Source: an optimization exercise on an open RTL-to-GDS flow (aim: small area). Production flows keep margins and buffers that such runs may drop.
At most, simulation tests tie the RTL to the original design; equivalence was not proved.
Not every run is shown, and edits may drop behaviour that the tests do not exercise.
The RTL of run 4 was laid out without a check of its function.
The clock port is modelled as an ideal driver; clocking choices that lean on that would not hold on a real chip.
Power is estimated from default activity; no workload was simulated.

==> run_1/clk_routes.png <==
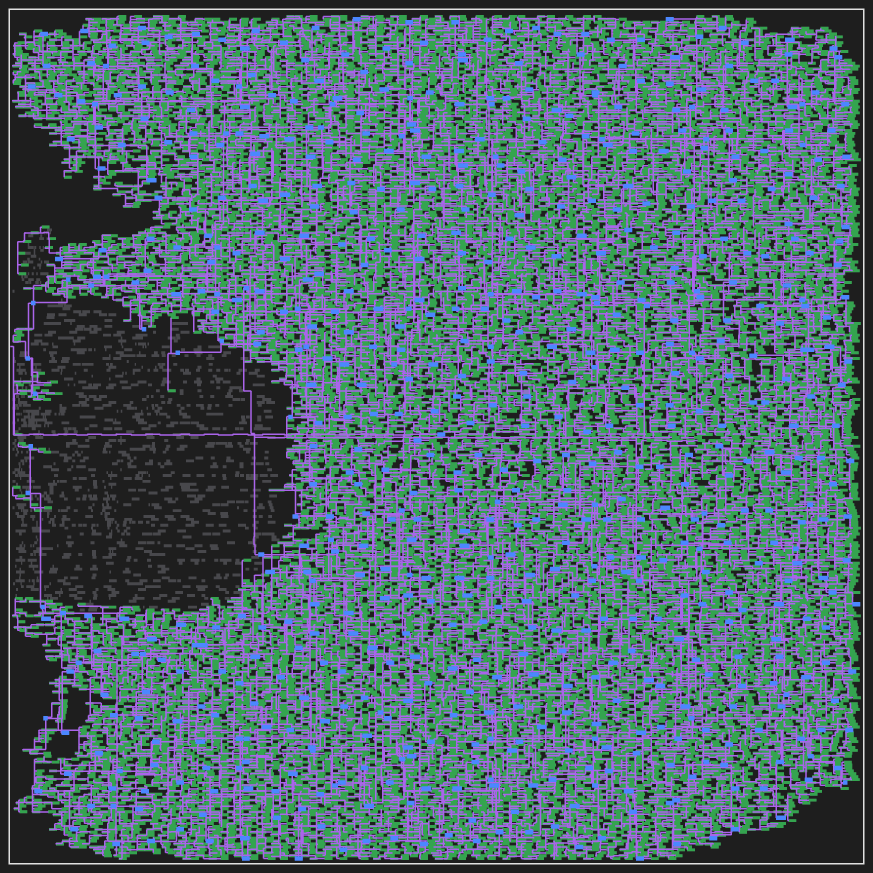
==> run_1/io_placement.png <==
Pins as bars across the die edge, other pins in gray.
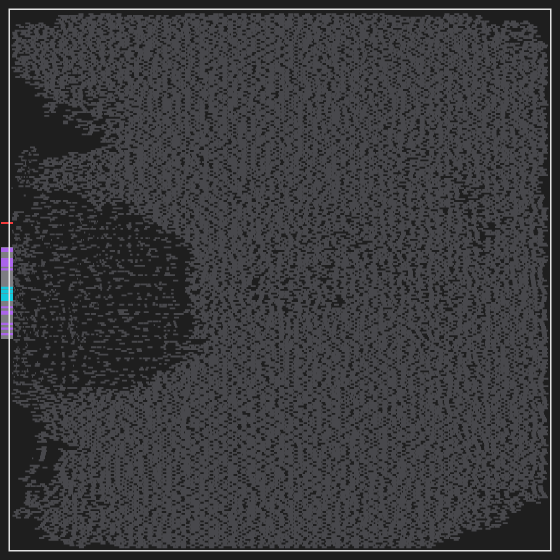
==> run_1/metal_density.png <==
40 x 40 tiles, from white (low) to dark blue (high), scaled to the fullest tile. Values are wire area over tile area, all layers added.
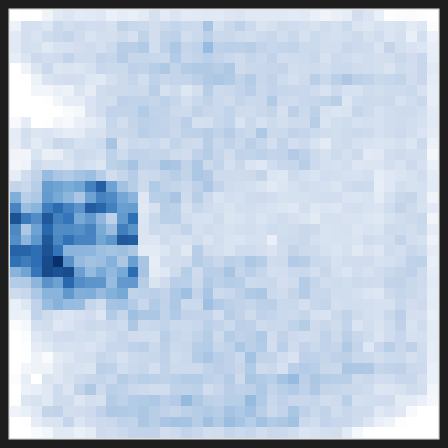
==> flow/design.v <==
`timescale 1ns / 1ps
module fa_cell(
    input a,
    input b,
    input c,
    output s,
    output co
    );
assign s = a ^ b ^ c;
assign co = (a & b) | (a & c) | (b & c);
endmodule
module sel_cell(
    input a,
    input x,
    input b,
    input y,
    input c,
    input z,
    output y_n
    );
assign y_n = ~((a & x) | (b & y) | (c & z));
endmodule
`timescale 1ns / 1ps
`timescale 1ns / 1ps
`timescale 1ns / 1ps
module conv_l1(
    	input clk,
    	input reset,
    	input [7:0] pxl_in,
		input [7:0] kernel_00, input [7:0] kernel_01, input [7:0] kernel_02,
		input [7:0] kernel_10, input [7:0] kernel_11, input [7:0] kernel_12,
		input [7:0] kernel_20, input [7:0] kernel_21, input [7:0] kernel_22,
    	output [15:0] pxl_out,
		output valid
    );
	localparam ROW = 1200;	 
	localparam COL = 6;	 
	localparam DEPTH = 2*ROW + 2*COL;	 
	reg [8*DEPTH-1:0] line;
	always @(posedge clk)
		line <= {line[8*DEPTH-9:0], pxl_in};
	wire [7:0] x00 = line[8*(2*ROW+2*COL)-1 -: 8];
	wire [7:0] x01 = line[8*(2*ROW+COL)-1 -: 8];
	wire [7:0] x02 = line[8*(2*ROW)-1 -: 8];
	wire [7:0] x10 = line[8*(ROW+2*COL)-1 -: 8];
	wire [7:0] x11 = line[8*(ROW+COL)-1 -: 8];
	wire [7:0] x12 = line[8*ROW-1 -: 8];
	wire [7:0] x20 = line[8*(2*COL)-1 -: 8];
	wire [7:0] x21 = line[8*COL-1 -: 8];
	wire [15:0] sum;
	assign pxl_out = sum;
	wire sa1;
	wire sb2;
	wire sc3;
	wire sa4;
	wire sb5;
	wire sc6;
	wire sa7;
	wire sb8;
	wire sc9;
	wire sa10;
	wire sb11;
	wire sc12;
	wire sa13;
	wire sb14;
	wire sc15;
	wire sa16;
	wire sb17;
	wire sc18;
	wire sa19;
	wire sb20;
	wire sc21;
	wire sa22;
	wire sb23;
	wire sc24;
	wire c25;
	wire c26;
	wire c27;
	wire c28;
	wire pp29;
	wire pp31;
	wire pp33;
	wire pp35;
	wire pp37;
	wire pp39;
	wire pp41;
	wire pp43;
	wire pp45;
	wire pp47;
	wire pp49;
	wire pp51;
	wire pp53;
	wire pp55;
	wire pp57;
	wire pp59;
	wire pp61;
	wire pp63;
	wire pp65;
	wire pp67;
	wire pp69;
	wire pp71;
	wire pp73;
	wire pp75;
	wire pp77;
	wire pp79;
	wire pp81;
	wire pp83;
	wire pp85;
	wire pp87;
	wire pp89;
	wire pp91;
	wire pp93;
	wire pp95;
	wire pp97;
	wire pp99;
	wire pp101;
	wire pp103;
	wire pp105;
	wire pp107;
	wire c109;
	wire c110;
	wire c111;
	wire c112;
	wire pp113;
	wire pp115;
	wire pp117;
	wire pp119;
	wire pp121;
	wire pp123;
	wire pp125;
	wire pp127;
	wire pp129;
	wire pp131;
	wire pp133;
	wire pp135;
	wire pp137;
	wire pp139;
	wire pp141;
	wire pp143;
	wire pp145;
	wire pp147;
	wire pp149;
	wire pp151;
	wire pp153;
	wire pp155;
	wire pp157;
	wire pp159;
	wire pp161;
	wire pp163;
	wire pp165;
	wire pp167;
	wire pp169;
	wire pp171;
	wire pp173;
	wire pp175;
	wire pp177;
	wire pp179;
	wire pp181;
	wire pp183;
	wire pp185;
	wire pp187;
	wire pp189;
	wire pp191;
	wire sa193;
	wire sb194;
	wire sc195;
	wire sa196;
	wire sb197;
	wire sc198;
	wire sa199;
	wire sb200;
	wire sc201;
	wire sa202;
	wire sb203;
	wire sc204;
	wire sa205;
	wire sb206;
	wire sc207;
	wire sa208;
	wire sb209;
	wire sc210;
	wire sa211;
	wire sb212;
	wire sc213;
	wire sa214;
	wire sb215;
	wire sc216;
	wire c217;
	wire c218;
	wire c219;
	wire c220;
	wire pp221;
	wire pp223;
	wire pp225;
	wire pp227;
	wire pp229;
	wire pp231;
	wire pp233;
	wire pp235;
	wire pp237;
	wire pp239;
	wire pp241;
	wire pp243;
	wire pp245;
	wire pp247;
	wire pp249;
	wire pp251;
	wire pp253;
	wire pp255;
	wire pp257;
	wire pp259;
	wire pp261;
	wire pp263;
	wire pp265;
	wire pp267;
	wire pp269;
	wire pp271;
	wire pp273;
	wire pp275;
	wire pp277;
	wire pp279;
	wire pp281;
	wire pp283;
	wire pp285;
	wire pp287;
	wire pp289;
	wire pp291;
	wire pp293;
	wire pp295;
	wire pp297;
	wire pp299;
	wire c301;
	wire c302;
	wire c303;
	wire c304;
	wire pp305;
	wire pp307;
	wire pp309;
	wire pp311;
	wire pp313;
	wire pp315;
	wire pp317;
	wire pp319;
	wire pp321;
	wire pp323;
	wire pp325;
	wire pp327;
	wire pp329;
	wire pp331;
	wire pp333;
	wire pp335;
	wire pp337;
	wire pp339;
	wire pp341;
	wire pp343;
	wire pp345;
	wire pp347;
	wire pp349;
	wire pp351;
	wire pp353;
	wire pp355;
	wire pp357;
	wire pp359;
	wire pp361;
	wire pp363;
	wire pp365;
	wire pp367;
	wire pp369;
	wire pp371;
	wire pp373;
	wire pp375;
	wire pp377;
	wire pp379;
	wire pp381;
	wire pp383;
	wire sa385;
	wire sb386;
	wire sc387;
	wire sa388;
	wire sb389;
	wire sc390;
	wire sa391;
	wire sb392;
	wire sc393;
	wire sa394;
	wire sb395;
	wire sc396;
	wire sa397;
	wire sb398;
	wire sc399;
	wire sa400;
	wire sb401;
	wire sc402;
	wire sa403;
	wire sb404;
	wire sc405;
	wire sa406;
	wire sb407;
	wire sc408;
	wire c409;
	wire c410;
	wire c411;
	wire c412;
	wire pp413;
	wire pp415;
	wire pp417;
	wire pp419;
	wire pp421;
	wire pp423;
	wire pp425;
	wire pp427;
	wire pp429;
	wire pp431;
	wire pp433;
	wire pp435;
	wire pp437;
	wire pp439;
	wire pp441;
	wire pp443;
	wire pp445;
	wire pp447;
	wire pp449;
	wire pp451;
	wire pp453;
	wire pp455;
	wire pp457;
	wire pp459;
	wire pp461;
	wire pp463;
	wire pp465;
	wire pp467;
	wire pp469;
	wire pp471;
	wire pp473;
	wire pp475;
	wire pp477;
	wire pp479;
	wire pp481;
	wire pp483;
	wire pp485;
	wire pp487;
	wire pp489;
	wire pp491;
	wire c493;
	wire c494;
	wire c495;
	wire c496;
	wire pp497;
	wire pp499;
	wire pp501;
	wire pp503;
	wire pp505;
	wire pp507;
	wire pp509;
	wire pp511;
	wire pp513;
	wire pp515;
	wire pp517;
	wire pp519;
	wire pp521;
	wire pp523;
	wire pp525;
	wire pp527;
	wire pp529;
	wire pp531;
	wire pp533;
	wire pp535;
	wire pp537;
	wire pp539;
	wire pp541;
	wire pp543;
	wire pp545;
	wire pp547;
	wire pp549;
	wire pp551;
	wire pp553;
	wire pp555;
	wire pp557;
	wire pp559;
	wire pp561;
	wire pp563;
	wire pp565;
	wire pp567;
	wire pp569;
	wire pp571;
	wire pp573;
	wire pp575;
	wire sa577;
	wire sb578;
	wire sc579;
	wire sa580;
	wire sb581;
	wire sc582;
	wire sa583;
	wire sb584;
	wire sc585;
	wire sa586;
	wire sb587;
	wire sc588;
	wire sa589;
	wire sb590;
	wire sc591;
	wire sa592;
	wire sb593;
	wire sc594;
	wire sa595;
	wire sb596;
	wire sc597;
	wire sa598;
	wire sb599;
	wire sc600;
	wire c601;
	wire c602;
	wire c603;
	wire c604;
	wire pp605;
	wire pp607;
	wire pp609;
	wire pp611;
	wire pp613;
	wire pp615;
	wire pp617;
	wire pp619;
	wire pp621;
	wire pp623;
	wire pp625;
	wire pp627;
	wire pp629;
	wire pp631;
	wire pp633;
	wire pp635;
	wire pp637;
	wire pp639;
	wire pp641;
	wire pp643;
	wire pp645;
	wire pp647;
	wire pp649;
	wire pp651;
	wire pp653;
	wire pp655;
	wire pp657;
	wire pp659;
	wire pp661;
	wire pp663;
	wire pp665;
	wire pp667;
	wire pp669;
	wire pp671;
	wire pp673;
	wire pp675;
	wire pp677;
	wire pp679;
	wire pp681;
	wire pp683;
	wire c685;
	wire c686;
	wire c687;
	wire c688;
	wire pp689;
	wire pp691;
	wire pp693;
	wire pp695;
	wire pp697;
	wire pp699;
	wire pp701;
	wire pp703;
	wire pp705;
	wire pp707;
	wire pp709;
	wire pp711;
	wire pp713;
	wire pp715;
	wire pp717;
	wire pp719;
	wire pp721;
	wire pp723;
	wire pp725;
	wire pp727;
	wire pp729;
	wire pp731;
	wire pp733;
	wire pp735;
	wire pp737;
	wire pp739;
	wire pp741;
	wire pp743;
	wire pp745;
	wire pp747;
	wire pp749;
	wire pp751;
	wire pp753;
	wire pp755;
	wire pp757;
	wire pp759;
	wire pp761;
	wire pp763;
	wire pp765;
	wire pp767;
	wire pp769;
	wire pp771;
	wire pp773;
	wire pp775;
	wire pp777;
	wire pp779;
	wire pp781;
	wire pp783;
	wire pp785;
	wire pp787;
	wire pp789;
	wire pp791;
	wire pp793;
	wire pp795;
	wire pp797;
	wire pp799;
	wire pp801;
	wire pp803;
	wire pp805;
	wire pp807;
	wire pp809;
	wire pp811;
	wire pp813;
	wire pp815;
	wire pp817;
	wire pp819;
	wire pp821;
	wire pp823;
	wire pp825;
	wire pp827;
	wire pp829;
	wire pp831;
	wire pp833;
	wire pp835;
	wire pp837;
	wire pp839;
	wire pp841;
	wire pp843;
	wire pp845;
	wire pp847;
	wire pp849;
	wire pp851;
	wire pp853;
	wire pp855;
	wire pp857;
	wire pp859;
	wire pp861;
	wire pp863;
	wire pp865;
	wire pp867;
	wire pp869;
	wire pp871;
	wire pp873;
	wire pp875;
	wire pp877;
	wire pp879;
	wire pp881;
	wire pp883;
	wire pp885;
	wire pp887;
	wire pp889;
	wire pp891;
	wire pp893;
	wire pp895;
	wire s897;
	wire c898;
	wire s901;
	wire c902;
	wire s905;
	wire c906;
	wire s909;
	wire c910;
	wire s913;
	wire c914;
	wire s917;
	wire c918;
	wire s921;
	wire c922;
	wire s925;
	wire c926;
	wire s929;
	wire c930;
	wire s933;
	wire c934;
	wire s937;
	wire c938;
	wire s941;
	wire c942;
	wire s945;
	wire c946;
	wire s949;
	wire c950;
	wire s953;
	wire c954;
	wire s957;
	wire c958;
	wire s961;
	wire c962;
	wire s965;
	wire c966;
	wire s969;
	wire c970;
	wire s973;
	wire c974;
	wire s977;
	wire c978;
	wire s981;
	wire c982;
	wire s985;
	wire c986;
	wire s989;
	wire c990;
	wire s993;
	wire c994;
	wire s997;
	wire c998;
	wire s1001;
	wire c1002;
	wire s1005;
	wire c1006;
	wire s1009;
	wire c1010;
	wire s1013;
	wire c1014;
	wire s1017;
	wire c1018;
	wire s1021;
	wire c1022;
	wire s1025;
	wire c1026;
	wire s1029;
	wire c1030;
	wire s1033;
	wire c1034;
	wire s1037;
	wire c1038;
	wire s1041;
	wire c1042;
	wire s1045;
	wire c1046;
	wire s1049;
	wire c1050;
	wire s1053;
	wire c1054;
	wire s1057;
	wire c1058;
	wire s1061;
	wire c1062;
	wire s1065;
	wire c1066;
	wire s1069;
	wire c1070;
	wire s1073;
	wire c1074;
	wire s1077;
	wire c1078;
	wire s1081;
	wire c1082;
	wire s1085;
	wire c1086;
	wire s1089;
	wire c1090;
	wire s1093;
	wire c1094;
	wire s1097;
	wire c1098;
	wire s1101;
	wire c1102;
	wire s1105;
	wire c1106;
	wire s1109;
	wire c1110;
	wire s1113;
	wire c1114;
	wire s1117;
	wire c1118;
	wire s1121;
	wire c1122;
	wire s1125;
	wire c1126;
	wire s1129;
	wire c1130;
	wire s1133;
	wire c1134;
	wire s1137;
	wire c1138;
	wire s1141;
	wire c1142;
	wire s1145;
	wire c1146;
	wire s1149;
	wire c1150;
	wire s1153;
	wire c1154;
	wire s1157;
	wire c1158;
	wire s1161;
	wire c1162;
	wire s1165;
	wire c1166;
	wire s1169;
	wire c1170;
	wire s1173;
	wire c1174;
	wire s1177;
	wire c1178;
	wire s1181;
	wire c1182;
	wire s1185;
	wire c1186;
	wire s1189;
	wire c1190;
	wire s1193;
	wire c1194;
	wire s1197;
	wire c1198;
	wire s1201;
	wire c1202;
	wire s1205;
	wire c1206;
	wire s1209;
	wire c1210;
	wire s1213;
	wire c1214;
	wire s1217;
	wire c1218;
	wire s1221;
	wire c1222;
	wire s1225;
	wire c1226;
	wire s1229;
	wire c1230;
	wire s1233;
	wire c1234;
	wire s1237;
	wire c1238;
	wire s1241;
	wire c1242;
	wire s1245;
	wire c1246;
	wire s1249;
	wire c1250;
	wire s1253;
	wire c1254;
	wire s1257;
	wire c1258;
	wire s1261;
	wire c1262;
	wire s1265;
	wire c1266;
	wire s1269;
	wire c1270;
	wire s1273;
	wire c1274;
	wire s1277;
	wire c1278;
	wire s1281;
	wire c1282;
	wire s1285;
	wire c1286;
	wire s1289;
	wire c1290;
	wire s1293;
	wire c1294;
	wire s1297;
	wire c1298;
	wire s1301;
	wire c1302;
	wire s1305;
	wire c1306;
	wire s1309;
	wire c1310;
	wire s1313;
	wire c1314;
	wire s1317;
	wire c1318;
	wire s1321;
	wire c1322;
	wire s1325;
	wire c1326;
	wire s1329;
	wire c1330;
	wire s1333;
	wire c1334;
	wire s1337;
	wire c1338;
	wire s1341;
	wire c1342;
	wire s1345;
	wire c1346;
	wire s1349;
	wire c1350;
	wire s1353;
	wire c1354;
	wire s1357;
	wire c1358;
	wire s1361;
	wire c1362;
	wire s1365;
	wire c1366;
	wire s1369;
	wire c1370;
	wire s1373;
	wire c1374;
	wire s1377;
	wire c1378;
	wire s1381;
	wire c1382;
	wire s1385;
	wire c1386;
	wire s1389;
	wire c1390;
	wire s1393;
	wire c1394;
	wire s1397;
	wire c1398;
	wire s1401;
	wire c1402;
	wire s1405;
	wire c1406;
	wire s1409;
	wire c1410;
	wire s1413;
	wire c1414;
	wire s1417;
	wire c1418;
	wire s1421;
	wire c1422;
	wire s1425;
	wire c1426;
	wire s1429;
	wire c1430;
	wire s1433;
	wire c1434;
	wire s1437;
	wire c1438;
	wire s1441;
	wire c1442;
	wire s1445;
	wire c1446;
	wire s1449;
	wire c1450;
	wire s1453;
	wire c1454;
	wire s1457;
	wire c1458;
	wire s1461;
	wire c1462;
	wire s1465;
	wire c1466;
	wire s1469;
	wire c1470;
	wire s1473;
	wire c1474;
	wire s1477;
	wire c1478;
	wire s1481;
	wire c1482;
	wire s1485;
	wire c1486;
	wire s1489;
	wire c1490;
	wire s1493;
	wire c1494;
	wire s1497;
	wire c1498;
	wire s1501;
	wire c1502;
	wire s1505;
	wire c1506;
	wire s1509;
	wire c1510;
	wire s1513;
	wire c1514;
	wire s1517;
	wire c1518;
	wire s1521;
	wire c1522;
	wire s1525;
	wire c1526;
	wire s1529;
	wire c1530;
	wire s1533;
	wire c1534;
	wire s1537;
	wire c1538;
	wire s1541;
	wire c1542;
	wire s1545;
	wire c1546;
	wire s1549;
	wire c1550;
	wire s1553;
	wire c1554;
	wire s1557;
	wire c1558;
	wire s1561;
	wire c1562;
	wire s1565;
	wire c1566;
	wire s1569;
	wire c1570;
	wire s1573;
	wire c1574;
	wire s1577;
	wire c1578;
	wire s1581;
	wire c1582;
	wire s1585;
	wire c1586;
	wire s1589;
	wire c1590;
	wire s1593;
	wire c1594;
	wire s1597;
	wire c1598;
	wire s1601;
	wire c1602;
	wire s1605;
	wire c1606;
	wire s1609;
	wire c1610;
	wire s1613;
	wire c1614;
	wire s1617;
	wire c1618;
	wire s1621;
	wire c1622;
	wire s1625;
	wire c1626;
	wire s1629;
	wire c1630;
	wire s1633;
	wire c1634;
	wire s1637;
	wire c1638;
	wire s1641;
	wire c1642;
	wire s1645;
	wire c1646;
	wire s1649;
	wire c1650;
	wire s1653;
	wire c1654;
	wire s1657;
	wire c1658;
	wire s1661;
	wire c1662;
	wire s1665;
	wire c1666;
	wire s1669;
	wire c1670;
	wire s1673;
	wire c1674;
	wire s1677;
	wire c1678;
	wire s1681;
	wire c1682;
	wire s1685;
	wire c1686;
	wire s1689;
	wire c1690;
	wire s1693;
	wire c1694;
	wire s1697;
	wire c1698;
	wire s1701;
	wire c1702;
	wire s1705;
	wire c1706;
	wire s1709;
	wire c1710;
	wire s1713;
	wire c1714;
	wire s1717;
	wire c1718;
	wire s1721;
	wire c1722;
	wire s1725;
	wire c1726;
	wire s1729;
	wire c1730;
	wire s1733;
	wire c1734;
	wire s1737;
	wire c1738;
	wire s1741;
	wire c1742;
	wire s1745;
	wire c1746;
	wire s1749;
	wire c1750;
	wire s1753;
	wire c1754;
	wire s1757;
	wire c1758;
	wire s1761;
	wire c1762;
	wire s1765;
	wire c1766;
	wire s1769;
	wire c1770;
	wire s1773;
	wire c1774;
	wire s1777;
	wire c1778;
	wire s1781;
	wire c1782;
	wire s1785;
	wire c1786;
	wire s1789;
	wire c1790;
	wire s1793;
	wire c1794;
	wire s1797;
	wire c1798;
	wire s1801;
	wire c1802;
	wire s1805;
	wire c1806;
	wire s1809;
	wire c1810;
	wire s1813;
	wire c1814;
	wire s1817;
	wire c1818;
	wire s1821;
	wire c1822;
	wire s1825;
	wire c1826;
	wire s1829;
	wire c1830;
	wire s1833;
	wire c1834;
	wire s1837;
	wire c1838;
	wire s1841;
	wire c1842;
	wire s1845;
	wire c1846;
	wire s1849;
	wire c1850;
	wire s1853;
	wire c1854;
	wire s1857;
	wire c1858;
	wire s1861;
	wire c1862;
	wire s1865;
	wire c1866;
	wire s1869;
	wire c1870;
	wire s1873;
	wire c1874;
	wire s1877;
	wire c1878;
	wire s1881;
	wire c1882;
	wire s1885;
	wire c1886;
	wire s1889;
	wire c1890;
	wire s1893;
	wire c1894;
	wire s1897;
	wire c1898;
	wire s1901;
	wire c1902;
	wire s1905;
	wire c1906;
	wire s1909;
	wire c1910;
	wire s1913;
	wire c1914;
	wire s1917;
	wire c1918;
	wire s1921;
	wire c1922;
	wire s1925;
	wire c1926;
	wire s1929;
	wire c1930;
	wire s1933;
	wire c1934;
	wire s1937;
	wire c1938;
	wire s1941;
	wire c1942;
	wire s1945;
	wire c1946;
	wire s1949;
	wire c1950;
	wire s1953;
	wire c1954;
	wire s1957;
	wire c1958;
	wire s1961;
	wire c1962;
	wire s1965;
	wire c1966;
	wire s1969;
	wire c1970;
	wire s1973;
	wire c1974;
	wire s1977;
	wire c1978;
	wire s1981;
	wire c1982;
	wire s1985;
	wire c1986;
	wire s1989;
	wire c1990;
	wire s1993;
	wire c1994;
	wire s1997;
	wire c1998;
	wire s2001;
	wire c2002;
	wire s2005;
	wire c2006;
	wire s2009;
	wire c2010;
	wire s2013;
	wire c2014;
	wire s2017;
	wire c2018;
	wire s2021;
	wire c2022;
	wire s2025;
	wire c2026;
	wire s2029;
	wire c2030;
	wire s2033;
	wire c2034;
	wire s2037;
	wire c2038;
	wire s2041;
	wire c2042;
	wire s2045;
	wire c2046;
	wire s2049;
	wire c2050;
	wire s2053;
	wire c2054;
	wire s2057;
	wire c2058;
	wire s2061;
	wire c2062;
	wire s2065;
	wire c2066;
	wire s2069;
	wire c2070;
	wire s2073;
	wire c2074;
	wire s2077;
	wire c2078;
	wire s2081;
	wire c2082;
	wire s2085;
	wire c2086;
	wire s2089;
	wire c2090;
	wire s2093;
	wire c2094;
	wire s2097;
	wire c2098;
	wire s2101;
	wire c2102;
	wire s2105;
	wire c2106;
	wire s2109;
	wire c2110;
	wire s2113;
	wire c2114;
	wire s2117;
	wire c2118;
	wire s2121;
	wire c2122;
	wire s2125;
	wire c2126;
	wire s2129;
	wire c2130;
	wire s2133;
	wire c2134;
	wire s2137;
	wire c2138;
	wire s2141;
	wire c2142;
	wire s2145;
	wire c2146;
	wire s2149;
	wire c2150;
	wire s2153;
	wire c2154;
	wire s2157;
	wire c2158;
	wire s2161;
	wire c2162;
	wire s2165;
	wire c2166;
	wire s2169;
	wire c2170;
	wire s2173;
	wire c2174;
	wire s2177;
	wire c2178;
	wire s2181;
	wire c2182;
	wire s2185;
	wire c2186;
	wire s2189;
	wire c2190;
	wire s2193;
	wire c2194;
	wire s2197;
	wire c2198;
	wire s2201;
	wire c2202;
	wire s2205;
	wire c2206;
	wire s2209;
	wire c2210;
	wire s2213;
	wire c2214;
	wire s2217;
	wire c2218;
	wire s2221;
	wire c2222;
	wire s2225;
	wire c2226;
	wire s2229;
	wire c2230;
	wire s2233;
	wire c2234;
	wire s2237;
	wire c2238;
	wire s2241;
	wire c2242;
	wire s2245;
	wire c2246;
	wire s2249;
	wire c2250;
	wire s2253;
	wire c2254;
	wire s2257;
	wire c2258;
	wire s2261;
	wire c2262;
	wire s2265;
	wire c2266;
	wire s2269;
	wire c2270;
	wire s2273;
	wire c2274;
	wire s2277;
	wire c2278;
	wire s2281;
	wire c2282;
	wire s2285;
	wire c2286;
	wire s2289;
	wire c2290;
	wire s2293;
	wire c2294;
	wire s2297;
	wire c2298;
	wire s2301;
	wire c2302;
	wire s2305;
	wire c2306;
	wire s2309;
	wire c2310;
	wire s2313;
	wire c2314;
	wire s2317;
	wire c2318;
	assign sa1 = kernel_00[0] & ~kernel_01[0];
	assign sb2 = ~kernel_00[0] & kernel_01[0];
	assign sc3 = kernel_00[0] & kernel_01[0];
	assign sa4 = kernel_00[1] & ~kernel_01[1];
	assign sb5 = ~kernel_00[1] & kernel_01[1];
	assign sc6 = kernel_00[1] & kernel_01[1];
	assign sa7 = kernel_00[2] & ~kernel_01[2];
	assign sb8 = ~kernel_00[2] & kernel_01[2];
	assign sc9 = kernel_00[2] & kernel_01[2];
	assign sa10 = kernel_00[3] & ~kernel_01[3];
	assign sb11 = ~kernel_00[3] & kernel_01[3];
	assign sc12 = kernel_00[3] & kernel_01[3];
	assign sa13 = kernel_00[4] & ~kernel_01[4];
	assign sb14 = ~kernel_00[4] & kernel_01[4];
	assign sc15 = kernel_00[4] & kernel_01[4];
	assign sa16 = kernel_00[5] & ~kernel_01[5];
	assign sb17 = ~kernel_00[5] & kernel_01[5];
	assign sc18 = kernel_00[5] & kernel_01[5];
	assign sa19 = kernel_00[6] & ~kernel_01[6];
	assign sb20 = ~kernel_00[6] & kernel_01[6];
	assign sc21 = kernel_00[6] & kernel_01[6];
	assign sa22 = kernel_00[7] & ~kernel_01[7];
	assign sb23 = ~kernel_00[7] & kernel_01[7];
	assign sc24 = kernel_00[7] & kernel_01[7];
	wire [4:0] s_x00_x01_0;
	assign s_x00_x01_0[0] = x00[0] ^ x01[0];
	assign c25 = x00[0] & x01[0];
	fa_cell f26(x00[1], x01[1], c25, s_x00_x01_0[1], c26);
	fa_cell f27(x00[2], x01[2], c26, s_x00_x01_0[2], c27);
	fa_cell f28(x00[3], x01[3], c27, s_x00_x01_0[3], c28);
	assign s_x00_x01_0[4] = c28;
	sel_cell m29(sa1, x00[0], sb2, x01[0], sc3, s_x00_x01_0[0], pp29);
	sel_cell m31(sa1, x00[1], sb2, x01[1], sc3, s_x00_x01_0[1], pp31);
	sel_cell m33(sa1, x00[2], sb2, x01[2], sc3, s_x00_x01_0[2], pp33);
	sel_cell m35(sa1, x00[3], sb2, x01[3], sc3, s_x00_x01_0[3], pp35);
	assign pp37 = ~(sc3 & s_x00_x01_0[4]);
	sel_cell m39(sa4, x00[0], sb5, x01[0], sc6, s_x00_x01_0[0], pp39);
	sel_cell m41(sa4, x00[1], sb5, x01[1], sc6, s_x00_x01_0[1], pp41);
	sel_cell m43(sa4, x00[2], sb5, x01[2], sc6, s_x00_x01_0[2], pp43);
	sel_cell m45(sa4, x00[3], sb5, x01[3], sc6, s_x00_x01_0[3], pp45);
	assign pp47 = ~(sc6 & s_x00_x01_0[4]);
	sel_cell m49(sa7, x00[0], sb8, x01[0], sc9, s_x00_x01_0[0], pp49);
	sel_cell m51(sa7, x00[1], sb8, x01[1], sc9, s_x00_x01_0[1], pp51);
	sel_cell m53(sa7, x00[2], sb8, x01[2], sc9, s_x00_x01_0[2], pp53);
	sel_cell m55(sa7, x00[3], sb8, x01[3], sc9, s_x00_x01_0[3], pp55);
	assign pp57 = ~(sc9 & s_x00_x01_0[4]);
	sel_cell m59(sa10, x00[0], sb11, x01[0], sc12, s_x00_x01_0[0], pp59);
	sel_cell m61(sa10, x00[1], sb11, x01[1], sc12, s_x00_x01_0[1], pp61);
	sel_cell m63(sa10, x00[2], sb11, x01[2], sc12, s_x00_x01_0[2], pp63);
	sel_cell m65(sa10, x00[3], sb11, x01[3], sc12, s_x00_x01_0[3], pp65);
	assign pp67 = ~(sc12 & s_x00_x01_0[4]);
	sel_cell m69(sa13, x00[0], sb14, x01[0], sc15, s_x00_x01_0[0], pp69);
	sel_cell m71(sa13, x00[1], sb14, x01[1], sc15, s_x00_x01_0[1], pp71);
	sel_cell m73(sa13, x00[2], sb14, x01[2], sc15, s_x00_x01_0[2], pp73);
	sel_cell m75(sa13, x00[3], sb14, x01[3], sc15, s_x00_x01_0[3], pp75);
	assign pp77 = ~(sc15 & s_x00_x01_0[4]);
	sel_cell m79(sa16, x00[0], sb17, x01[0], sc18, s_x00_x01_0[0], pp79);
	sel_cell m81(sa16, x00[1], sb17, x01[1], sc18, s_x00_x01_0[1], pp81);
	sel_cell m83(sa16, x00[2], sb17, x01[2], sc18, s_x00_x01_0[2], pp83);
	sel_cell m85(sa16, x00[3], sb17, x01[3], sc18, s_x00_x01_0[3], pp85);
	assign pp87 = ~(sc18 & s_x00_x01_0[4]);
	sel_cell m89(sa19, x00[0], sb20, x01[0], sc21, s_x00_x01_0[0], pp89);
	sel_cell m91(sa19, x00[1], sb20, x01[1], sc21, s_x00_x01_0[1], pp91);
	sel_cell m93(sa19, x00[2], sb20, x01[2], sc21, s_x00_x01_0[2], pp93);
	sel_cell m95(sa19, x00[3], sb20, x01[3], sc21, s_x00_x01_0[3], pp95);
	assign pp97 = ~(sc21 & s_x00_x01_0[4]);
	sel_cell m99(sa22, x00[0], sb23, x01[0], sc24, s_x00_x01_0[0], pp99);
	sel_cell m101(sa22, x00[1], sb23, x01[1], sc24, s_x00_x01_0[1], pp101);
	sel_cell m103(sa22, x00[2], sb23, x01[2], sc24, s_x00_x01_0[2], pp103);
	sel_cell m105(sa22, x00[3], sb23, x01[3], sc24, s_x00_x01_0[3], pp105);
	assign pp107 = ~(sc24 & s_x00_x01_0[4]);
	wire [4:0] s_x00_x01_4;
	assign s_x00_x01_4[0] = x00[4] ^ x01[4];
	assign c109 = x00[4] & x01[4];
	fa_cell f110(x00[5], x01[5], c109, s_x00_x01_4[1], c110);
	fa_cell f111(x00[6], x01[6], c110, s_x00_x01_4[2], c111);
	fa_cell f112(x00[7], x01[7], c111, s_x00_x01_4[3], c112);
	assign s_x00_x01_4[4] = c112;
	sel_cell m113(sa1, x00[4], sb2, x01[4], sc3, s_x00_x01_4[0], pp113);
	sel_cell m115(sa1, x00[5], sb2, x01[5], sc3, s_x00_x01_4[1], pp115);
	sel_cell m117(sa1, x00[6], sb2, x01[6], sc3, s_x00_x01_4[2], pp117);
	sel_cell m119(sa1, x00[7], sb2, x01[7], sc3, s_x00_x01_4[3], pp119);
	assign pp121 = ~(sc3 & s_x00_x01_4[4]);
	sel_cell m123(sa4, x00[4], sb5, x01[4], sc6, s_x00_x01_4[0], pp123);
	sel_cell m125(sa4, x00[5], sb5, x01[5], sc6, s_x00_x01_4[1], pp125);
	sel_cell m127(sa4, x00[6], sb5, x01[6], sc6, s_x00_x01_4[2], pp127);
	sel_cell m129(sa4, x00[7], sb5, x01[7], sc6, s_x00_x01_4[3], pp129);
	assign pp131 = ~(sc6 & s_x00_x01_4[4]);
	sel_cell m133(sa7, x00[4], sb8, x01[4], sc9, s_x00_x01_4[0], pp133);
	sel_cell m135(sa7, x00[5], sb8, x01[5], sc9, s_x00_x01_4[1], pp135);
	sel_cell m137(sa7, x00[6], sb8, x01[6], sc9, s_x00_x01_4[2], pp137);
	sel_cell m139(sa7, x00[7], sb8, x01[7], sc9, s_x00_x01_4[3], pp139);
	assign pp141 = ~(sc9 & s_x00_x01_4[4]);
	sel_cell m143(sa10, x00[4], sb11, x01[4], sc12, s_x00_x01_4[0], pp143);
	sel_cell m145(sa10, x00[5], sb11, x01[5], sc12, s_x00_x01_4[1], pp145);
	sel_cell m147(sa10, x00[6], sb11, x01[6], sc12, s_x00_x01_4[2], pp147);
	sel_cell m149(sa10, x00[7], sb11, x01[7], sc12, s_x00_x01_4[3], pp149);
	assign pp151 = ~(sc12 & s_x00_x01_4[4]);
	sel_cell m153(sa13, x00[4], sb14, x01[4], sc15, s_x00_x01_4[0], pp153);
	sel_cell m155(sa13, x00[5], sb14, x01[5], sc15, s_x00_x01_4[1], pp155);
	sel_cell m157(sa13, x00[6], sb14, x01[6], sc15, s_x00_x01_4[2], pp157);
	sel_cell m159(sa13, x00[7], sb14, x01[7], sc15, s_x00_x01_4[3], pp159);
	assign pp161 = ~(sc15 & s_x00_x01_4[4]);
	sel_cell m163(sa16, x00[4], sb17, x01[4], sc18, s_x00_x01_4[0], pp163);
	sel_cell m165(sa16, x00[5], sb17, x01[5], sc18, s_x00_x01_4[1], pp165);
	sel_cell m167(sa16, x00[6], sb17, x01[6], sc18, s_x00_x01_4[2], pp167);
	sel_cell m169(sa16, x00[7], sb17, x01[7], sc18, s_x00_x01_4[3], pp169);
	assign pp171 = ~(sc18 & s_x00_x01_4[4]);
	sel_cell m173(sa19, x00[4], sb20, x01[4], sc21, s_x00_x01_4[0], pp173);
	sel_cell m175(sa19, x00[5], sb20, x01[5], sc21, s_x00_x01_4[1], pp175);
	sel_cell m177(sa19, x00[6], sb20, x01[6], sc21, s_x00_x01_4[2], pp177);
	sel_cell m179(sa19, x00[7], sb20, x01[7], sc21, s_x00_x01_4[3], pp179);
	assign pp181 = ~(sc21 & s_x00_x01_4[4]);
	sel_cell m183(sa22, x00[4], sb23, x01[4], sc24, s_x00_x01_4[0], pp183);
	sel_cell m185(sa22, x00[5], sb23, x01[5], sc24, s_x00_x01_4[1], pp185);
	sel_cell m187(sa22, x00[6], sb23, x01[6], sc24, s_x00_x01_4[2], pp187);
	sel_cell m189(sa22, x00[7], sb23, x01[7], sc24, s_x00_x01_4[3], pp189);
	assign pp191 = ~(sc24 & s_x00_x01_4[4]);
	assign sa193 = kernel_02[0] & ~kernel_10[0];
	assign sb194 = ~kernel_02[0] & kernel_10[0];
	assign sc195 = kernel_02[0] & kernel_10[0];
	assign sa196 = kernel_02[1] & ~kernel_10[1];
	assign sb197 = ~kernel_02[1] & kernel_10[1];
	assign sc198 = kernel_02[1] & kernel_10[1];
	assign sa199 = kernel_02[2] & ~kernel_10[2];
	assign sb200 = ~kernel_02[2] & kernel_10[2];
	assign sc201 = kernel_02[2] & kernel_10[2];
	assign sa202 = kernel_02[3] & ~kernel_10[3];
	assign sb203 = ~kernel_02[3] & kernel_10[3];
	assign sc204 = kernel_02[3] & kernel_10[3];
	assign sa205 = kernel_02[4] & ~kernel_10[4];
	assign sb206 = ~kernel_02[4] & kernel_10[4];
	assign sc207 = kernel_02[4] & kernel_10[4];
	assign sa208 = kernel_02[5] & ~kernel_10[5];
	assign sb209 = ~kernel_02[5] & kernel_10[5];
	assign sc210 = kernel_02[5] & kernel_10[5];
	assign sa211 = kernel_02[6] & ~kernel_10[6];
	assign sb212 = ~kernel_02[6] & kernel_10[6];
	assign sc213 = kernel_02[6] & kernel_10[6];
	assign sa214 = kernel_02[7] & ~kernel_10[7];
	assign sb215 = ~kernel_02[7] & kernel_10[7];
	assign sc216 = kernel_02[7] & kernel_10[7];
	wire [4:0] s_x02_x10_0;
	assign s_x02_x10_0[0] = x02[0] ^ x10[0];
	assign c217 = x02[0] & x10[0];
	fa_cell f218(x02[1], x10[1], c217, s_x02_x10_0[1], c218);
	fa_cell f219(x02[2], x10[2], c218, s_x02_x10_0[2], c219);
	fa_cell f220(x02[3], x10[3], c219, s_x02_x10_0[3], c220);
	assign s_x02_x10_0[4] = c220;
	sel_cell m221(sa193, x02[0], sb194, x10[0], sc195, s_x02_x10_0[0], pp221);
	sel_cell m223(sa193, x02[1], sb194, x10[1], sc195, s_x02_x10_0[1], pp223);
	sel_cell m225(sa193, x02[2], sb194, x10[2], sc195, s_x02_x10_0[2], pp225);
	sel_cell m227(sa193, x02[3], sb194, x10[3], sc195, s_x02_x10_0[3], pp227);
	assign pp229 = ~(sc195 & s_x02_x10_0[4]);
	sel_cell m231(sa196, x02[0], sb197, x10[0], sc198, s_x02_x10_0[0], pp231);
	sel_cell m233(sa196, x02[1], sb197, x10[1], sc198, s_x02_x10_0[1], pp233);
	sel_cell m235(sa196, x02[2], sb197, x10[2], sc198, s_x02_x10_0[2], pp235);
	sel_cell m237(sa196, x02[3], sb197, x10[3], sc198, s_x02_x10_0[3], pp237);
	assign pp239 = ~(sc198 & s_x02_x10_0[4]);
	sel_cell m241(sa199, x02[0], sb200, x10[0], sc201, s_x02_x10_0[0], pp241);
	sel_cell m243(sa199, x02[1], sb200, x10[1], sc201, s_x02_x10_0[1], pp243);
	sel_cell m245(sa199, x02[2], sb200, x10[2], sc201, s_x02_x10_0[2], pp245);
	sel_cell m247(sa199, x02[3], sb200, x10[3], sc201, s_x02_x10_0[3], pp247);
	assign pp249 = ~(sc201 & s_x02_x10_0[4]);
	sel_cell m251(sa202, x02[0], sb203, x10[0], sc204, s_x02_x10_0[0], pp251);
	sel_cell m253(sa202, x02[1], sb203, x10[1], sc204, s_x02_x10_0[1], pp253);
	sel_cell m255(sa202, x02[2], sb203, x10[2], sc204, s_x02_x10_0[2], pp255);
	sel_cell m257(sa202, x02[3], sb203, x10[3], sc204, s_x02_x10_0[3], pp257);
	assign pp259 = ~(sc204 & s_x02_x10_0[4]);
	sel_cell m261(sa205, x02[0], sb206, x10[0], sc207, s_x02_x10_0[0], pp261);
	sel_cell m263(sa205, x02[1], sb206, x10[1], sc207, s_x02_x10_0[1], pp263);
	sel_cell m265(sa205, x02[2], sb206, x10[2], sc207, s_x02_x10_0[2], pp265);
	sel_cell m267(sa205, x02[3], sb206, x10[3], sc207, s_x02_x10_0[3], pp267);
	assign pp269 = ~(sc207 & s_x02_x10_0[4]);
	sel_cell m271(sa208, x02[0], sb209, x10[0], sc210, s_x02_x10_0[0], pp271);
	sel_cell m273(sa208, x02[1], sb209, x10[1], sc210, s_x02_x10_0[1], pp273);
	sel_cell m275(sa208, x02[2], sb209, x10[2], sc210, s_x02_x10_0[2], pp275);
	sel_cell m277(sa208, x02[3], sb209, x10[3], sc210, s_x02_x10_0[3], pp277);
	assign pp279 = ~(sc210 & s_x02_x10_0[4]);
	sel_cell m281(sa211, x02[0], sb212, x10[0], sc213, s_x02_x10_0[0], pp281);
	sel_cell m283(sa211, x02[1], sb212, x10[1], sc213, s_x02_x10_0[1], pp283);
	sel_cell m285(sa211, x02[2], sb212, x10[2], sc213, s_x02_x10_0[2], pp285);
	sel_cell m287(sa211, x02[3], sb212, x10[3], sc213, s_x02_x10_0[3], pp287);
	assign pp289 = ~(sc213 & s_x02_x10_0[4]);
	sel_cell m291(sa214, x02[0], sb215, x10[0], sc216, s_x02_x10_0[0], pp291);
	sel_cell m293(sa214, x02[1], sb215, x10[1], sc216, s_x02_x10_0[1], pp293);
	sel_cell m295(sa214, x02[2], sb215, x10[2], sc216, s_x02_x10_0[2], pp295);
	sel_cell m297(sa214, x02[3], sb215, x10[3], sc216, s_x02_x10_0[3], pp297);
	assign pp299 = ~(sc216 & s_x02_x10_0[4]);
	wire [4:0] s_x02_x10_4;
	assign s_x02_x10_4[0] = x02[4] ^ x10[4];
	assign c301 = x02[4] & x10[4];
	fa_cell f302(x02[5], x10[5], c301, s_x02_x10_4[1], c302);
	fa_cell f303(x02[6], x10[6], c302, s_x02_x10_4[2], c303);
	fa_cell f304(x02[7], x10[7], c303, s_x02_x10_4[3], c304);
	assign s_x02_x10_4[4] = c304;
	sel_cell m305(sa193, x02[4], sb194, x10[4], sc195, s_x02_x10_4[0], pp305);
	sel_cell m307(sa193, x02[5], sb194, x10[5], sc195, s_x02_x10_4[1], pp307);
	sel_cell m309(sa193, x02[6], sb194, x10[6], sc195, s_x02_x10_4[2], pp309);
	sel_cell m311(sa193, x02[7], sb194, x10[7], sc195, s_x02_x10_4[3], pp311);
	assign pp313 = ~(sc195 & s_x02_x10_4[4]);
	sel_cell m315(sa196, x02[4], sb197, x10[4], sc198, s_x02_x10_4[0], pp315);
	sel_cell m317(sa196, x02[5], sb197, x10[5], sc198, s_x02_x10_4[1], pp317);
	sel_cell m319(sa196, x02[6], sb197, x10[6], sc198, s_x02_x10_4[2], pp319);
	sel_cell m321(sa196, x02[7], sb197, x10[7], sc198, s_x02_x10_4[3], pp321);
	assign pp323 = ~(sc198 & s_x02_x10_4[4]);
	sel_cell m325(sa199, x02[4], sb200, x10[4], sc201, s_x02_x10_4[0], pp325);
	sel_cell m327(sa199, x02[5], sb200, x10[5], sc201, s_x02_x10_4[1], pp327);
	sel_cell m329(sa199, x02[6], sb200, x10[6], sc201, s_x02_x10_4[2], pp329);
	sel_cell m331(sa199, x02[7], sb200, x10[7], sc201, s_x02_x10_4[3], pp331);
	assign pp333 = ~(sc201 & s_x02_x10_4[4]);
	sel_cell m335(sa202, x02[4], sb203, x10[4], sc204, s_x02_x10_4[0], pp335);
	sel_cell m337(sa202, x02[5], sb203, x10[5], sc204, s_x02_x10_4[1], pp337);
	sel_cell m339(sa202, x02[6], sb203, x10[6], sc204, s_x02_x10_4[2], pp339);
	sel_cell m341(sa202, x02[7], sb203, x10[7], sc204, s_x02_x10_4[3], pp341);
	assign pp343 = ~(sc204 & s_x02_x10_4[4]);
	sel_cell m345(sa205, x02[4], sb206, x10[4], sc207, s_x02_x10_4[0], pp345);
	sel_cell m347(sa205, x02[5], sb206, x10[5], sc207, s_x02_x10_4[1], pp347);
	sel_cell m349(sa205, x02[6], sb206, x10[6], sc207, s_x02_x10_4[2], pp349);
	sel_cell m351(sa205, x02[7], sb206, x10[7], sc207, s_x02_x10_4[3], pp351);
	assign pp353 = ~(sc207 & s_x02_x10_4[4]);
	sel_cell m355(sa208, x02[4], sb209, x10[4], sc210, s_x02_x10_4[0], pp355);
	sel_cell m357(sa208, x02[5], sb209, x10[5], sc210, s_x02_x10_4[1], pp357);
	sel_cell m359(sa208, x02[6], sb209, x10[6], sc210, s_x02_x10_4[2], pp359);
	sel_cell m361(sa208, x02[7], sb209, x10[7], sc210, s_x02_x10_4[3], pp361);
	assign pp363 = ~(sc210 & s_x02_x10_4[4]);
	sel_cell m365(sa211, x02[4], sb212, x10[4], sc213, s_x02_x10_4[0], pp365);
	sel_cell m367(sa211, x02[5], sb212, x10[5], sc213, s_x02_x10_4[1], pp367);
	sel_cell m369(sa211, x02[6], sb212, x10[6], sc213, s_x02_x10_4[2], pp369);
	sel_cell m371(sa211, x02[7], sb212, x10[7], sc213, s_x02_x10_4[3], pp371);
	assign pp373 = ~(sc213 & s_x02_x10_4[4]);
	sel_cell m375(sa214, x02[4], sb215, x10[4], sc216, s_x02_x10_4[0], pp375);
	sel_cell m377(sa214, x02[5], sb215, x10[5], sc216, s_x02_x10_4[1], pp377);
	sel_cell m379(sa214, x02[6], sb215, x10[6], sc216, s_x02_x10_4[2], pp379);
	sel_cell m381(sa214, x02[7], sb215, x10[7], sc216, s_x02_x10_4[3], pp381);
	assign pp383 = ~(sc216 & s_x02_x10_4[4]);
	assign sa385 = kernel_11[0] & ~kernel_12[0];
	assign sb386 = ~kernel_11[0] & kernel_12[0];
	assign sc387 = kernel_11[0] & kernel_12[0];
	assign sa388 = kernel_11[1] & ~kernel_12[1];
	assign sb389 = ~kernel_11[1] & kernel_12[1];
	assign sc390 = kernel_11[1] & kernel_12[1];
	assign sa391 = kernel_11[2] & ~kernel_12[2];
	assign sb392 = ~kernel_11[2] & kernel_12[2];
	assign sc393 = kernel_11[2] & kernel_12[2];
	assign sa394 = kernel_11[3] & ~kernel_12[3];
	assign sb395 = ~kernel_11[3] & kernel_12[3];
	assign sc396 = kernel_11[3] & kernel_12[3];
	assign sa397 = kernel_11[4] & ~kernel_12[4];
	assign sb398 = ~kernel_11[4] & kernel_12[4];
	assign sc399 = kernel_11[4] & kernel_12[4];
	assign sa400 = kernel_11[5] & ~kernel_12[5];
	assign sb401 = ~kernel_11[5] & kernel_12[5];
	assign sc402 = kernel_11[5] & kernel_12[5];
	assign sa403 = kernel_11[6] & ~kernel_12[6];
	assign sb404 = ~kernel_11[6] & kernel_12[6];
	assign sc405 = kernel_11[6] & kernel_12[6];
	assign sa406 = kernel_11[7] & ~kernel_12[7];
	assign sb407 = ~kernel_11[7] & kernel_12[7];
	assign sc408 = kernel_11[7] & kernel_12[7];
	wire [4:0] s_x11_x12_0;
	assign s_x11_x12_0[0] = x11[0] ^ x12[0];
	assign c409 = x11[0] & x12[0];
	fa_cell f410(x11[1], x12[1], c409, s_x11_x12_0[1], c410);
	fa_cell f411(x11[2], x12[2], c410, s_x11_x12_0[2], c411);
	fa_cell f412(x11[3], x12[3], c411, s_x11_x12_0[3], c412);
	assign s_x11_x12_0[4] = c412;
	sel_cell m413(sa385, x11[0], sb386, x12[0], sc387, s_x11_x12_0[0], pp413);
	sel_cell m415(sa385, x11[1], sb386, x12[1], sc387, s_x11_x12_0[1], pp415);
	sel_cell m417(sa385, x11[2], sb386, x12[2], sc387, s_x11_x12_0[2], pp417);
	sel_cell m419(sa385, x11[3], sb386, x12[3], sc387, s_x11_x12_0[3], pp419);
	assign pp421 = ~(sc387 & s_x11_x12_0[4]);
	sel_cell m423(sa388, x11[0], sb389, x12[0], sc390, s_x11_x12_0[0], pp423);
	sel_cell m425(sa388, x11[1], sb389, x12[1], sc390, s_x11_x12_0[1], pp425);
	sel_cell m427(sa388, x11[2], sb389, x12[2], sc390, s_x11_x12_0[2], pp427);
	sel_cell m429(sa388, x11[3], sb389, x12[3], sc390, s_x11_x12_0[3], pp429);
	assign pp431 = ~(sc390 & s_x11_x12_0[4]);
	sel_cell m433(sa391, x11[0], sb392, x12[0], sc393, s_x11_x12_0[0], pp433);
	sel_cell m435(sa391, x11[1], sb392, x12[1], sc393, s_x11_x12_0[1], pp435);
	sel_cell m437(sa391, x11[2], sb392, x12[2], sc393, s_x11_x12_0[2], pp437);
	sel_cell m439(sa391, x11[3], sb392, x12[3], sc393, s_x11_x12_0[3], pp439);
	assign pp441 = ~(sc393 & s_x11_x12_0[4]);
	sel_cell m443(sa394, x11[0], sb395, x12[0], sc396, s_x11_x12_0[0], pp443);
	sel_cell m445(sa394, x11[1], sb395, x12[1], sc396, s_x11_x12_0[1], pp445);
	sel_cell m447(sa394, x11[2], sb395, x12[2], sc396, s_x11_x12_0[2], pp447);
	sel_cell m449(sa394, x11[3], sb395, x12[3], sc396, s_x11_x12_0[3], pp449);
	assign pp451 = ~(sc396 & s_x11_x12_0[4]);
	sel_cell m453(sa397, x11[0], sb398, x12[0], sc399, s_x11_x12_0[0], pp453);
	sel_cell m455(sa397, x11[1], sb398, x12[1], sc399, s_x11_x12_0[1], pp455);
	sel_cell m457(sa397, x11[2], sb398, x12[2], sc399, s_x11_x12_0[2], pp457);
	sel_cell m459(sa397, x11[3], sb398, x12[3], sc399, s_x11_x12_0[3], pp459);
	assign pp461 = ~(sc399 & s_x11_x12_0[4]);
	sel_cell m463(sa400, x11[0], sb401, x12[0], sc402, s_x11_x12_0[0], pp463);
	sel_cell m465(sa400, x11[1], sb401, x12[1], sc402, s_x11_x12_0[1], pp465);
	sel_cell m467(sa400, x11[2], sb401, x12[2], sc402, s_x11_x12_0[2], pp467);
	sel_cell m469(sa400, x11[3], sb401, x12[3], sc402, s_x11_x12_0[3], pp469);
	assign pp471 = ~(sc402 & s_x11_x12_0[4]);
	sel_cell m473(sa403, x11[0], sb404, x12[0], sc405, s_x11_x12_0[0], pp473);
	sel_cell m475(sa403, x11[1], sb404, x12[1], sc405, s_x11_x12_0[1], pp475);
	sel_cell m477(sa403, x11[2], sb404, x12[2], sc405, s_x11_x12_0[2], pp477);
	sel_cell m479(sa403, x11[3], sb404, x12[3], sc405, s_x11_x12_0[3], pp479);
	assign pp481 = ~(sc405 & s_x11_x12_0[4]);
	sel_cell m483(sa406, x11[0], sb407, x12[0], sc408, s_x11_x12_0[0], pp483);
	sel_cell m485(sa406, x11[1], sb407, x12[1], sc408, s_x11_x12_0[1], pp485);
	sel_cell m487(sa406, x11[2], sb407, x12[2], sc408, s_x11_x12_0[2], pp487);
	sel_cell m489(sa406, x11[3], sb407, x12[3], sc408, s_x11_x12_0[3], pp489);
	assign pp491 = ~(sc408 & s_x11_x12_0[4]);
	wire [4:0] s_x11_x12_4;
	assign s_x11_x12_4[0] = x11[4] ^ x12[4];
	assign c493 = x11[4] & x12[4];
	fa_cell f494(x11[5], x12[5], c493, s_x11_x12_4[1], c494);
	fa_cell f495(x11[6], x12[6], c494, s_x11_x12_4[2], c495);
	fa_cell f496(x11[7], x12[7], c495, s_x11_x12_4[3], c496);
	assign s_x11_x12_4[4] = c496;
	sel_cell m497(sa385, x11[4], sb386, x12[4], sc387, s_x11_x12_4[0], pp497);
	sel_cell m499(sa385, x11[5], sb386, x12[5], sc387, s_x11_x12_4[1], pp499);
	sel_cell m501(sa385, x11[6], sb386, x12[6], sc387, s_x11_x12_4[2], pp501);
	sel_cell m503(sa385, x11[7], sb386, x12[7], sc387, s_x11_x12_4[3], pp503);
	assign pp505 = ~(sc387 & s_x11_x12_4[4]);
	sel_cell m507(sa388, x11[4], sb389, x12[4], sc390, s_x11_x12_4[0], pp507);
	sel_cell m509(sa388, x11[5], sb389, x12[5], sc390, s_x11_x12_4[1], pp509);
	sel_cell m511(sa388, x11[6], sb389, x12[6], sc390, s_x11_x12_4[2], pp511);
	sel_cell m513(sa388, x11[7], sb389, x12[7], sc390, s_x11_x12_4[3], pp513);
	assign pp515 = ~(sc390 & s_x11_x12_4[4]);
	sel_cell m517(sa391, x11[4], sb392, x12[4], sc393, s_x11_x12_4[0], pp517);
	sel_cell m519(sa391, x11[5], sb392, x12[5], sc393, s_x11_x12_4[1], pp519);
	sel_cell m521(sa391, x11[6], sb392, x12[6], sc393, s_x11_x12_4[2], pp521);
	sel_cell m523(sa391, x11[7], sb392, x12[7], sc393, s_x11_x12_4[3], pp523);
	assign pp525 = ~(sc393 & s_x11_x12_4[4]);
	sel_cell m527(sa394, x11[4], sb395, x12[4], sc396, s_x11_x12_4[0], pp527);
	sel_cell m529(sa394, x11[5], sb395, x12[5], sc396, s_x11_x12_4[1], pp529);
	sel_cell m531(sa394, x11[6], sb395, x12[6], sc396, s_x11_x12_4[2], pp531);
	sel_cell m533(sa394, x11[7], sb395, x12[7], sc396, s_x11_x12_4[3], pp533);
	assign pp535 = ~(sc396 & s_x11_x12_4[4]);
	sel_cell m537(sa397, x11[4], sb398, x12[4], sc399, s_x11_x12_4[0], pp537);
	sel_cell m539(sa397, x11[5], sb398, x12[5], sc399, s_x11_x12_4[1], pp539);
	sel_cell m541(sa397, x11[6], sb398, x12[6], sc399, s_x11_x12_4[2], pp541);
	sel_cell m543(sa397, x11[7], sb398, x12[7], sc399, s_x11_x12_4[3], pp543);
	assign pp545 = ~(sc399 & s_x11_x12_4[4]);
	sel_cell m547(sa400, x11[4], sb401, x12[4], sc402, s_x11_x12_4[0], pp547);
	sel_cell m549(sa400, x11[5], sb401, x12[5], sc402, s_x11_x12_4[1], pp549);
	sel_cell m551(sa400, x11[6], sb401, x12[6], sc402, s_x11_x12_4[2], pp551);
	sel_cell m553(sa400, x11[7], sb401, x12[7], sc402, s_x11_x12_4[3], pp553);
	assign pp555 = ~(sc402 & s_x11_x12_4[4]);
	sel_cell m557(sa403, x11[4], sb404, x12[4], sc405, s_x11_x12_4[0], pp557);
	sel_cell m559(sa403, x11[5], sb404, x12[5], sc405, s_x11_x12_4[1], pp559);
	sel_cell m561(sa403, x11[6], sb404, x12[6], sc405, s_x11_x12_4[2], pp561);
	sel_cell m563(sa403, x11[7], sb404, x12[7], sc405, s_x11_x12_4[3], pp563);
	assign pp565 = ~(sc405 & s_x11_x12_4[4]);
	sel_cell m567(sa406, x11[4], sb407, x12[4], sc408, s_x11_x12_4[0], pp567);
	sel_cell m569(sa406, x11[5], sb407, x12[5], sc408, s_x11_x12_4[1], pp569);
	sel_cell m571(sa406, x11[6], sb407, x12[6], sc408, s_x11_x12_4[2], pp571);
	sel_cell m573(sa406, x11[7], sb407, x12[7], sc408, s_x11_x12_4[3], pp573);
	assign pp575 = ~(sc408 & s_x11_x12_4[4]);
	assign sa577 = kernel_20[0] & ~kernel_21[0];
	assign sb578 = ~kernel_20[0] & kernel_21[0];
	assign sc579 = kernel_20[0] & kernel_21[0];
	assign sa580 = kernel_20[1] & ~kernel_21[1];
	assign sb581 = ~kernel_20[1] & kernel_21[1];
	assign sc582 = kernel_20[1] & kernel_21[1];
	assign sa583 = kernel_20[2] & ~kernel_21[2];
	assign sb584 = ~kernel_20[2] & kernel_21[2];
	assign sc585 = kernel_20[2] & kernel_21[2];
	assign sa586 = kernel_20[3] & ~kernel_21[3];
	assign sb587 = ~kernel_20[3] & kernel_21[3];
	assign sc588 = kernel_20[3] & kernel_21[3];
	assign sa589 = kernel_20[4] & ~kernel_21[4];
	assign sb590 = ~kernel_20[4] & kernel_21[4];
	assign sc591 = kernel_20[4] & kernel_21[4];
	assign sa592 = kernel_20[5] & ~kernel_21[5];
	assign sb593 = ~kernel_20[5] & kernel_21[5];
	assign sc594 = kernel_20[5] & kernel_21[5];
	assign sa595 = kernel_20[6] & ~kernel_21[6];
	assign sb596 = ~kernel_20[6] & kernel_21[6];
	assign sc597 = kernel_20[6] & kernel_21[6];
	assign sa598 = kernel_20[7] & ~kernel_21[7];
	assign sb599 = ~kernel_20[7] & kernel_21[7];
	assign sc600 = kernel_20[7] & kernel_21[7];
	wire [4:0] s_x20_x21_0;
	assign s_x20_x21_0[0] = x20[0] ^ x21[0];
	assign c601 = x20[0] & x21[0];
	fa_cell f602(x20[1], x21[1], c601, s_x20_x21_0[1], c602);
	fa_cell f603(x20[2], x21[2], c602, s_x20_x21_0[2], c603);
	fa_cell f604(x20[3], x21[3], c603, s_x20_x21_0[3], c604);
	assign s_x20_x21_0[4] = c604;
	sel_cell m605(sa577, x20[0], sb578, x21[0], sc579, s_x20_x21_0[0], pp605);
	sel_cell m607(sa577, x20[1], sb578, x21[1], sc579, s_x20_x21_0[1], pp607);
	sel_cell m609(sa577, x20[2], sb578, x21[2], sc579, s_x20_x21_0[2], pp609);
	sel_cell m611(sa577, x20[3], sb578, x21[3], sc579, s_x20_x21_0[3], pp611);
	assign pp613 = ~(sc579 & s_x20_x21_0[4]);
	sel_cell m615(sa580, x20[0], sb581, x21[0], sc582, s_x20_x21_0[0], pp615);
	sel_cell m617(sa580, x20[1], sb581, x21[1], sc582, s_x20_x21_0[1], pp617);
	sel_cell m619(sa580, x20[2], sb581, x21[2], sc582, s_x20_x21_0[2], pp619);
	sel_cell m621(sa580, x20[3], sb581, x21[3], sc582, s_x20_x21_0[3], pp621);
	assign pp623 = ~(sc582 & s_x20_x21_0[4]);
	sel_cell m625(sa583, x20[0], sb584, x21[0], sc585, s_x20_x21_0[0], pp625);
	sel_cell m627(sa583, x20[1], sb584, x21[1], sc585, s_x20_x21_0[1], pp627);
	sel_cell m629(sa583, x20[2], sb584, x21[2], sc585, s_x20_x21_0[2], pp629);
	sel_cell m631(sa583, x20[3], sb584, x21[3], sc585, s_x20_x21_0[3], pp631);
	assign pp633 = ~(sc585 & s_x20_x21_0[4]);
	sel_cell m635(sa586, x20[0], sb587, x21[0], sc588, s_x20_x21_0[0], pp635);
	sel_cell m637(sa586, x20[1], sb587, x21[1], sc588, s_x20_x21_0[1], pp637);
	sel_cell m639(sa586, x20[2], sb587, x21[2], sc588, s_x20_x21_0[2], pp639);
	sel_cell m641(sa586, x20[3], sb587, x21[3], sc588, s_x20_x21_0[3], pp641);
	assign pp643 = ~(sc588 & s_x20_x21_0[4]);
	sel_cell m645(sa589, x20[0], sb590, x21[0], sc591, s_x20_x21_0[0], pp645);
	sel_cell m647(sa589, x20[1], sb590, x21[1], sc591, s_x20_x21_0[1], pp647);
	sel_cell m649(sa589, x20[2], sb590, x21[2], sc591, s_x20_x21_0[2], pp649);
	sel_cell m651(sa589, x20[3], sb590, x21[3], sc591, s_x20_x21_0[3], pp651);
	assign pp653 = ~(sc591 & s_x20_x21_0[4]);
	sel_cell m655(sa592, x20[0], sb593, x21[0], sc594, s_x20_x21_0[0], pp655);
	sel_cell m657(sa592, x20[1], sb593, x21[1], sc594, s_x20_x21_0[1], pp657);
	sel_cell m659(sa592, x20[2], sb593, x21[2], sc594, s_x20_x21_0[2], pp659);
	sel_cell m661(sa592, x20[3], sb593, x21[3], sc594, s_x20_x21_0[3], pp661);
	assign pp663 = ~(sc594 & s_x20_x21_0[4]);
	sel_cell m665(sa595, x20[0], sb596, x21[0], sc597, s_x20_x21_0[0], pp665);
	sel_cell m667(sa595, x20[1], sb596, x21[1], sc597, s_x20_x21_0[1], pp667);
	sel_cell m669(sa595, x20[2], sb596, x21[2], sc597, s_x20_x21_0[2], pp669);
	sel_cell m671(sa595, x20[3], sb596, x21[3], sc597, s_x20_x21_0[3], pp671);
	assign pp673 = ~(sc597 & s_x20_x21_0[4]);
	sel_cell m675(sa598, x20[0], sb599, x21[0], sc600, s_x20_x21_0[0], pp675);
	sel_cell m677(sa598, x20[1], sb599, x21[1], sc600, s_x20_x21_0[1], pp677);
	sel_cell m679(sa598, x20[2], sb599, x21[2], sc600, s_x20_x21_0[2], pp679);
	sel_cell m681(sa598, x20[3], sb599, x21[3], sc600, s_x20_x21_0[3], pp681);
	assign pp683 = ~(sc600 & s_x20_x21_0[4]);
	wire [4:0] s_x20_x21_4;
	assign s_x20_x21_4[0] = x20[4] ^ x21[4];
	assign c685 = x20[4] & x21[4];
	fa_cell f686(x20[5], x21[5], c685, s_x20_x21_4[1], c686);
	fa_cell f687(x20[6], x21[6], c686, s_x20_x21_4[2], c687);
	fa_cell f688(x20[7], x21[7], c687, s_x20_x21_4[3], c688);
	assign s_x20_x21_4[4] = c688;
	sel_cell m689(sa577, x20[4], sb578, x21[4], sc579, s_x20_x21_4[0], pp689);
	sel_cell m691(sa577, x20[5], sb578, x21[5], sc579, s_x20_x21_4[1], pp691);
	sel_cell m693(sa577, x20[6], sb578, x21[6], sc579, s_x20_x21_4[2], pp693);
	sel_cell m695(sa577, x20[7], sb578, x21[7], sc579, s_x20_x21_4[3], pp695);
	assign pp697 = ~(sc579 & s_x20_x21_4[4]);
	sel_cell m699(sa580, x20[4], sb581, x21[4], sc582, s_x20_x21_4[0], pp699);
	sel_cell m701(sa580, x20[5], sb581, x21[5], sc582, s_x20_x21_4[1], pp701);
	sel_cell m703(sa580, x20[6], sb581, x21[6], sc582, s_x20_x21_4[2], pp703);
	sel_cell m705(sa580, x20[7], sb581, x21[7], sc582, s_x20_x21_4[3], pp705);
	assign pp707 = ~(sc582 & s_x20_x21_4[4]);
	sel_cell m709(sa583, x20[4], sb584, x21[4], sc585, s_x20_x21_4[0], pp709);
	sel_cell m711(sa583, x20[5], sb584, x21[5], sc585, s_x20_x21_4[1], pp711);
	sel_cell m713(sa583, x20[6], sb584, x21[6], sc585, s_x20_x21_4[2], pp713);
	sel_cell m715(sa583, x20[7], sb584, x21[7], sc585, s_x20_x21_4[3], pp715);
	assign pp717 = ~(sc585 & s_x20_x21_4[4]);
	sel_cell m719(sa586, x20[4], sb587, x21[4], sc588, s_x20_x21_4[0], pp719);
	sel_cell m721(sa586, x20[5], sb587, x21[5], sc588, s_x20_x21_4[1], pp721);
	sel_cell m723(sa586, x20[6], sb587, x21[6], sc588, s_x20_x21_4[2], pp723);
	sel_cell m725(sa586, x20[7], sb587, x21[7], sc588, s_x20_x21_4[3], pp725);
	assign pp727 = ~(sc588 & s_x20_x21_4[4]);
	sel_cell m729(sa589, x20[4], sb590, x21[4], sc591, s_x20_x21_4[0], pp729);
	sel_cell m731(sa589, x20[5], sb590, x21[5], sc591, s_x20_x21_4[1], pp731);
	sel_cell m733(sa589, x20[6], sb590, x21[6], sc591, s_x20_x21_4[2], pp733);
	sel_cell m735(sa589, x20[7], sb590, x21[7], sc591, s_x20_x21_4[3], pp735);
	assign pp737 = ~(sc591 & s_x20_x21_4[4]);
	sel_cell m739(sa592, x20[4], sb593, x21[4], sc594, s_x20_x21_4[0], pp739);
	sel_cell m741(sa592, x20[5], sb593, x21[5], sc594, s_x20_x21_4[1], pp741);
	sel_cell m743(sa592, x20[6], sb593, x21[6], sc594, s_x20_x21_4[2], pp743);
	sel_cell m745(sa592, x20[7], sb593, x21[7], sc594, s_x20_x21_4[3], pp745);
	assign pp747 = ~(sc594 & s_x20_x21_4[4]);
	sel_cell m749(sa595, x20[4], sb596, x21[4], sc597, s_x20_x21_4[0], pp749);
	sel_cell m751(sa595, x20[5], sb596, x21[5], sc597, s_x20_x21_4[1], pp751);
	sel_cell m753(sa595, x20[6], sb596, x21[6], sc597, s_x20_x21_4[2], pp753);
	sel_cell m755(sa595, x20[7], sb596, x21[7], sc597, s_x20_x21_4[3], pp755);
	assign pp757 = ~(sc597 & s_x20_x21_4[4]);
	sel_cell m759(sa598, x20[4], sb599, x21[4], sc600, s_x20_x21_4[0], pp759);
	sel_cell m761(sa598, x20[5], sb599, x21[5], sc600, s_x20_x21_4[1], pp761);
	sel_cell m763(sa598, x20[6], sb599, x21[6], sc600, s_x20_x21_4[2], pp763);
	sel_cell m765(sa598, x20[7], sb599, x21[7], sc600, s_x20_x21_4[3], pp765);
	assign pp767 = ~(sc600 & s_x20_x21_4[4]);
	assign pp769 = ~(kernel_22[0] & pxl_in[0]);
	assign pp771 = ~(kernel_22[0] & pxl_in[1]);
	assign pp773 = ~(kernel_22[0] & pxl_in[2]);
	assign pp775 = ~(kernel_22[0] & pxl_in[3]);
	assign pp777 = ~(kernel_22[0] & pxl_in[4]);
	assign pp779 = ~(kernel_22[0] & pxl_in[5]);
	assign pp781 = ~(kernel_22[0] & pxl_in[6]);
	assign pp783 = ~(kernel_22[0] & pxl_in[7]);
	assign pp785 = ~(kernel_22[1] & pxl_in[0]);
	assign pp787 = ~(kernel_22[1] & pxl_in[1]);
	assign pp789 = ~(kernel_22[1] & pxl_in[2]);
	assign pp791 = ~(kernel_22[1] & pxl_in[3]);
	assign pp793 = ~(kernel_22[1] & pxl_in[4]);
	assign pp795 = ~(kernel_22[1] & pxl_in[5]);
	assign pp797 = ~(kernel_22[1] & pxl_in[6]);
	assign pp799 = ~(kernel_22[1] & pxl_in[7]);
	assign pp801 = ~(kernel_22[2] & pxl_in[0]);
	assign pp803 = ~(kernel_22[2] & pxl_in[1]);
	assign pp805 = ~(kernel_22[2] & pxl_in[2]);
	assign pp807 = ~(kernel_22[2] & pxl_in[3]);
	assign pp809 = ~(kernel_22[2] & pxl_in[4]);
	assign pp811 = ~(kernel_22[2] & pxl_in[5]);
	assign pp813 = ~(kernel_22[2] & pxl_in[6]);
	assign pp815 = ~(kernel_22[2] & pxl_in[7]);
	assign pp817 = ~(kernel_22[3] & pxl_in[0]);
	assign pp819 = ~(kernel_22[3] & pxl_in[1]);
	assign pp821 = ~(kernel_22[3] & pxl_in[2]);
	assign pp823 = ~(kernel_22[3] & pxl_in[3]);
	assign pp825 = ~(kernel_22[3] & pxl_in[4]);
	assign pp827 = ~(kernel_22[3] & pxl_in[5]);
	assign pp829 = ~(kernel_22[3] & pxl_in[6]);
	assign pp831 = ~(kernel_22[3] & pxl_in[7]);
	assign pp833 = ~(kernel_22[4] & pxl_in[0]);
	assign pp835 = ~(kernel_22[4] & pxl_in[1]);
	assign pp837 = ~(kernel_22[4] & pxl_in[2]);
	assign pp839 = ~(kernel_22[4] & pxl_in[3]);
	assign pp841 = ~(kernel_22[4] & pxl_in[4]);
	assign pp843 = ~(kernel_22[4] & pxl_in[5]);
	assign pp845 = ~(kernel_22[4] & pxl_in[6]);
	assign pp847 = ~(kernel_22[4] & pxl_in[7]);
	assign pp849 = ~(kernel_22[5] & pxl_in[0]);
	assign pp851 = ~(kernel_22[5] & pxl_in[1]);
	assign pp853 = ~(kernel_22[5] & pxl_in[2]);
	assign pp855 = ~(kernel_22[5] & pxl_in[3]);
	assign pp857 = ~(kernel_22[5] & pxl_in[4]);
	assign pp859 = ~(kernel_22[5] & pxl_in[5]);
	assign pp861 = ~(kernel_22[5] & pxl_in[6]);
	assign pp863 = ~(kernel_22[5] & pxl_in[7]);
	assign pp865 = ~(kernel_22[6] & pxl_in[0]);
	assign pp867 = ~(kernel_22[6] & pxl_in[1]);
	assign pp869 = ~(kernel_22[6] & pxl_in[2]);
	assign pp871 = ~(kernel_22[6] & pxl_in[3]);
	assign pp873 = ~(kernel_22[6] & pxl_in[4]);
	assign pp875 = ~(kernel_22[6] & pxl_in[5]);
	assign pp877 = ~(kernel_22[6] & pxl_in[6]);
	assign pp879 = ~(kernel_22[6] & pxl_in[7]);
	assign pp881 = ~(kernel_22[7] & pxl_in[0]);
	assign pp883 = ~(kernel_22[7] & pxl_in[1]);
	assign pp885 = ~(kernel_22[7] & pxl_in[2]);
	assign pp887 = ~(kernel_22[7] & pxl_in[3]);
	assign pp889 = ~(kernel_22[7] & pxl_in[4]);
	assign pp891 = ~(kernel_22[7] & pxl_in[5]);
	assign pp893 = ~(kernel_22[7] & pxl_in[6]);
	assign pp895 = ~(kernel_22[7] & pxl_in[7]);
	fa_cell f898(pp769, pp29, pp221, s897, c898);
	fa_cell f902(pp413, pp605, s897, s901, c902);
	fa_cell f906(pp771, pp785, pp31, s905, c906);
	fa_cell f910(pp39, pp223, pp231, s909, c910);
	fa_cell f914(pp415, pp423, pp607, s913, c914);
	fa_cell f918(pp615, c898, s905, s917, c918);
	fa_cell f922(s909, s913, c902, s921, c922);
	fa_cell f926(s917, s921, 1'b1, s925, c926);
	fa_cell f930(pp773, pp787, pp801, s929, c930);
	fa_cell f934(s929, pp33, pp41, s933, c934);
	fa_cell f938(pp49, pp225, pp233, s937, c938);
	fa_cell f942(pp241, pp417, pp425, s941, c942);
	fa_cell f946(pp433, pp609, pp617, s945, c946);
	fa_cell f950(pp625, c906, c910, s949, c950);
	fa_cell f954(c914, s933, s937, s953, c954);
	fa_cell f958(s941, s945, c918, s957, c958);
	fa_cell f962(s949, s953, c922, s961, c962);
	fa_cell f966(s957, s961, c926, s965, c966);
	fa_cell f970(pp775, pp789, pp803, s969, c970);
	fa_cell f974(pp817, c930, s969, s973, c974);
	fa_cell f978(pp43, pp51, pp59, s977, c978);
	fa_cell f982(pp235, pp243, pp251, s981, c982);
	fa_cell f986(pp427, pp435, pp443, s985, c986);
	fa_cell f990(pp619, pp627, pp635, s989, c990);
	fa_cell f994(s973, pp35, pp227, s993, c994);
	fa_cell f998(pp419, pp611, c934, s997, c998);
	fa_cell f1002(c938, c942, c946, s1001, c1002);
	fa_cell f1006(s977, s981, s985, s1005, c1006);
	fa_cell f1010(s989, s993, c950, s1009, c1010);
	fa_cell f1014(c954, s997, s1001, s1013, c1014);
	fa_cell f1018(s1005, c958, s1009, s1017, c1018);
	fa_cell f1022(s1013, c962, s1017, s1021, c1022);
	fa_cell f1026(c966, s1021, 1'b1, s1025, c1026);
	fa_cell f1030(pp777, pp791, pp805, s1029, c1030);
	fa_cell f1034(pp819, pp833, c970, s1033, c1034);
	fa_cell f1038(s1029, s1033, c974, s1037, c1038);
	fa_cell f1042(pp53, pp61, pp69, s1041, c1042);
	fa_cell f1046(pp113, pp245, pp253, s1045, c1046);
	fa_cell f1050(pp261, pp305, pp437, s1049, c1050);
	fa_cell f1054(pp445, pp453, pp497, s1053, c1054);
	fa_cell f1058(pp629, pp637, pp645, s1057, c1058);
	fa_cell f1062(pp689, pp37, pp229, s1061, c1062);
	fa_cell f1066(pp421, pp613, pp45, s1065, c1066);
	fa_cell f1070(pp237, pp429, pp621, s1069, c1070);
	fa_cell f1074(c978, c982, c986, s1073, c1074);
	fa_cell f1078(c990, s1037, s1041, s1077, c1078);
	fa_cell f1082(s1045, s1049, s1053, s1081, c1082);
	fa_cell f1086(s1057, s1061, c994, s1085, c1086);
	fa_cell f1090(s1065, s1069, c998, s1089, c1090);
	fa_cell f1094(c1002, c1006, s1073, s1093, c1094);
	fa_cell f1098(s1077, s1081, s1085, s1097, c1098);
	fa_cell f1102(c1010, s1089, c1014, s1101, c1102);
	fa_cell f1106(s1093, s1097, c1018, s1105, c1106);
	fa_cell f1110(s1101, c1022, s1105, s1109, c1110);
	fa_cell f1114(pp779, pp793, pp807, s1113, c1114);
	fa_cell f1118(pp821, pp835, pp849, s1117, c1118);
	fa_cell f1122(c1030, s1113, s1117, s1121, c1122);
	fa_cell f1126(c1034, pp63, pp71, s1125, c1126);
	fa_cell f1130(pp79, pp115, pp123, s1129, c1130);
	fa_cell f1134(pp255, pp263, pp271, s1133, c1134);
	fa_cell f1138(pp307, pp315, pp447, s1137, c1138);
	fa_cell f1142(pp455, pp463, pp499, s1141, c1142);
	fa_cell f1146(pp507, pp639, pp647, s1145, c1146);
	fa_cell f1150(pp655, pp691, pp699, s1149, c1150);
	fa_cell f1154(s1121, pp47, pp239, s1153, c1154);
	fa_cell f1158(pp431, pp623, pp55, s1157, c1158);
	fa_cell f1162(pp247, pp439, pp631, s1161, c1162);
	fa_cell f1166(c1038, c1042, c1046, s1165, c1166);
	fa_cell f1170(c1050, c1054, c1058, s1169, c1170);
	fa_cell f1174(s1125, s1129, s1133, s1173, c1174);
	fa_cell f1178(s1137, s1141, s1145, s1177, c1178);
	fa_cell f1182(s1149, c1062, s1153, s1181, c1182);
	fa_cell f1186(c1066, c1070, s1157, s1185, c1186);
	fa_cell f1190(s1161, c1074, c1078, s1189, c1190);
	fa_cell f1194(c1082, s1165, s1169, s1193, c1194);
	fa_cell f1198(s1173, s1177, c1086, s1197, c1198);
	fa_cell f1202(s1181, s1185, c1090, s1201, c1202);
	fa_cell f1206(c1094, s1189, s1193, s1205, c1206);
	fa_cell f1210(s1197, c1098, c1102, s1209, c1210);
	fa_cell f1214(s1201, s1205, c1106, s1213, c1214);
	fa_cell f1218(s1209, s1213, 1'b1, s1217, c1218);
	fa_cell f1222(pp781, pp795, pp809, s1221, c1222);
	fa_cell f1226(pp823, pp837, pp851, s1225, c1226);
	fa_cell f1230(pp865, c1114, c1118, s1229, c1230);
	fa_cell f1234(s1221, s1225, s1229, s1233, c1234);
	fa_cell f1238(c1122, pp73, pp81, s1237, c1238);
	fa_cell f1242(pp89, pp117, pp125, s1241, c1242);
	fa_cell f1246(pp133, pp265, pp273, s1245, c1246);
	fa_cell f1250(pp281, pp309, pp317, s1249, c1250);
	fa_cell f1254(pp325, pp457, pp465, s1253, c1254);
	fa_cell f1258(pp473, pp501, pp509, s1257, c1258);
	fa_cell f1262(pp517, pp649, pp657, s1261, c1262);
	fa_cell f1266(pp665, pp693, pp701, s1265, c1266);
	fa_cell f1270(pp709, pp57, pp249, s1269, c1270);
	fa_cell f1274(pp441, pp633, pp65, s1273, c1274);
	fa_cell f1278(pp257, pp449, pp641, s1277, c1278);
	fa_cell f1282(c1126, c1130, c1134, s1281, c1282);
	fa_cell f1286(c1138, c1142, c1146, s1285, c1286);
	fa_cell f1290(c1150, s1233, s1237, s1289, c1290);
	fa_cell f1294(s1241, s1245, s1249, s1293, c1294);
	fa_cell f1298(s1253, s1257, s1261, s1297, c1298);
	fa_cell f1302(s1265, c1154, s1269, s1301, c1302);
	fa_cell f1306(c1158, c1162, s1273, s1305, c1306);
	fa_cell f1310(s1277, c1166, c1170, s1309, c1310);
	fa_cell f1314(c1174, c1178, s1281, s1313, c1314);
	fa_cell f1318(s1285, s1289, s1293, s1317, c1318);
	fa_cell f1322(s1297, c1182, s1301, s1321, c1322);
	fa_cell f1326(c1186, s1305, c1190, s1325, c1326);
	fa_cell f1330(s1309, c1194, s1313, s1329, c1330);
	fa_cell f1334(s1317, c1198, s1321, s1333, c1334);
	fa_cell f1338(c1202, s1325, c1206, s1337, c1338);
	fa_cell f1342(s1329, s1333, c1210, s1341, c1342);
	fa_cell f1346(s1337, c1214, s1341, s1345, c1346);
	fa_cell f1350(pp783, pp797, pp811, s1349, c1350);
	fa_cell f1354(pp825, pp839, pp853, s1353, c1354);
	fa_cell f1358(pp867, pp881, c1222, s1357, c1358);
	fa_cell f1362(c1226, s1349, s1353, s1361, c1362);
	fa_cell f1366(c1230, s1357, pp83, s1365, c1366);
	fa_cell f1370(pp91, pp99, pp127, s1369, c1370);
	fa_cell f1374(pp135, pp143, pp275, s1373, c1374);
	fa_cell f1378(pp283, pp291, pp319, s1377, c1378);
	fa_cell f1382(pp327, pp335, pp467, s1381, c1382);
	fa_cell f1386(pp475, pp483, pp511, s1385, c1386);
	fa_cell f1390(pp519, pp527, pp659, s1389, c1390);
	fa_cell f1394(pp667, pp675, pp703, s1393, c1394);
	fa_cell f1398(pp711, pp719, s1361, s1397, c1398);
	fa_cell f1402(pp67, pp259, pp451, s1401, c1402);
	fa_cell f1406(pp643, pp75, pp119, s1405, c1406);
	fa_cell f1410(pp267, pp311, pp459, s1409, c1410);
	fa_cell f1414(pp503, pp651, pp695, s1413, c1414);
	fa_cell f1418(c1234, c1238, c1242, s1417, c1418);
	fa_cell f1422(c1246, c1250, c1254, s1421, c1422);
	fa_cell f1426(c1258, c1262, c1266, s1425, c1426);
	fa_cell f1430(s1365, s1369, s1373, s1429, c1430);
	fa_cell f1434(s1377, s1381, s1385, s1433, c1434);
	fa_cell f1438(s1389, s1393, s1397, s1437, c1438);
	fa_cell f1442(c1270, s1401, c1274, s1441, c1442);
	fa_cell f1446(c1278, s1405, s1409, s1445, c1446);
	fa_cell f1450(s1413, c1282, c1286, s1449, c1450);
	fa_cell f1454(c1290, c1294, c1298, s1453, c1454);
	fa_cell f1458(s1417, s1421, s1425, s1457, c1458);
	fa_cell f1462(s1429, s1433, s1437, s1461, c1462);
	fa_cell f1466(c1302, c1306, s1441, s1465, c1466);
	fa_cell f1470(s1445, c1310, s1449, s1469, c1470);
	fa_cell f1474(c1314, c1318, s1453, s1473, c1474);
	fa_cell f1478(s1457, s1461, c1322, s1477, c1478);
	fa_cell f1482(s1465, c1326, s1469, s1481, c1482);
	fa_cell f1486(c1330, s1473, c1334, s1485, c1486);
	fa_cell f1490(s1477, c1338, s1481, s1489, c1490);
	fa_cell f1494(s1485, c1342, s1489, s1493, c1494);
	fa_cell f1498(pp799, pp813, pp827, s1497, c1498);
	fa_cell f1502(pp841, pp855, pp869, s1501, c1502);
	fa_cell f1506(pp883, c1350, c1354, s1505, c1506);
	fa_cell f1510(s1497, s1501, c1358, s1509, c1510);
	fa_cell f1514(s1505, c1362, pp93, s1513, c1514);
	fa_cell f1518(pp101, pp137, pp145, s1517, c1518);
	fa_cell f1522(pp153, pp285, pp293, s1521, c1522);
	fa_cell f1526(pp329, pp337, pp345, s1525, c1526);
	fa_cell f1530(pp477, pp485, pp521, s1529, c1530);
	fa_cell f1534(pp529, pp537, pp669, s1533, c1534);
	fa_cell f1538(pp677, pp713, pp721, s1537, c1538);
	fa_cell f1542(pp729, pp77, pp121, s1541, c1542);
	fa_cell f1546(pp269, pp313, pp461, s1545, c1546);
	fa_cell f1550(pp505, pp653, pp697, s1549, c1550);
	fa_cell f1554(pp85, pp129, pp277, s1553, c1554);
	fa_cell f1558(pp321, pp469, pp513, s1557, c1558);
	fa_cell f1562(pp661, pp705, s1509, s1561, c1562);
	fa_cell f1566(c1366, c1370, c1374, s1565, c1566);
	fa_cell f1570(c1378, c1382, c1386, s1569, c1570);
	fa_cell f1574(c1390, c1394, c1398, s1573, c1574);
	fa_cell f1578(s1513, s1517, s1521, s1577, c1578);
	fa_cell f1582(s1525, s1529, s1533, s1581, c1582);
	fa_cell f1586(s1537, c1402, s1541, s1585, c1586);
	fa_cell f1590(s1545, s1549, c1406, s1589, c1590);
	fa_cell f1594(c1410, c1414, s1553, s1593, c1594);
	fa_cell f1598(s1557, c1418, c1422, s1597, c1598);
	fa_cell f1602(c1426, s1561, c1430, s1601, c1602);
	fa_cell f1606(c1434, s1565, s1569, s1605, c1606);
	fa_cell f1610(s1573, c1438, s1577, s1609, c1610);
	fa_cell f1614(s1581, c1442, s1585, s1613, c1614);
	fa_cell f1618(c1446, s1589, s1593, s1617, c1618);
	fa_cell f1622(c1450, c1454, s1597, s1621, c1622);
	fa_cell f1626(c1458, s1601, s1605, s1625, c1626);
	fa_cell f1630(c1462, s1609, c1466, s1629, c1630);
	fa_cell f1634(s1613, s1617, c1470, s1633, c1634);
	fa_cell f1638(s1621, c1474, s1625, s1637, c1638);
	fa_cell f1642(c1478, s1629, c1482, s1641, c1642);
	fa_cell f1646(s1633, s1637, c1486, s1645, c1646);
	fa_cell f1650(c1490, s1641, s1645, s1649, c1650);
	fa_cell f1654(pp815, pp829, pp843, s1653, c1654);
	fa_cell f1658(pp857, pp871, pp885, s1657, c1658);
	fa_cell f1662(c1498, c1502, s1653, s1661, c1662);
	fa_cell f1666(s1657, c1506, pp103, s1665, c1666);
	fa_cell f1670(pp147, pp155, pp163, s1669, c1670);
	fa_cell f1674(pp295, pp339, pp347, s1673, c1674);
	fa_cell f1678(pp355, pp487, pp531, s1677, c1678);
	fa_cell f1682(pp539, pp547, pp679, s1681, c1682);
	fa_cell f1686(pp723, pp731, pp739, s1685, c1686);
	fa_cell f1690(s1661, pp87, pp131, s1689, c1690);
	fa_cell f1694(pp279, pp323, pp471, s1693, c1694);
	fa_cell f1698(pp515, pp663, pp707, s1697, c1698);
	fa_cell f1702(pp95, pp139, pp287, s1701, c1702);
	fa_cell f1706(pp331, pp479, pp523, s1705, c1706);
	fa_cell f1710(pp671, pp715, c1510, s1709, c1710);
	fa_cell f1714(c1514, c1518, c1522, s1713, c1714);
	fa_cell f1718(c1526, c1530, c1534, s1717, c1718);
	fa_cell f1722(c1538, s1665, s1669, s1721, c1722);
	fa_cell f1726(s1673, s1677, s1681, s1725, c1726);
	fa_cell f1730(s1685, c1542, c1546, s1729, c1730);
	fa_cell f1734(c1550, s1689, s1693, s1733, c1734);
	fa_cell f1738(s1697, c1554, c1558, s1737, c1738);
	fa_cell f1742(s1701, s1705, c1562, s1741, c1742);
	fa_cell f1746(s1709, c1566, c1570, s1745, c1746);
	fa_cell f1750(c1574, c1578, c1582, s1749, c1750);
	fa_cell f1754(s1713, s1717, s1721, s1753, c1754);
	fa_cell f1758(s1725, c1586, c1590, s1757, c1758);
	fa_cell f1762(s1729, s1733, c1594, s1761, c1762);
	fa_cell f1766(s1737, c1598, s1741, s1765, c1766);
	fa_cell f1770(c1602, s1745, c1606, s1769, c1770);
	fa_cell f1774(c1610, s1749, s1753, s1773, c1774);
	fa_cell f1778(c1614, s1757, c1618, s1777, c1778);
	fa_cell f1782(s1761, c1622, s1765, s1781, c1782);
	fa_cell f1786(c1626, s1769, s1773, s1785, c1786);
	fa_cell f1790(c1630, s1777, c1634, s1789, c1790);
	fa_cell f1794(s1781, c1638, s1785, s1793, c1794);
	fa_cell f1798(c1642, s1789, s1793, s1797, c1798);
	fa_cell f1802(c1646, s1797, 1'b1, s1801, c1802);
	fa_cell f1806(pp831, pp845, pp859, s1805, c1806);
	fa_cell f1810(pp873, pp887, c1654, s1809, c1810);
	fa_cell f1814(c1658, s1805, s1809, s1813, c1814);
	fa_cell f1818(c1662, pp157, pp165, s1817, c1818);
	fa_cell f1822(pp173, pp349, pp357, s1821, c1822);
	fa_cell f1826(pp365, pp541, pp549, s1825, c1826);
	fa_cell f1830(pp557, pp733, pp741, s1829, c1830);
	fa_cell f1834(pp749, pp97, pp141, s1833, c1834);
	fa_cell f1838(pp289, pp333, pp481, s1837, c1838);
	fa_cell f1842(pp525, pp673, pp717, s1841, c1842);
	fa_cell f1846(pp105, pp149, pp297, s1845, c1846);
	fa_cell f1850(pp341, pp489, pp533, s1849, c1850);
	fa_cell f1854(pp681, pp725, c1666, s1853, c1854);
	fa_cell f1858(c1670, c1674, c1678, s1857, c1858);
	fa_cell f1862(c1682, c1686, s1813, s1861, c1862);
	fa_cell f1866(s1817, s1821, s1825, s1865, c1866);
	fa_cell f1870(s1829, c1690, c1694, s1869, c1870);
	fa_cell f1874(c1698, s1833, s1837, s1873, c1874);
	fa_cell f1878(s1841, c1702, c1706, s1877, c1878);
	fa_cell f1882(s1845, s1849, c1710, s1881, c1882);
	fa_cell f1886(c1714, c1718, c1722, s1885, c1886);
	fa_cell f1890(c1726, s1853, s1857, s1889, c1890);
	fa_cell f1894(s1861, s1865, c1730, s1893, c1894);
	fa_cell f1898(c1734, c1738, s1869, s1897, c1898);
	fa_cell f1902(s1873, s1877, c1742, s1901, c1902);
	fa_cell f1906(s1881, c1746, c1750, s1905, c1906);
	fa_cell f1910(c1754, s1885, s1889, s1909, c1910);
	fa_cell f1914(s1893, c1758, c1762, s1913, c1914);
	fa_cell f1918(s1897, s1901, c1766, s1917, c1918);
	fa_cell f1922(c1770, s1905, c1774, s1921, c1922);
	fa_cell f1926(s1909, c1778, s1913, s1925, c1926);
	fa_cell f1930(c1782, s1917, c1786, s1929, c1930);
	fa_cell f1934(s1921, s1925, c1790, s1933, c1934);
	fa_cell f1938(c1794, s1929, s1933, s1937, c1938);
	fa_cell f1942(c1798, s1937, 1'b1, s1941, c1942);
	fa_cell f1946(pp847, pp861, pp875, s1945, c1946);
	fa_cell f1950(pp889, c1806, s1945, s1949, c1950);
	fa_cell f1954(c1810, pp167, pp175, s1953, c1954);
	fa_cell f1958(pp183, pp359, pp367, s1957, c1958);
	fa_cell f1962(pp375, pp551, pp559, s1961, c1962);
	fa_cell f1966(pp567, pp743, pp751, s1965, c1966);
	fa_cell f1970(pp759, s1949, pp107, s1969, c1970);
	fa_cell f1974(pp151, pp299, pp343, s1973, c1974);
	fa_cell f1978(pp491, pp535, pp683, s1977, c1978);
	fa_cell f1982(pp727, pp159, pp351, s1981, c1982);
	fa_cell f1986(pp543, pp735, c1814, s1985, c1986);
	fa_cell f1990(c1818, c1822, c1826, s1989, c1990);
	fa_cell f1994(c1830, s1953, s1957, s1993, c1994);
	fa_cell f1998(s1961, s1965, c1834, s1997, c1998);
	fa_cell f2002(c1838, c1842, s1969, s2001, c2002);
	fa_cell f2006(s1973, s1977, c1846, s2005, c2006);
	fa_cell f2010(c1850, s1981, c1854, s2009, c2010);
	fa_cell f2014(c1858, c1862, s1985, s2013, c2014);
	fa_cell f2018(c1866, s1989, s1993, s2017, c2018);
	fa_cell f2022(c1870, c1874, c1878, s2021, c2022);
	fa_cell f2026(s1997, s2001, s2005, s2025, c2026);
	fa_cell f2030(c1882, c1886, s2009, s2029, c2030);
	fa_cell f2034(c1890, s2013, s2017, s2033, c2034);
	fa_cell f2038(c1894, c1898, s2021, s2037, c2038);
	fa_cell f2042(s2025, c1902, c1906, s2041, c2042);
	fa_cell f2046(s2029, c1910, s2033, s2045, c2046);
	fa_cell f2050(c1914, s2037, c1918, s2049, c2050);
	fa_cell f2054(s2041, c1922, s2045, s2053, c2054);
	fa_cell f2058(c1926, s2049, c1930, s2057, c2058);
	fa_cell f2062(s2053, c1934, s2057, s2061, c2062);
	fa_cell f2066(c1938, s2061, 1'b1, s2065, c2066);
	fa_cell f2070(pp863, pp877, pp891, s2069, c2070);
	fa_cell f2074(c1946, s2069, c1950, s2073, c2074);
	fa_cell f2078(pp177, pp185, pp369, s2077, c2078);
	fa_cell f2082(pp377, pp561, pp569, s2081, c2082);
	fa_cell f2086(pp753, pp761, pp161, s2085, c2086);
	fa_cell f2090(pp353, pp545, pp737, s2089, c2090);
	fa_cell f2094(pp169, pp361, pp553, s2093, c2094);
	fa_cell f2098(pp745, c1954, c1958, s2097, c2098);
	fa_cell f2102(c1962, c1966, s2073, s2101, c2102);
	fa_cell f2106(s2077, s2081, c1970, s2105, c2106);
	fa_cell f2110(c1974, c1978, s2085, s2109, c2110);
	fa_cell f2114(s2089, c1982, s2093, s2113, c2114);
	fa_cell f2118(c1986, c1990, c1994, s2117, c2118);
	fa_cell f2122(s2097, s2101, c1998, s2121, c2122);
	fa_cell f2126(c2002, c2006, s2105, s2125, c2126);
	fa_cell f2130(s2109, s2113, c2010, s2129, c2130);
	fa_cell f2134(c2014, c2018, s2117, s2133, c2134);
	fa_cell f2138(s2121, c2022, s2125, s2137, c2138);
	fa_cell f2142(c2026, c2030, s2129, s2141, c2142);
	fa_cell f2146(c2034, s2133, c2038, s2145, c2146);
	fa_cell f2150(s2137, c2042, s2141, s2149, c2150);
	fa_cell f2154(c2046, s2145, c2050, s2153, c2154);
	fa_cell f2158(s2149, c2054, s2153, s2157, c2158);
	fa_cell f2162(c2058, s2157, c2062, s2161, c2162);
	fa_cell f2166(pp879, pp893, c2070, s2165, c2166);
	fa_cell f2170(s2165, pp187, pp379, s2169, c2170);
	fa_cell f2174(pp571, pp763, pp171, s2173, c2174);
	fa_cell f2178(pp363, pp555, pp747, s2177, c2178);
	fa_cell f2182(pp179, pp371, pp563, s2181, c2182);
	fa_cell f2186(pp755, c2074, c2078, s2185, c2186);
	fa_cell f2190(c2082, s2169, c2086, s2189, c2190);
	fa_cell f2194(c2090, s2173, s2177, s2193, c2194);
	fa_cell f2198(c2094, s2181, c2098, s2197, c2198);
	fa_cell f2202(c2102, s2185, c2106, s2201, c2202);
	fa_cell f2206(c2110, s2189, s2193, s2205, c2206);
	fa_cell f2210(c2114, c2118, s2197, s2209, c2210);
	fa_cell f2214(c2122, s2201, c2126, s2213, c2214);
	fa_cell f2218(s2205, c2130, s2209, s2217, c2218);
	fa_cell f2222(c2134, c2138, s2213, s2221, c2222);
	fa_cell f2226(c2142, s2217, c2146, s2225, c2226);
	fa_cell f2230(s2221, c2150, s2225, s2229, c2230);
	fa_cell f2234(c2154, s2229, c2158, s2233, c2234);
	fa_cell f2238(pp895, c2166, pp181, s2237, c2238);
	fa_cell f2242(pp373, pp565, pp757, s2241, c2242);
	fa_cell f2246(pp189, pp381, pp573, s2245, c2246);
	fa_cell f2250(pp765, c2170, c2174, s2249, c2250);
	fa_cell f2254(c2178, s2237, s2241, s2253, c2254);
	fa_cell f2258(c2182, s2245, c2186, s2257, c2258);
	fa_cell f2262(c2190, c2194, s2249, s2261, c2262);
	fa_cell f2266(s2253, c2198, s2257, s2265, c2266);
	fa_cell f2270(c2202, c2206, s2261, s2269, c2270);
	fa_cell f2274(c2210, s2265, c2214, s2273, c2274);
	fa_cell f2278(s2269, c2218, s2273, s2277, c2278);
	fa_cell f2282(c2222, c2226, s2277, s2281, c2282);
	fa_cell f2286(c2230, s2281, 1'b1, s2285, c2286);
	fa_cell f2290(pp191, pp383, pp575, s2289, c2290);
	fa_cell f2294(pp767, c2238, c2242, s2293, c2294);
	fa_cell f2298(s2289, c2246, c2250, s2297, c2298);
	fa_cell f2302(c2254, s2293, c2258, s2301, c2302);
	fa_cell f2306(s2297, c2262, c2266, s2305, c2306);
	fa_cell f2310(s2301, c2270, s2305, s2309, c2310);
	fa_cell f2314(c2274, s2309, c2278, s2313, c2314);
	fa_cell f2318(c2282, s2313, 1'b1, s2317, c2318);
	wire g4 = ~(c1026 | s1109);
	wire p4 = c1026 ^ s1109;
	wire g5 = ~(c1110 | s1217);
	wire p5 = c1110 ^ s1217;
	wire g6 = ~(c1218 | s1345);
	wire p6 = c1218 ^ s1345;
	wire g7 = ~(c1346 | s1493);
	wire p7 = c1346 ^ s1493;
	wire g8 = ~(c1494 | s1649);
	wire p8 = c1494 ^ s1649;
	wire g9 = ~(c1650 | s1801);
	wire p9 = c1650 ^ s1801;
	wire g10 = ~(c1802 | s1941);
	wire p10 = c1802 ^ s1941;
	wire g11 = ~(c1942 | s2065);
	wire p11 = c1942 ^ s2065;
	wire g12 = ~(c2066 | s2161);
	wire p12 = c2066 ^ s2161;
	wire g13 = ~(s2233 | c2162);
	wire p13 = s2233 ^ c2162;
	wire g14 = ~(s2285 | c2234);
	wire p14 = s2285 ^ c2234;
	wire g15 = ~(c2286 | s2317);
	wire p15 = c2286 ^ s2317;
	wire G0_5 = g5 | (p5 & g4);
	wire P0_5 = p5 & p4;
	wire G0_7 = g7 | (p7 & g6);
	wire P0_7 = p7 & p6;
	wire G0_9 = g9 | (p9 & g8);
	wire P0_9 = p9 & p8;
	wire G0_11 = g11 | (p11 & g10);
	wire P0_11 = p11 & p10;
	wire G0_13 = g13 | (p13 & g12);
	wire P0_13 = p13 & p12;
	wire G0_15 = g15 | (p15 & g14);
	wire P0_15 = p15 & p14;
	wire G1_6 = g6 | (p6 & G0_5);
	wire P1_6 = p6 & P0_5;
	wire G1_7 = G0_7 | (P0_7 & G0_5);
	wire P1_7 = P0_7 & P0_5;
	wire G1_10 = g10 | (p10 & G0_9);
	wire P1_10 = p10 & P0_9;
	wire G1_11 = G0_11 | (P0_11 & G0_9);
	wire P1_11 = P0_11 & P0_9;
	wire G1_14 = g14 | (p14 & G0_13);
	wire P1_14 = p14 & P0_13;
	wire G1_15 = G0_15 | (P0_15 & G0_13);
	wire P1_15 = P0_15 & P0_13;
	wire G2_8 = g8 | (p8 & G1_7);
	wire P2_8 = p8 & P1_7;
	wire G2_9 = G0_9 | (P0_9 & G1_7);
	wire P2_9 = P0_9 & P1_7;
	wire G2_10 = G1_10 | (P1_10 & G1_7);
	wire P2_10 = P1_10 & P1_7;
	wire G2_11 = G1_11 | (P1_11 & G1_7);
	wire P2_11 = P1_11 & P1_7;
	wire G3_12 = g12 | (p12 & G2_11);
	wire P3_12 = p12 & P2_11;
	wire G3_13 = G0_13 | (P0_13 & G2_11);
	wire P3_13 = P0_13 & P2_11;
	wire G3_14 = G1_14 | (P1_14 & G2_11);
	wire P3_14 = P1_14 & P2_11;
	wire G3_15 = G1_15 | (P1_15 & G2_11);
	wire P3_15 = P1_15 & P2_11;
	assign sum[0] = ~s901;
	assign sum[1] = ~s925;
	assign sum[2] = ~s965;
	assign sum[3] = ~s1025;
	assign sum[4] = p4;
	assign sum[5] = p5 ^ g4;
	assign sum[6] = p6 ^ G0_5;
	assign sum[7] = p7 ^ G1_6;
	assign sum[8] = p8 ^ G1_7;
	assign sum[9] = p9 ^ G2_8;
	assign sum[10] = p10 ^ G2_9;
	assign sum[11] = p11 ^ G2_10;
	assign sum[12] = p12 ^ G2_11;
	assign sum[13] = p13 ^ G3_12;
	assign sum[14] = p14 ^ G3_13;
	assign sum[15] = p15 ^ G3_14;
	reg [11:0] count;
	always @(posedge clk) begin
		if (reset)
			count <= 0;
		else if (count == 12'd3599)
			count <= 12'd2400;
		else
			count <= count + 1;
	end
	assign valid = (count >= 12'd2412);
endmodule
==> flow/flow/run.sh <==
#!/bin/bash
# The standard layout (standard.sh), run with these changes:
# - clock tree synthesis builds sink clusters of 33 flip-flops driven by
#   buf_12, with buf_8 above them and no dummy loads; post_cts.tcl then
#   resizes each leaf buffer to the smallest that keeps the flip-flop
#   clock-pin slew under LEAF_SLEW_PS (estimated after placement);
# - io.tcl puts all ports next to each other on the left edge;
# - every port gets a buf_2 as its port buffer (resized later as needed);
# - clock nets may be routed from met2 up.
# ORFS writes each step's full log under orfs/logs; make's own output goes
# to standard.log.
set -euo pipefail
here=$(cd "$(dirname "$0")" && pwd)
export CTS_ARGS="-sink_clustering_enable -repair_clock_nets -dont_use_dummy_load -sink_clustering_size 33 -sink_clustering_max_diameter 80 -buf_list sky130_fd_sc_hd__buf_12 -tree_buf sky130_fd_sc_hd__buf_8"
export POST_CTS_TCL="$here/post_cts.tcl"
export LEAF_SLEW_PS=118
export IO_CONSTRAINTS="$here/io.tcl"
export MIN_CLK_ROUTING_LAYER=met2
export BUFFER_PORTS_ARGS="-buffer_cell sky130_fd_sc_hd__buf_2"
bash standard.sh > standard.log 2>&1
==> flow/flow/io.tcl <==
# All ports on one stretch of the left edge, next to each other, so the
# adder tree and the pixel taps gather there instead of spreading over the die.
set die [[ord::get_db_block] getDieArea]
set h [expr {[$die dy] / 1000.0}]
set lo [expr {int($h / 2 - 85)}]
set hi [expr {int($h / 2 + 85)}]
set_io_pin_constraint -pin_names [get_ports *] -region left:$lo-$hi
==> flow/flow/leafsize.tcl <==
# Resize each clock-tree leaf buffer (one that drives only flip-flop clock
# pins) to the smallest of the candidate buffers (listed by rising area) that
# keeps the slew at its flip-flops' clock pins at most target_ps; if none
# does, to the candidate with the lowest slew.
proc leaf_worst_slew {sinks} {
  set w 0
  foreach pin $sinks {
    foreach q {slew_max_rise slew_max_fall} {
      set s [get_property $pin $q]
      if {$s > $w} { set w $s }
    }
  }
  return $w
}

proc leaf_resize {target_ps cands} {
  set target [expr {$target_ps / 1000.0}]
  set block [ord::get_db_block]
  set n 0
  set before 0.0
  set after 0.0
  foreach inst [$block getInsts] {
    if {![string match "clkbuf_*" [$inst getName]]} continue
    set out ""
    foreach it [$inst getITerms] { if {[$it isOutputSignal]} { set out [$it getNet] } }
    if {$out eq "" || $out eq "NULL"} continue
    set leaf 1
    foreach it [$out getITerms] {
      if {[$it isOutputSignal]} continue
      if {![string match "*__df*" [[[$it getInst] getMaster] getName]]} { set leaf 0; break }
    }
    if {!$leaf} continue
    set sinks [get_pins -of_objects [get_nets [$out getName]] -filter "direction==input"]
    if {[llength $sinks] == 0} continue
    set m [$inst getMaster]
    set before [expr {$before + [$m getWidth] * [$m getHeight] / 1e6}]
    set iname [$inst getName]
    set chosen ""
    set best ""
    set bestw 1e9
    foreach c $cands {
      replace_cell [get_cells $iname] $c
      set w [leaf_worst_slew $sinks]
      if {$w <= $target} { set chosen $c; break }
      if {$w < $bestw} { set bestw $w; set best $c }
    }
    if {$chosen eq ""} { set chosen $best; replace_cell [get_cells $iname] $chosen }
    set m [$inst getMaster]
    set after [expr {$after + [$m getWidth] * [$m getHeight] / 1e6}]
    incr n
  }
  puts [format "leaf_resize: %d leaf buffers, area %.1f -> %.1f um2" $n $before $after]
}
==> flow/flow/post_cts.tcl <==
# Runs at the end of ORFS's CTS step (POST_CTS_TCL): resize the clock-tree
# leaf buffers to the smallest that keeps the flip-flop clock-pin slew low.
source [file join [file dirname [info script]] leafsize.tcl]
set_propagated_clock [all_clocks]
estimate_parasitics -placement
leaf_resize $::env(LEAF_SLEW_PS) {sky130_fd_sc_hd__buf_2 sky130_fd_sc_hd__buf_4 sky130_fd_sc_hd__buf_6 sky130_fd_sc_hd__buf_8 sky130_fd_sc_hd__buf_12 sky130_fd_sc_hd__clkbuf_16 sky130_fd_sc_hd__buf_16}
detailed_placement
check_placement -verbose
==> flow/standard.sh <==
#!/bin/bash
# synth_recipe.tcl (not shown) runs the flow's synth.tcl, then flattens the netlist and writes it again
# the make line also repeats each setting of config.mk as NAME=value (left out here)
make -C /OpenROAD-flow-scripts/flow DESIGN_CONFIG=/design/flow/config.mk WORK_HOME=/design/flow/orfs CLKGATE_MAP_FILE= SYNTH_SCRIPT=/design/flow/synth_recipe.tcl "${@:-finish}"
==> flow/config.mk <==
export PLATFORM = sky130hd
export DESIGN_NAME = conv_l1
export DESIGN_NICKNAME = conv_l1
export VERILOG_FILES = /design/flow/design.v
export SDC_FILE = /design/flow/constraint.sdc
export NUM_CORES = 8
export LEC_CHECK = 0
export CAP_MARGIN = 20
export CORE_MARGIN = 2
export CORE_UTILIZATION = 64
export GPL_TIMING_DRIVEN = 0
export PLACE_DENSITY = 0.8
export SETUP_SLACK_MARGIN = 0.1
export SLEW_MARGIN = 20
export SYNTH_HIERARCHICAL = 1
==> flow/constraint.sdc <==
create_clock -name core_clock -period 12.0 [get_ports {clk}]
set_input_delay 2.4000 -clock core_clock [delete_from_list [all_inputs] [get_ports {clk}]]
set_output_delay 2.4000 -clock core_clock [all_outputs]
set_load 0.01 [all_outputs]
==> flow_metrics.py, run 1 <==
metrics = {
    "logic_synthesis": {
        "yosys.area_share.xor_xnor_pct": 0.0351,
        "synthMuxAreaShare_pct": 0,
        "synthDistinctLibCells": 34,
        "ys_seq_elements": 19308,
        "yosys.area_share.adder_pct": 1.99,
        "synth_cells": 20329,
        "ys_warn_count": 7,
        "synth_top_family_by_area": "adder cells",
        "synth_compound_area_share_pct": 0.678,
        "syn_avg_cell_area_um2": 19.6,
        "synthSimpleGateAreaFrac_pct": 0.321,
    },
    "pwr": {
        "comb-power_w": 0.00476,
        "maxPowerGroup": "sequential cells",
        "power.internal_w": 0.0746,
        "switching_share_pct": 21.0,
        "powerSeq_w": 0.0641,
        "leakage_nw": 166,
        "p_comb_share_pct": 5.0,
        "max-vdd-ir-drop_v": 0.00178,
        "p_switching_w": 0.0198,
    },
    "critical_path": {
        "critPathRequiredTime_ns": 9.60,
        "rrSetupSlack_ns": 10.42,
        "critical_path.top_delay_family": "adder cells",
        "crit_path_start": "kernel_02[5]",
        "critPathKind": "input port to output pin",
        "end_kind": "output pin",
        "reg2reg_to": "count[9]",
        "worst-path-buf-inv": 4,
        "max_stage_delay_ns": 0.71,
        "reg2reg_from": "count[0]",
        "crit_end": "pxl_out[12]",
        "worst-path-max-fanout": 8,
        "cp.arrival_ns": 9.50,
        "path_cells": "buf_2 -> nor2b_2 -> a222oi_1 -> fa_1 -> fa_2 -> fa_2 -> fa_2 -> fa_2 -> fa_2 -> fa_1 -> fa_2 -> fa_1 -> inv_1 -> ha_4 -> nand2_1 -> o21ai_1 -> a41oi_2 -> fa_2 -> inv_1 -> buf_2",
    },
    "status": {
        "status": "no timing/DRC/antenna violations",
    },
    "cells_and_area": {
        "dominant_cells": "flip-flops and latches",
        "final-nonclk-buf-share_pct": 0.178,
        "mostFrequentLayoutCell": "dfxtp_1",
        "seq_area_share_pct": 91.2,
        "seq_cell_count": 19308,
        "num-clock-buffers": 666,
        "final-clk-cell-share_pct": 3.20,
        "regArea_um2": 387000,
        "postLayoutCoreUtil_pct": 68.3,
        "largest_reg_flops": 19296,
        "multi_input_area_share_pct": 2.93,
        "reg_top3": "line (19296), count (12)",
        "buffers": 131,
        "layoutNonFillerInstCount": 29409,
        "n_antenna_cell": 8,
        "drive_gt1_share_pct": 4.42,
        "layout_common_cells": "19.3k x dfxtp_1, 434 x buf_12, 323 x fa_1",
        "nMultiInputCombCells": 971,
        "nNonClkInverters": 32,
        "final_nets": 21596,
    },
    "sta": {
        "period_share_pct": 99.2,
        "maxSlewHeadroom_pct": 26.3,
        "worst_pin_slew_ns": 1.11,
        "rsz0062_at_grt": "no",
        "worst_slack_ns": 0.0984,
        "fin_crit_ns": 11.90,
        "finalSetupTns_ns": 0,
        "hold_viol": 0,
    },
    "die": {
        "floorplan.initialDensity_pct": 64.3,
        "io_pins": 99,
        "rows": 289,
        "fp.coreArea_um2": 620000,
    },
    "clock_network": {
        "clk_pin_slew_ns": 0.12,
        "clock-sinks": 19308,
    },
    "placed_design": {
        "globalplace.congestion": 0.845,
        "dpl.cell_count": 28735,
    },
    "route": {
        "drc": 0,
        "detail-route-antenna-nets": 0,
        "wl_per_cell_um": 17.1,
        "drt_iter0_drc": 8433,
        "drt_first_pass_iters": 13,
        "routed_via_density": 4.30,
    },
    "grt": {
        "grt_pass1_wl_mm": 788,
        "grt_pass1_vias": 132038,
        "grt-ovfl-total": 0,
        "antenna_found_initial": 33,
    },
    "worst_hold_path": {
        "hold_depth": 0,
        "hold_path_class": "register to register",
        "hold_start": "line[745]",
    },
}
-- clk_routes.png (at the start) --
Key: green = flip-flops [count 19308]; purple = clock wires [length 152 mm]; blue = clock drivers [count 666]
Position of the flops: all over the die.
insertion delay to the later sink of the worst-skew pair: 1.18 ns
Clk power: 0.0256 W
Worst Skew: 0.161 ns
Clock power frac: 27.1%

-- io_placement.png (at the start) --
Key: cyan = kernel_10 [pins 8, direction input, edge west]; purple = pxl_out [pins 16, direction output, edge west]; red = clk [pins 1, direction input, edge west]
number of buffers added on ports: 90
Die Wd: 793 um
Die Span Y: 793 um

-- metal_density.png (at the start) --
3.2% of the tiles are nearly empty. 5.1% of the tiles are over half the peak. The densest ninth of the die: west.
total track usage: 16.0%
DR vias: 127k
Post-Route WL: 503 mm

-- run 1: Yosys cell counts, drive strengths merged --
cell type  count  area (um^2)
a21boi         1         7.51
o21ai          3         15.0
buf            2         11.3
nand4          2         12.5
o211ai         1         7.51
nor2          18         67.6
xnor2         11         96.3
a222oi       256         2560
ha            20          250
and3           3         18.8
a311o          1         10.0
nor2b         64          400
o21a           2         15.0
nand2b         3         18.8
nor3           3         20.0
nor4b          1         8.76
conb           1         3.75
fa           384         7690
nand3          2         10.0
a31oi          1         6.26
a21oi          9         56.3
o22ai          1         6.26
clkbuf        23         86.3
and2          32          200
and4           1         8.76
nand2        137          514
a21o           1         7.51
dfxtp      19308       387000
inv           32          120
a41oi          1         8.76
xor2           5         43.8
-- run 1: layer usage --
| layer | vias up | track usage, % | part of all wire (%) | routed length (um) |
|---|---|---|---|---|
| met2 | 1478 | 25.8 | 45 | 226000 |
| met3 | 141 | 2.34 | 3.4 | 17000 |
| li1 | 63923 | - | - | - |
| met1 | 61007 | 24.5 | 51 | 257000 |
| met5 | - | 0 | 0.044 | 223 |
| met4 | 36 | 0.681 | 0.56 | 2830 |
==> run 2: changes to the inputs <==
--- a/flow/config.mk
+++ b/flow/config.mk
@@ -8,8 +8,9 @@
 export CAP_MARGIN = 20
 export CORE_MARGIN = 2
-export CORE_UTILIZATION = 64
+export CORE_UTILIZATION = 60
 export GPL_TIMING_DRIVEN = 0
-export PLACE_DENSITY = 0.8
+export PLACE_DENSITY = 0.75
 export SETUP_SLACK_MARGIN = 0.1
 export SLEW_MARGIN = 20
 export SYNTH_HIERARCHICAL = 1
+export TNS_END_PERCENT = 10
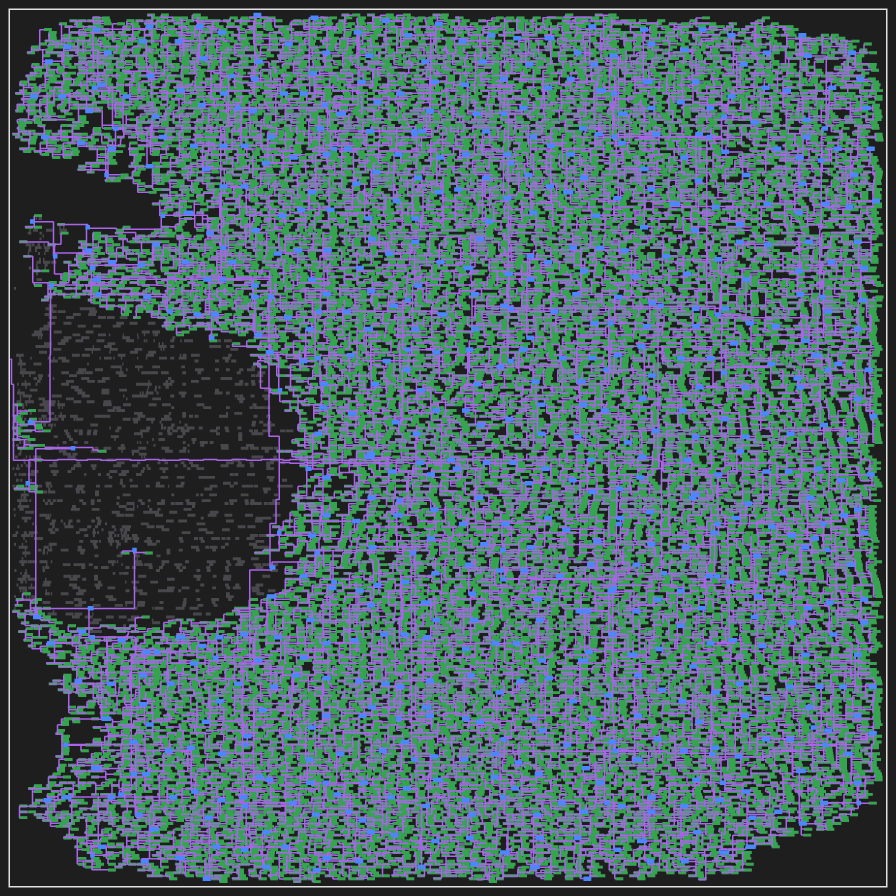
(run_2/clk_routes.png)
Key: blue = clock drivers [count 669]; green = flip-flops [count 19308]; purple = clock wires [length 147 mm]
There are 670 routed clock nets. Position of the flops: all over the die.
insertion delay to the later sink of the worst-skew pair: 1.16 ns
Clk power: 0.0251 W
Worst Skew: 0.114 ns
Clock power frac: 26.7%

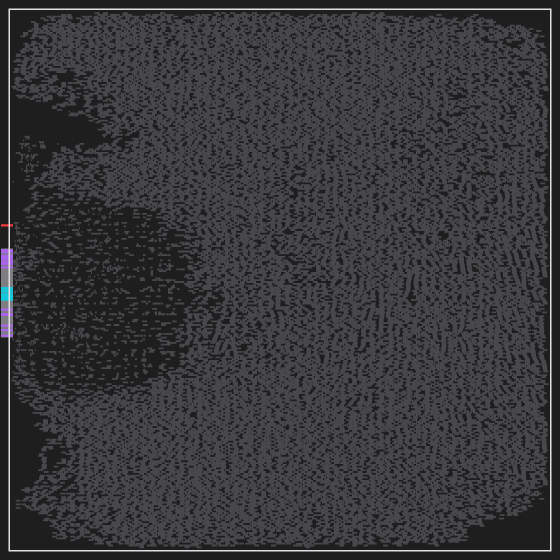
(run_2/io_placement.png)
Pins as bars across the die edge, other pins in gray.
Key: purple = pxl_out [pins 16, direction output, edge west]; red = clk [pins 1, direction input, edge west]; cyan = kernel_10 [pins 8, direction input, edge west]
All pins by edge: west.
Die Wd: 819 um
Die Span Y: 819 um

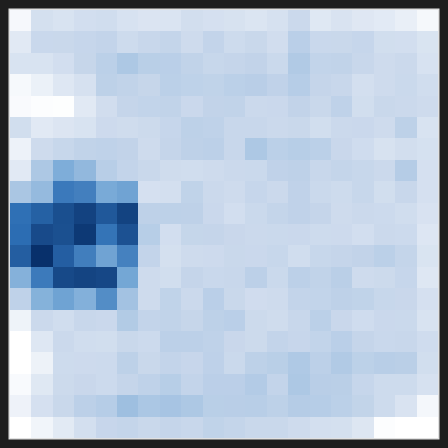
(run_2/metal_density.png)
20 x 20 tiles, from white (low) to dark blue (high), scaled to the fullest tile. Values are wire area over tile area, all layers added.
DR vias: 125k
Post-Route WL: 449 mm

==> run 2 against run 1 <==
The layout now fails its checks (negative setup slack). Synthesized area is the same. Largest power group unchanged. Core utilization is 4.3 points lower. Clock skew decreased by 0.047 ns. Register-to-register slack got worse by 0.06 ns. Design area hardly changed. Worst hold slack improved by 0.054 ns. Synthesized cell count unchanged. Via count down 0.98%.
==> flow_metrics.py, run 2 <==
metrics = {
    "status": {
        "status": "complete, but fails checks",
        "check-failures": "negative setup slack",
    },
    "critical_path": {
        "path_cells": "buf_2 -> nor2b_1 -> a222oi_1 -> fa_1 -> fa_1 -> fa_1 -> fa_1 -> fa_2 -> fa_2 -> fa_1 -> fa_2 -> fa_1 -> inv_1 -> ha_4 -> nand2_1 -> o21ai_1 -> a41oi_2 -> fa_2 -> inv_1 -> buf_2",
        "crit_path_start": "kernel_10[7]",
        "end_kind": "output pin",
        "critical_path.top_delay_family": "adder cells",
        "critPathRequiredTime_ns": 9.60,
        "worst-path-buf-inv": 4,
        "reg2reg_to": "count[4]",
    },
    "route": {
        "dr_wl_met3_mm": 18.0,
        "top_layer": "met5",
        "detail-route-antenna-nets": 0,
        "drt_first_pass_iters": 12,
        "drt_iter0_drc": 8009,
        "wl_per_cell_um": 15.0,
    },
    "cells_and_area": {
        "mostFrequentLayoutCell": "dfxtp_1",
        "postLayoutCoreUtil_pct": 64.0,
        "layoutNonFillerInstCount": 30011,
        "drive_gt1_share_pct": 4.41,
        "regArea_um2": 387000,
    },
    "die": {
        "floorplan.initialDensity_pct": 60.2,
        "rows": 299,
        "fp.coreArea_um2": 663000,
    },
    "sta": {
        "rsz0062_at_grt": "yes",
        "setup_viol": 2,
        "worst_slack_ns": -0.0506,
    },
    "worst_hold_path": {
        "hold_start": "line[12962]",
        "hold_depth": 0,
        "hold_path_class": "register to register",
    },
    "pwr": {
        "leakage_nw": 165,
    },
    "clock_network": {
        "clock-sinks": 19308,
        "clk_pin_slew_ns": 0.11,
    },
    "logic_synthesis": {
        "synth_most_common_cell": "dfxtp_1",
        "synthMuxAreaShare_pct": 0,
        "synth_compound_area_share_pct": 0.678,
        "synth_edf_count": 0,
        "yosys.area_share.adder_pct": 1.99,
        "ys_seq_elements": 19308,
    },
    "placed_design": {
        "dpl.cell_count": 29320,
        "globalplace.congestion": 0.838,
        "portBuffers": 90,
    },
    "grt": {
        "antenna_found_initial": 33,
        "grt.busiest_layer": "met1",
    },
}
-- run 2: through the flow --
step                worst slack (ns)  hold WS (ns)  power [W]
finish                       -0.0506         0.235     0.0940
floorplan                      0.506         0.310     0.0682
global placement              -0.724         0.310     0.0702
detailed placement            -0.741         0.312     0.0701
global route                 -0.0206         0.244     0.0976
-- run 2: cell type report --
| cell class | count | area share (%) |
|---|---|---|
| well taps | 8879 | 2.62 |
| diodes | 17 | 0.0100 |
| inverters | 32 | 0.0283 |
| plain buffers | 17 | 0.0209 |
| multi-input cells | 971 | 2.93 |
| repair buffers | 118 | 0.160 |
| flip-flops and latches | 19308 | 91.2 |
| clock buffers | 669 | 3.07 |
-- run 2: Yosys stat by module, one instance, submodules excluded --
module,cells,cell area (um^2),times used
fa_cell,1,20.0,380
conv_l1,19693,389000,1
sel_cell,1,10.0,256
-- run 2: power by group --
part | total (W) | internal, W | switching, W
registers | 0.0641 | 0.0641 | 0.0000297
logic | 0.00482 | 0.00205 | 0.00277
clock network | 0.0251 | 0.00832 | 0.0167
-- run 2: worst reg2reg max path, cell delays in order (launching register included) --
cell	delay, ns
dfxtp_1	0.39
ha_1	0.24
and3_1	0.25
nand3_1	0.21
nand2b_1	0.34
nor2_1	0.09
==> run 3: changes to the inputs <==
--- a/flow/config.mk
+++ b/flow/config.mk
@@ -14,3 +14,2 @@
 export SLEW_MARGIN = 20
 export SYNTH_HIERARCHICAL = 1
-export TNS_END_PERCENT = 10
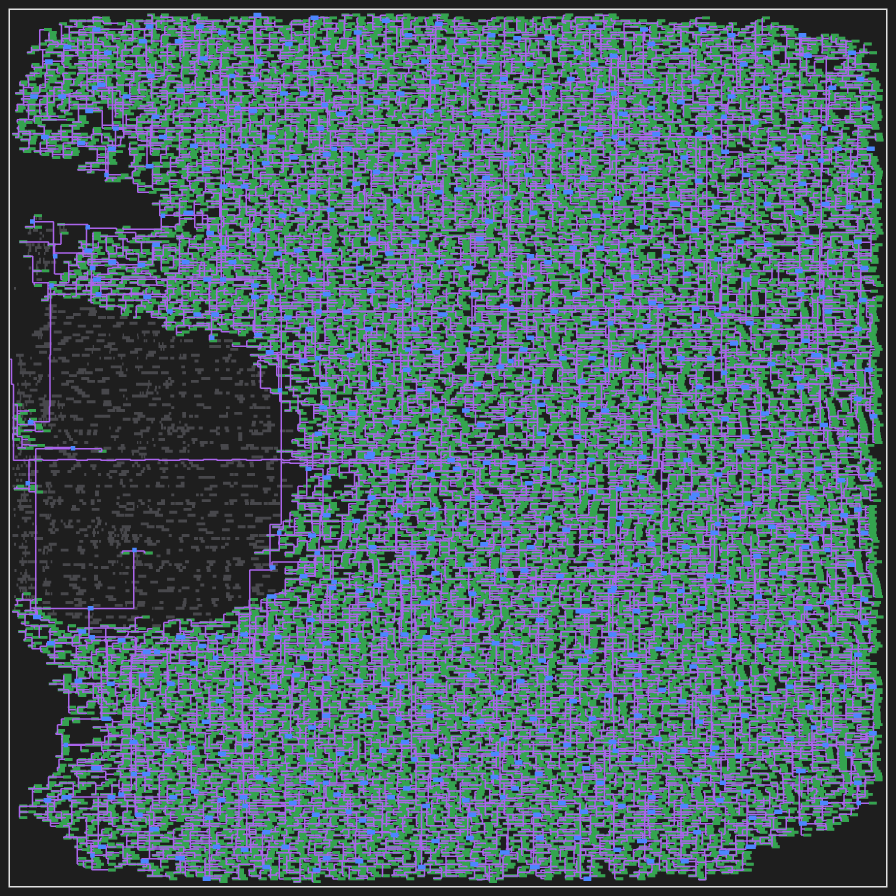
(run_3/clk_routes.png)
Key: purple = clock wires [length 147 mm]; blue = clock drivers [count 669]; green = flip-flops [count 19308]
There are 670 routed clock nets.
Clk power: 0.0250 W
Worst Skew: 0.112 ns
Clock power frac: 26.6%

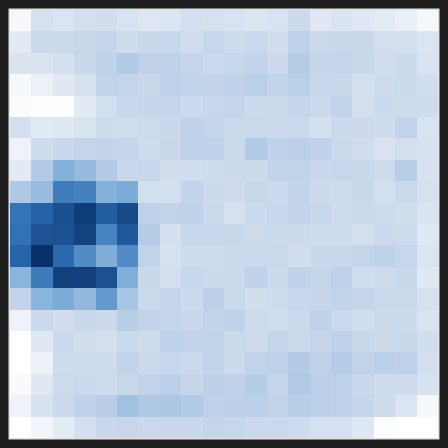
(run_3/metal_density.png)
20 x 20 tiles, from white (low) to dark blue (high), scaled to the fullest tile. Values are wire area over tile area, all layers added.
The emptiest ninth of the die: north-west. 6.0% of the tiles are over half the peak. 2.0% of the tiles are nearly empty. The fullest tile reaches 0.39. The mean over all tiles is 0.10. The densest ninth of the die: west.
total track usage: 13.2%
DR vias: 125k
Post-Route WL: 450 mm
post-DR wirelength/cell: 15.0 um

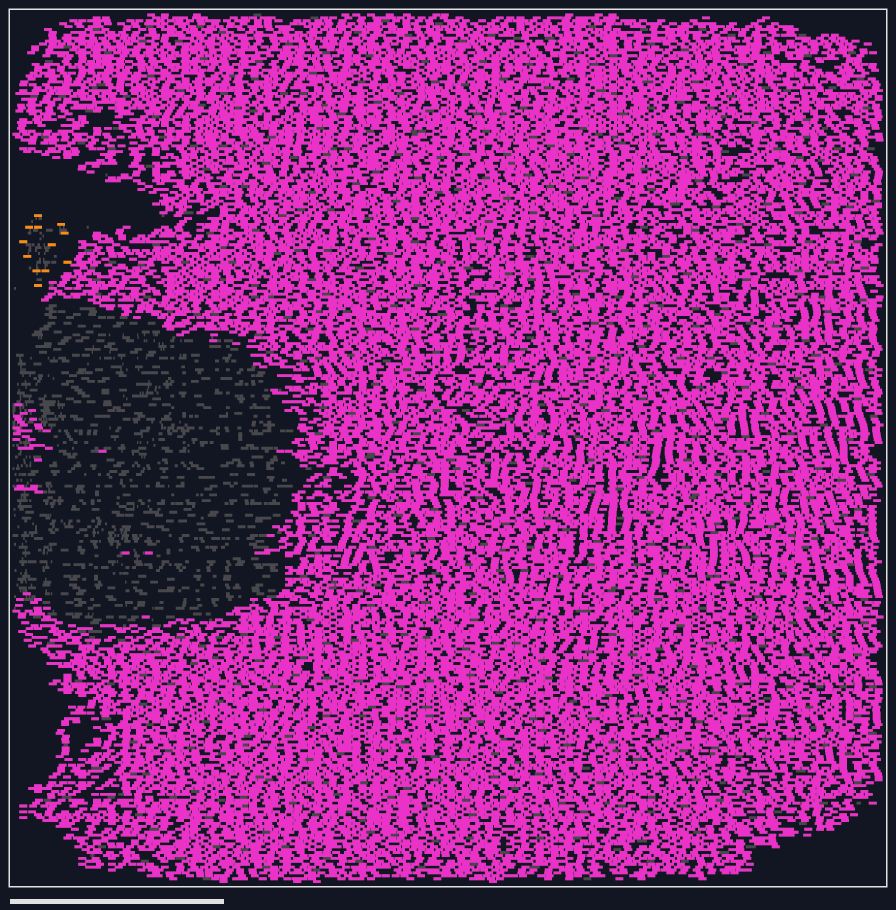
(run_3/flops_by_reg.png)
Bar = 200 um.
Key: magenta = line [placed flops 19296, where all over the die]; orange = count [placed flops 12, where north-west]
fin util: 64.0%
Seq/total area: 91.1%

==> run 3 against run 2 <==
Now clean on timing, DRC and antenna. Critical path depth stayed put. Clock power hardly changed. Design area barely moved. Sequential cell count stayed put. Via count about the same. Critical endpoint is now pxl_out[13].
==> flow_metrics.py, run 3 <==
metrics = {
    "sta": {
        "hold_ws_ns": 0.237,
        "rsz0062_at_grt": "yes",
        "finalSetupTns_ns": 0,
        "worst_pin_slew_ns": 1.18,
        "fin_crit_ns": 11.90,
        "setup_viol": 0,
        "hold_viol": 0,
        "maxSlewHeadroom_pct": 21.5,
    },
    "pwr": {
        "max-vdd-ir-drop_v": 0.00107,
        "power_w": 0.0942,
    },
    "logic_synthesis": {
        "synth_cells": 20329,
        "async_flop_share_pct": 0,
        "yosys.area.top_type": "dfxtp_1",
        "yosys.area_share.xor_xnor_pct": 0.0351,
        "yosys.area_share.adder_pct": 1.99,
        "synth_compound_area_share_pct": 0.678,
        "ys_seq_elements": 19308,
        "yosys.area.top_type_share_pct": 96.9,
        "synthMuxAreaShare_pct": 0,
    },
    "die": {
        "die_x_um": 819,
        "n_tap_cell": 8879,
        "io_pins": 99,
        "fp.coreArea_um2": 663000,
        "die_y_um": 819,
        "floorplan.initialDensity_pct": 60.2,
    },
    "cells_and_area": {
        "seq_cell_count": 19308,
        "nNonClkInverters": 32,
        "mostFrequentLayoutCell": "dfxtp_1",
        "layout_common_cells": "19.3k x dfxtp_1, 551 x buf_12, 327 x fa_1",
        "drive_gt1_share_pct": 4.54,
        "reg_top3": "line (19296), count (12)",
        "buffers": 148,
        "multi_input_area_share_pct": 2.94,
        "regArea_um2": 387000,
        "final_nets": 21616,
    },
    "grt": {
        "grt.busiest_layer": "met1",
        "grt-ovfl-total": 0,
        "met3_usage_pct": 2.34,
        "antenna_found_initial": 34,
        "use_met1_pct": 21.9,
    },
    "critical_path": {
        "worst-path-max-fanout": 8,
        "worst-path-buf-inv": 3,
        "cp.arrival_ns": 9.50,
        "rrSetupSlack_ns": 10.36,
        "max_stage_delay_ns": 0.79,
        "end_kind": "output pin",
    },
    "route": {
        "met2_length_mm": 178,
        "dr_wl_met3_mm": 18.1,
        "met1_length_mm": 250,
        "drc": 0,
        "detail-route-antenna-nets": 0,
        "drt_first_pass_iters": 13,
        "top_layer": "met5",
        "drt_iter0_drc": 7915,
    },
    "status": {
        "status": "no timing/DRC/antenna violations",
    },
    "placed_design": {
        "portBuffers": 90,
        "place_ws_ns": -0.741,
        "globalplace.congestion": 0.838,
        "dpl.cell_count": 29320,
    },
    "clock_network": {
        "clk_latency_ns": 1.16,
        "clock-sinks": 19308,
    },
    "worst_hold_path": {
        "hold_path_class": "register to register",
    },
}
-- run 3: cell count changes in the layout (fill, tap and decap cells not counted), moves of 3 or more --
cell and change:
buf_4 +15, fa_1 -4, nor2b_1 -6, buf_2 -3, fa_2 +4, nor2b_4 +3
diode_2 -3, nor2b_2 +3
-- run 3: worst paths after layout --
kind | from | to | cells past startpoint
min | line[12962] | line[12970] | 0
max | kernel_02[3] | pxl_out[13] | 20
max reg2reg | count[0] | count[4] | 5
min reg2reg | line[12962] | line[12970] | 0
-- run 3: power by group --
part | switching (W) | total [W] | leakage, nW | internal (W)
sequential | 0.0000291 | 0.0641 | 156 | 0.0641
clock | 0.0167 | 0.0250 | 6.17 | 0.00832
combinational | 0.00284 | 0.00499 | 3.54 | 0.00215
-- run 3: modules after synthesis, one instance, submodules excluded --
module / flip-flops and latches / cells inside / times used
conv_l1: 19308 / 19693 / 1
fa_cell: 0 / 1 / 380
sel_cell: 0 / 1 / 256
-- run 3: logic make-up after synthesis --
family,after synthesis
AOI/OAI and AO/OA,277
xor gates and xnor gates,16
adders and majority gates,404
buffers and inverters,57
DFF,19308
other,1
and+or+nand+nor,266
## Run 4: large edit since run 3, in outline
flow/design.v: 2258 -> 2249 lines; modules unchanged: 2
  conv_l1: edited, 2233 -> 2224 lines
==> flow/flow/run.sh (replaced) <==
#!/bin/bash
# The standard layout (standard.sh) with a leaner clock tree: clock tree
# synthesis builds sink clusters of buf_12 without dummy loads, then
# post_cts.tcl resizes each leaf buffer to the smallest that keeps the
# flip-flop clock-pin slew under LEAF_SLEW_PS.
set -euo pipefail
here=$(cd "$(dirname "$0")" && pwd)
export CTS_ARGS="-sink_clustering_enable -repair_clock_nets -dont_use_dummy_load -sink_clustering_size 33 -sink_clustering_max_diameter 80 -buf_list sky130_fd_sc_hd__buf_12 -tree_buf sky130_fd_sc_hd__buf_8"
export POST_CTS_TCL="$here/post_cts.tcl"
export LEAF_SLEW_PS=119
export IO_CONSTRAINTS="$here/io.tcl"
export BUFFER_PORTS_ARGS="-buffer_cell sky130_fd_sc_hd__buf_2"
bash standard.sh > standard.log 2>&1
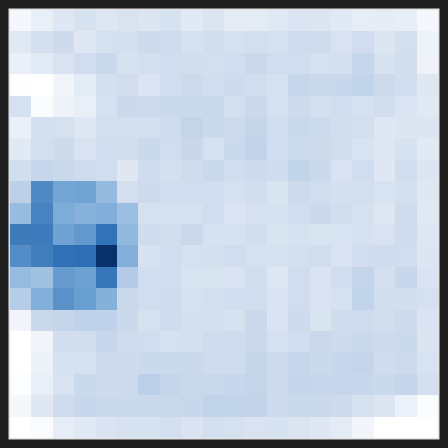
(run_4/metal_density.png)
20 x 20 tiles, from white (low) to dark blue (high), scaled to the fullest tile. Values are wire area over tile area, all layers added.
DR vias: 126k
post-DR wirelength/cell: 14.7 um

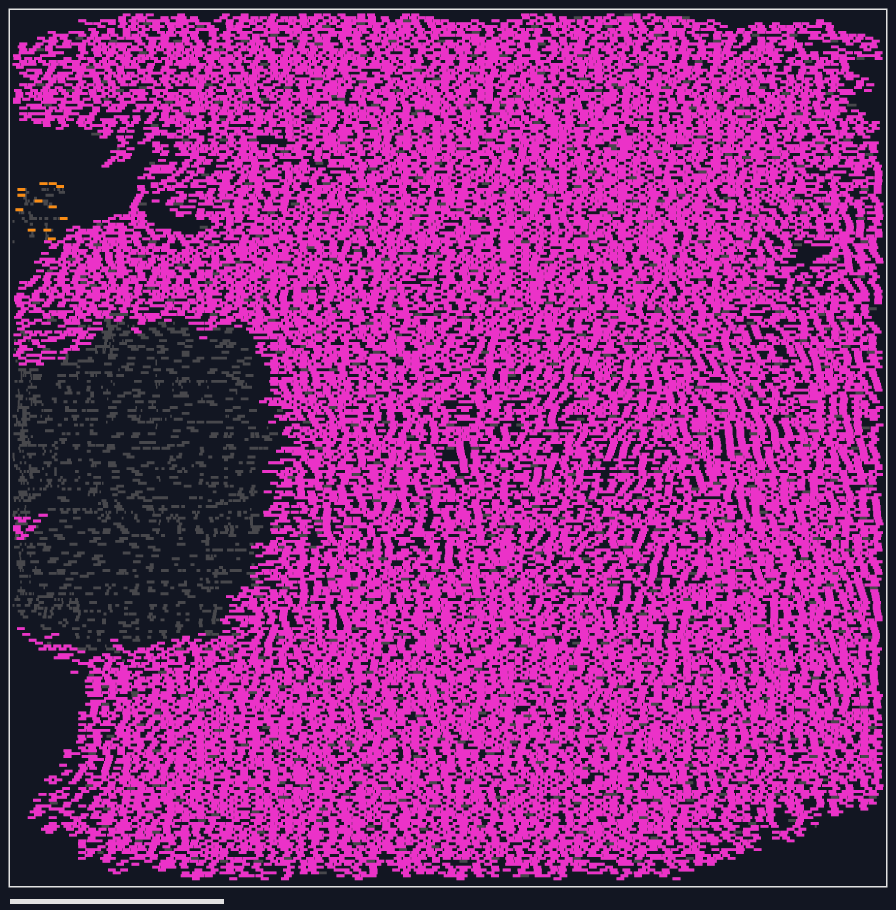
(run_4/flops_by_reg.png)
Bar = 200 um.
Power Sequential: 0.0641 W
Register Area: 387000 um^2
Seq/total area: 91.1%
fin util: 64.1%

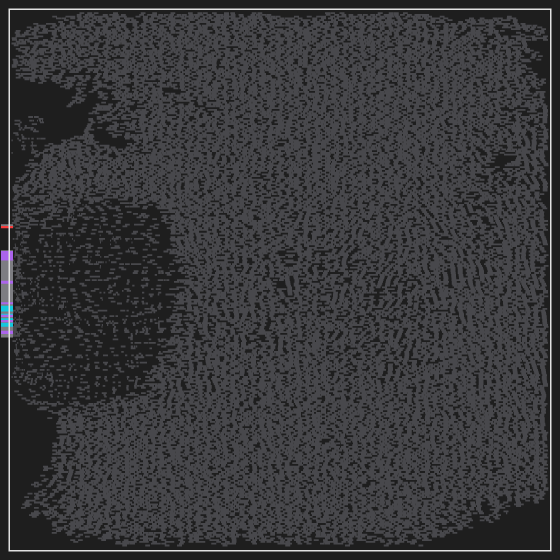
(run_4/io_placement.png)
Pins as bars across the die edge, other pins in gray.
Key: cyan = kernel_10 [pins 8, direction input, edge west]; red = clk [pins 1, direction input, edge west]; purple = pxl_out [pins 16, direction output, edge west]
All pins by edge: west.
Die Wd: 819 um
Die Span Y: 819 um

==> run 4 against run 3 <==
Sequential share of layout area fell by 0.052 points. Worst hold slack worse by 0.024 ns. Non-clock buffer count up 14. Core utilization about the same. Clock skew is 0.014 ns higher. Global-route usage is 0.22 points lower. Synthesized area barely moved. Count of clock-buffer cells in the layout down 7. Critical path depth down 3. Register-to-register slack improved by 0.09 ns. Via count is 0.36% higher. Critical endpoint is now pxl_out[14].
==> flow_metrics.py, run 4 <==
metrics = {
    "cells_and_area": {
        "final-nonclk-buf-share_pct": 0.265,
        "num-clock-buffers": 662,
        "final-clk-cell-share_pct": 3.03,
        "seq_cell_count": 19308,
        "multi_input_area_share_pct": 2.98,
        "final_nets": 21604,
        "nNonClkInverters": 28,
        "n_antenna_cell": 7,
        "reg_top3": "line (19296), count (12)",
        "mostFrequentLayoutCell": "dfxtp_1",
        "drive_gt1_share_pct": 4.86,
    },
    "critical_path": {
        "rrSetupSlack_ns": 10.45,
        "worst_r2r_path_depth": 5,
        "critPathRequiredTime_ns": 9.60,
        "cp.arrival_ns": 9.50,
        "worst-path-buf-inv": 2,
        "end_kind": "output pin",
        "reg2reg_to": "count[7]",
        "critPathKind": "input port to output pin",
        "critical_path.top_delay_family": "adder cells",
        "reg2reg_from": "count[0]",
    },
    "logic_synthesis": {
        "synth_most_common_cell": "dfxtp_1",
        "ys_warn_count": 7,
        "syn_avg_cell_area_um2": 19.6,
        "yosys.area.top_type": "dfxtp_1",
        "synthDistinctLibCells": 32,
        "synth_edf_count": 0,
        "synthTopCellsByArea": "dfxtp_1 97%, fa_1 1.9%, a222oi_1 0.64%, nand2_1 0.12%, nor2b_1 0.10%",
        "synth_cells": 20311,
        "async_flop_share_pct": 0,
    },
    "sta": {
        "finalSetupTns_ns": 0,
        "hold_ws_ns": 0.213,
        "setup_viol": 0,
        "skew_ns": 0.126,
        "maxSlewHeadroom_pct": 9.40,
        "period_share_pct": 99.2,
        "fin_crit_ns": 11.90,
        "worst_pin_slew_ns": 1.36,
        "worst_slack_ns": 0.0991,
    },
    "worst_hold_path": {
        "hold_path_class": "register to register",
        "min_to": "line[11068]",
    },
    "pwr": {
        "p_switching_w": 0.0200,
        "leakage_nw": 165,
        "power_w": 0.0949,
        "clkPwrFrac_pct": 26.3,
        "switching_share_pct": 21.1,
        "power.internal_w": 0.0749,
        "max-vdd-ir-drop_v": 0.00118,
        "maxPowerGroup": "sequential cells",
    },
    "route": {
        "met1_length_mm": 244,
        "detail-route-antenna-nets": 0,
        "routed_wl_mm": 441,
        "drc": 0,
        "dr_wl_met3_mm": 18.2,
    },
    "grt": {
        "grt.busiest_layer": "met1",
        "grt_pass1_vias": 126331,
        "met3_usage_pct": 2.26,
        "grt-ovfl-total": 0,
        "track_usage_pct": 13.0,
    },
    "die": {
        "fp.coreArea_um2": 663000,
        "floorplan.initialDensity_pct": 60.2,
        "n_tap_cell": 8879,
    },
    "clock_network": {
        "clk_pin_slew_ns": 0.11,
        "clk_latency_ns": 1.14,
    },
    "placed_design": {
        "place_ws_ns": -1.11,
        "globalplace.congestion": 0.844,
        "portBuffers": 90,
    },
    "status": {
        "status": "no timing/DRC/antenna violations",
    },
}
[run 4: cell types whose count changed after synthesis, moves of 3 or more]
cell / previous run / this run
a21oi_2: 3 / 0
fa_1: 384 / 388
ha_1: 20 / 16
inv_1: 32 / 28
nand2_1: 137 / 131
nand2b_1: 3 / 0
nor2_1: 18 / 15
xnor2_1: 11 / 5
xor2_1: 5 / 9
[run 4: how the worst max path moves through the flow]
stage	slack [ns]	startpoint	end	depth (start not counted)
2_1_floorplan	0.37	pxl_in[3]	pxl_out[13]	22
3_3_place_gp	-1.17	kernel_02[0]	pxl_out[13]	23
5_1_grt	0.05	line[88]	pxl_out[14]	20
3_5_place_dp	-1.11	pxl_in[2]	pxl_out[13]	24
6_report	0.1	kernel_20[6]	pxl_out[14]	17
[run 4: kinds of logic (layout without fill, tap and decap cells)]
| kind of cell | after synthesis | after routing | share of synthesized area (%) |
|---|---|---|---|
| fa+ha+maj | 404 | 404 | 2.00 |
| flops | 19308 | 19308 | 96.9 |
| compound gates | 268 | 268 | 0.664 |
| buf+inv | 55 | 852 | 0.0533 |
| other cells | 1 | 16 | 0.000940 |
| simple gates | 261 | 261 | 0.323 |
| xor+xnor | 14 | 14 | 0.0307 |

[afterwards: timing with drivers on the ports]
The flow's constraints put no driver on any port. The routed layouts listed below were extracted and timed again, unchanged, in two steps. Step 1 assumes that a clkbuf_16 drives the clock port and a buf_2 every other input. Step 2 moves the port delays by t, midway between the first and last clock arrival at a register: inputs arrive t later, outputs are due t later. That takes back most of the time a late clock gives input paths. a / b / c = ideal / step 1 / step 2; a / b = the first two.
run | t (ns) | setup slack, ns | worst hold slack (ns) | worst setup path at the end | cell pins on the clock port's net
run 1 | 1.166 | 0.098 / 0.043 / 0.043 | 0.181 / 0.181 / 0.181 | input to output | 1
run 2 | 1.164 | -0.051 / -0.114 / -0.114 | 0.235 / 0.235 / 0.235 | input to output | 1
run 3 | 1.161 | 0.098 / 0.037 / 0.037 | 0.237 / 0.237 / 0.237 | input to output | 1
run 4 | 1.185 | 0.099 / 0.035 / 0.035 | 0.213 / 0.213 / 0.213 | input to output | 1
The setup slack of run 4, which loses most, moves by -0.064 ns with the drivers and by -0.064 ns with both steps.
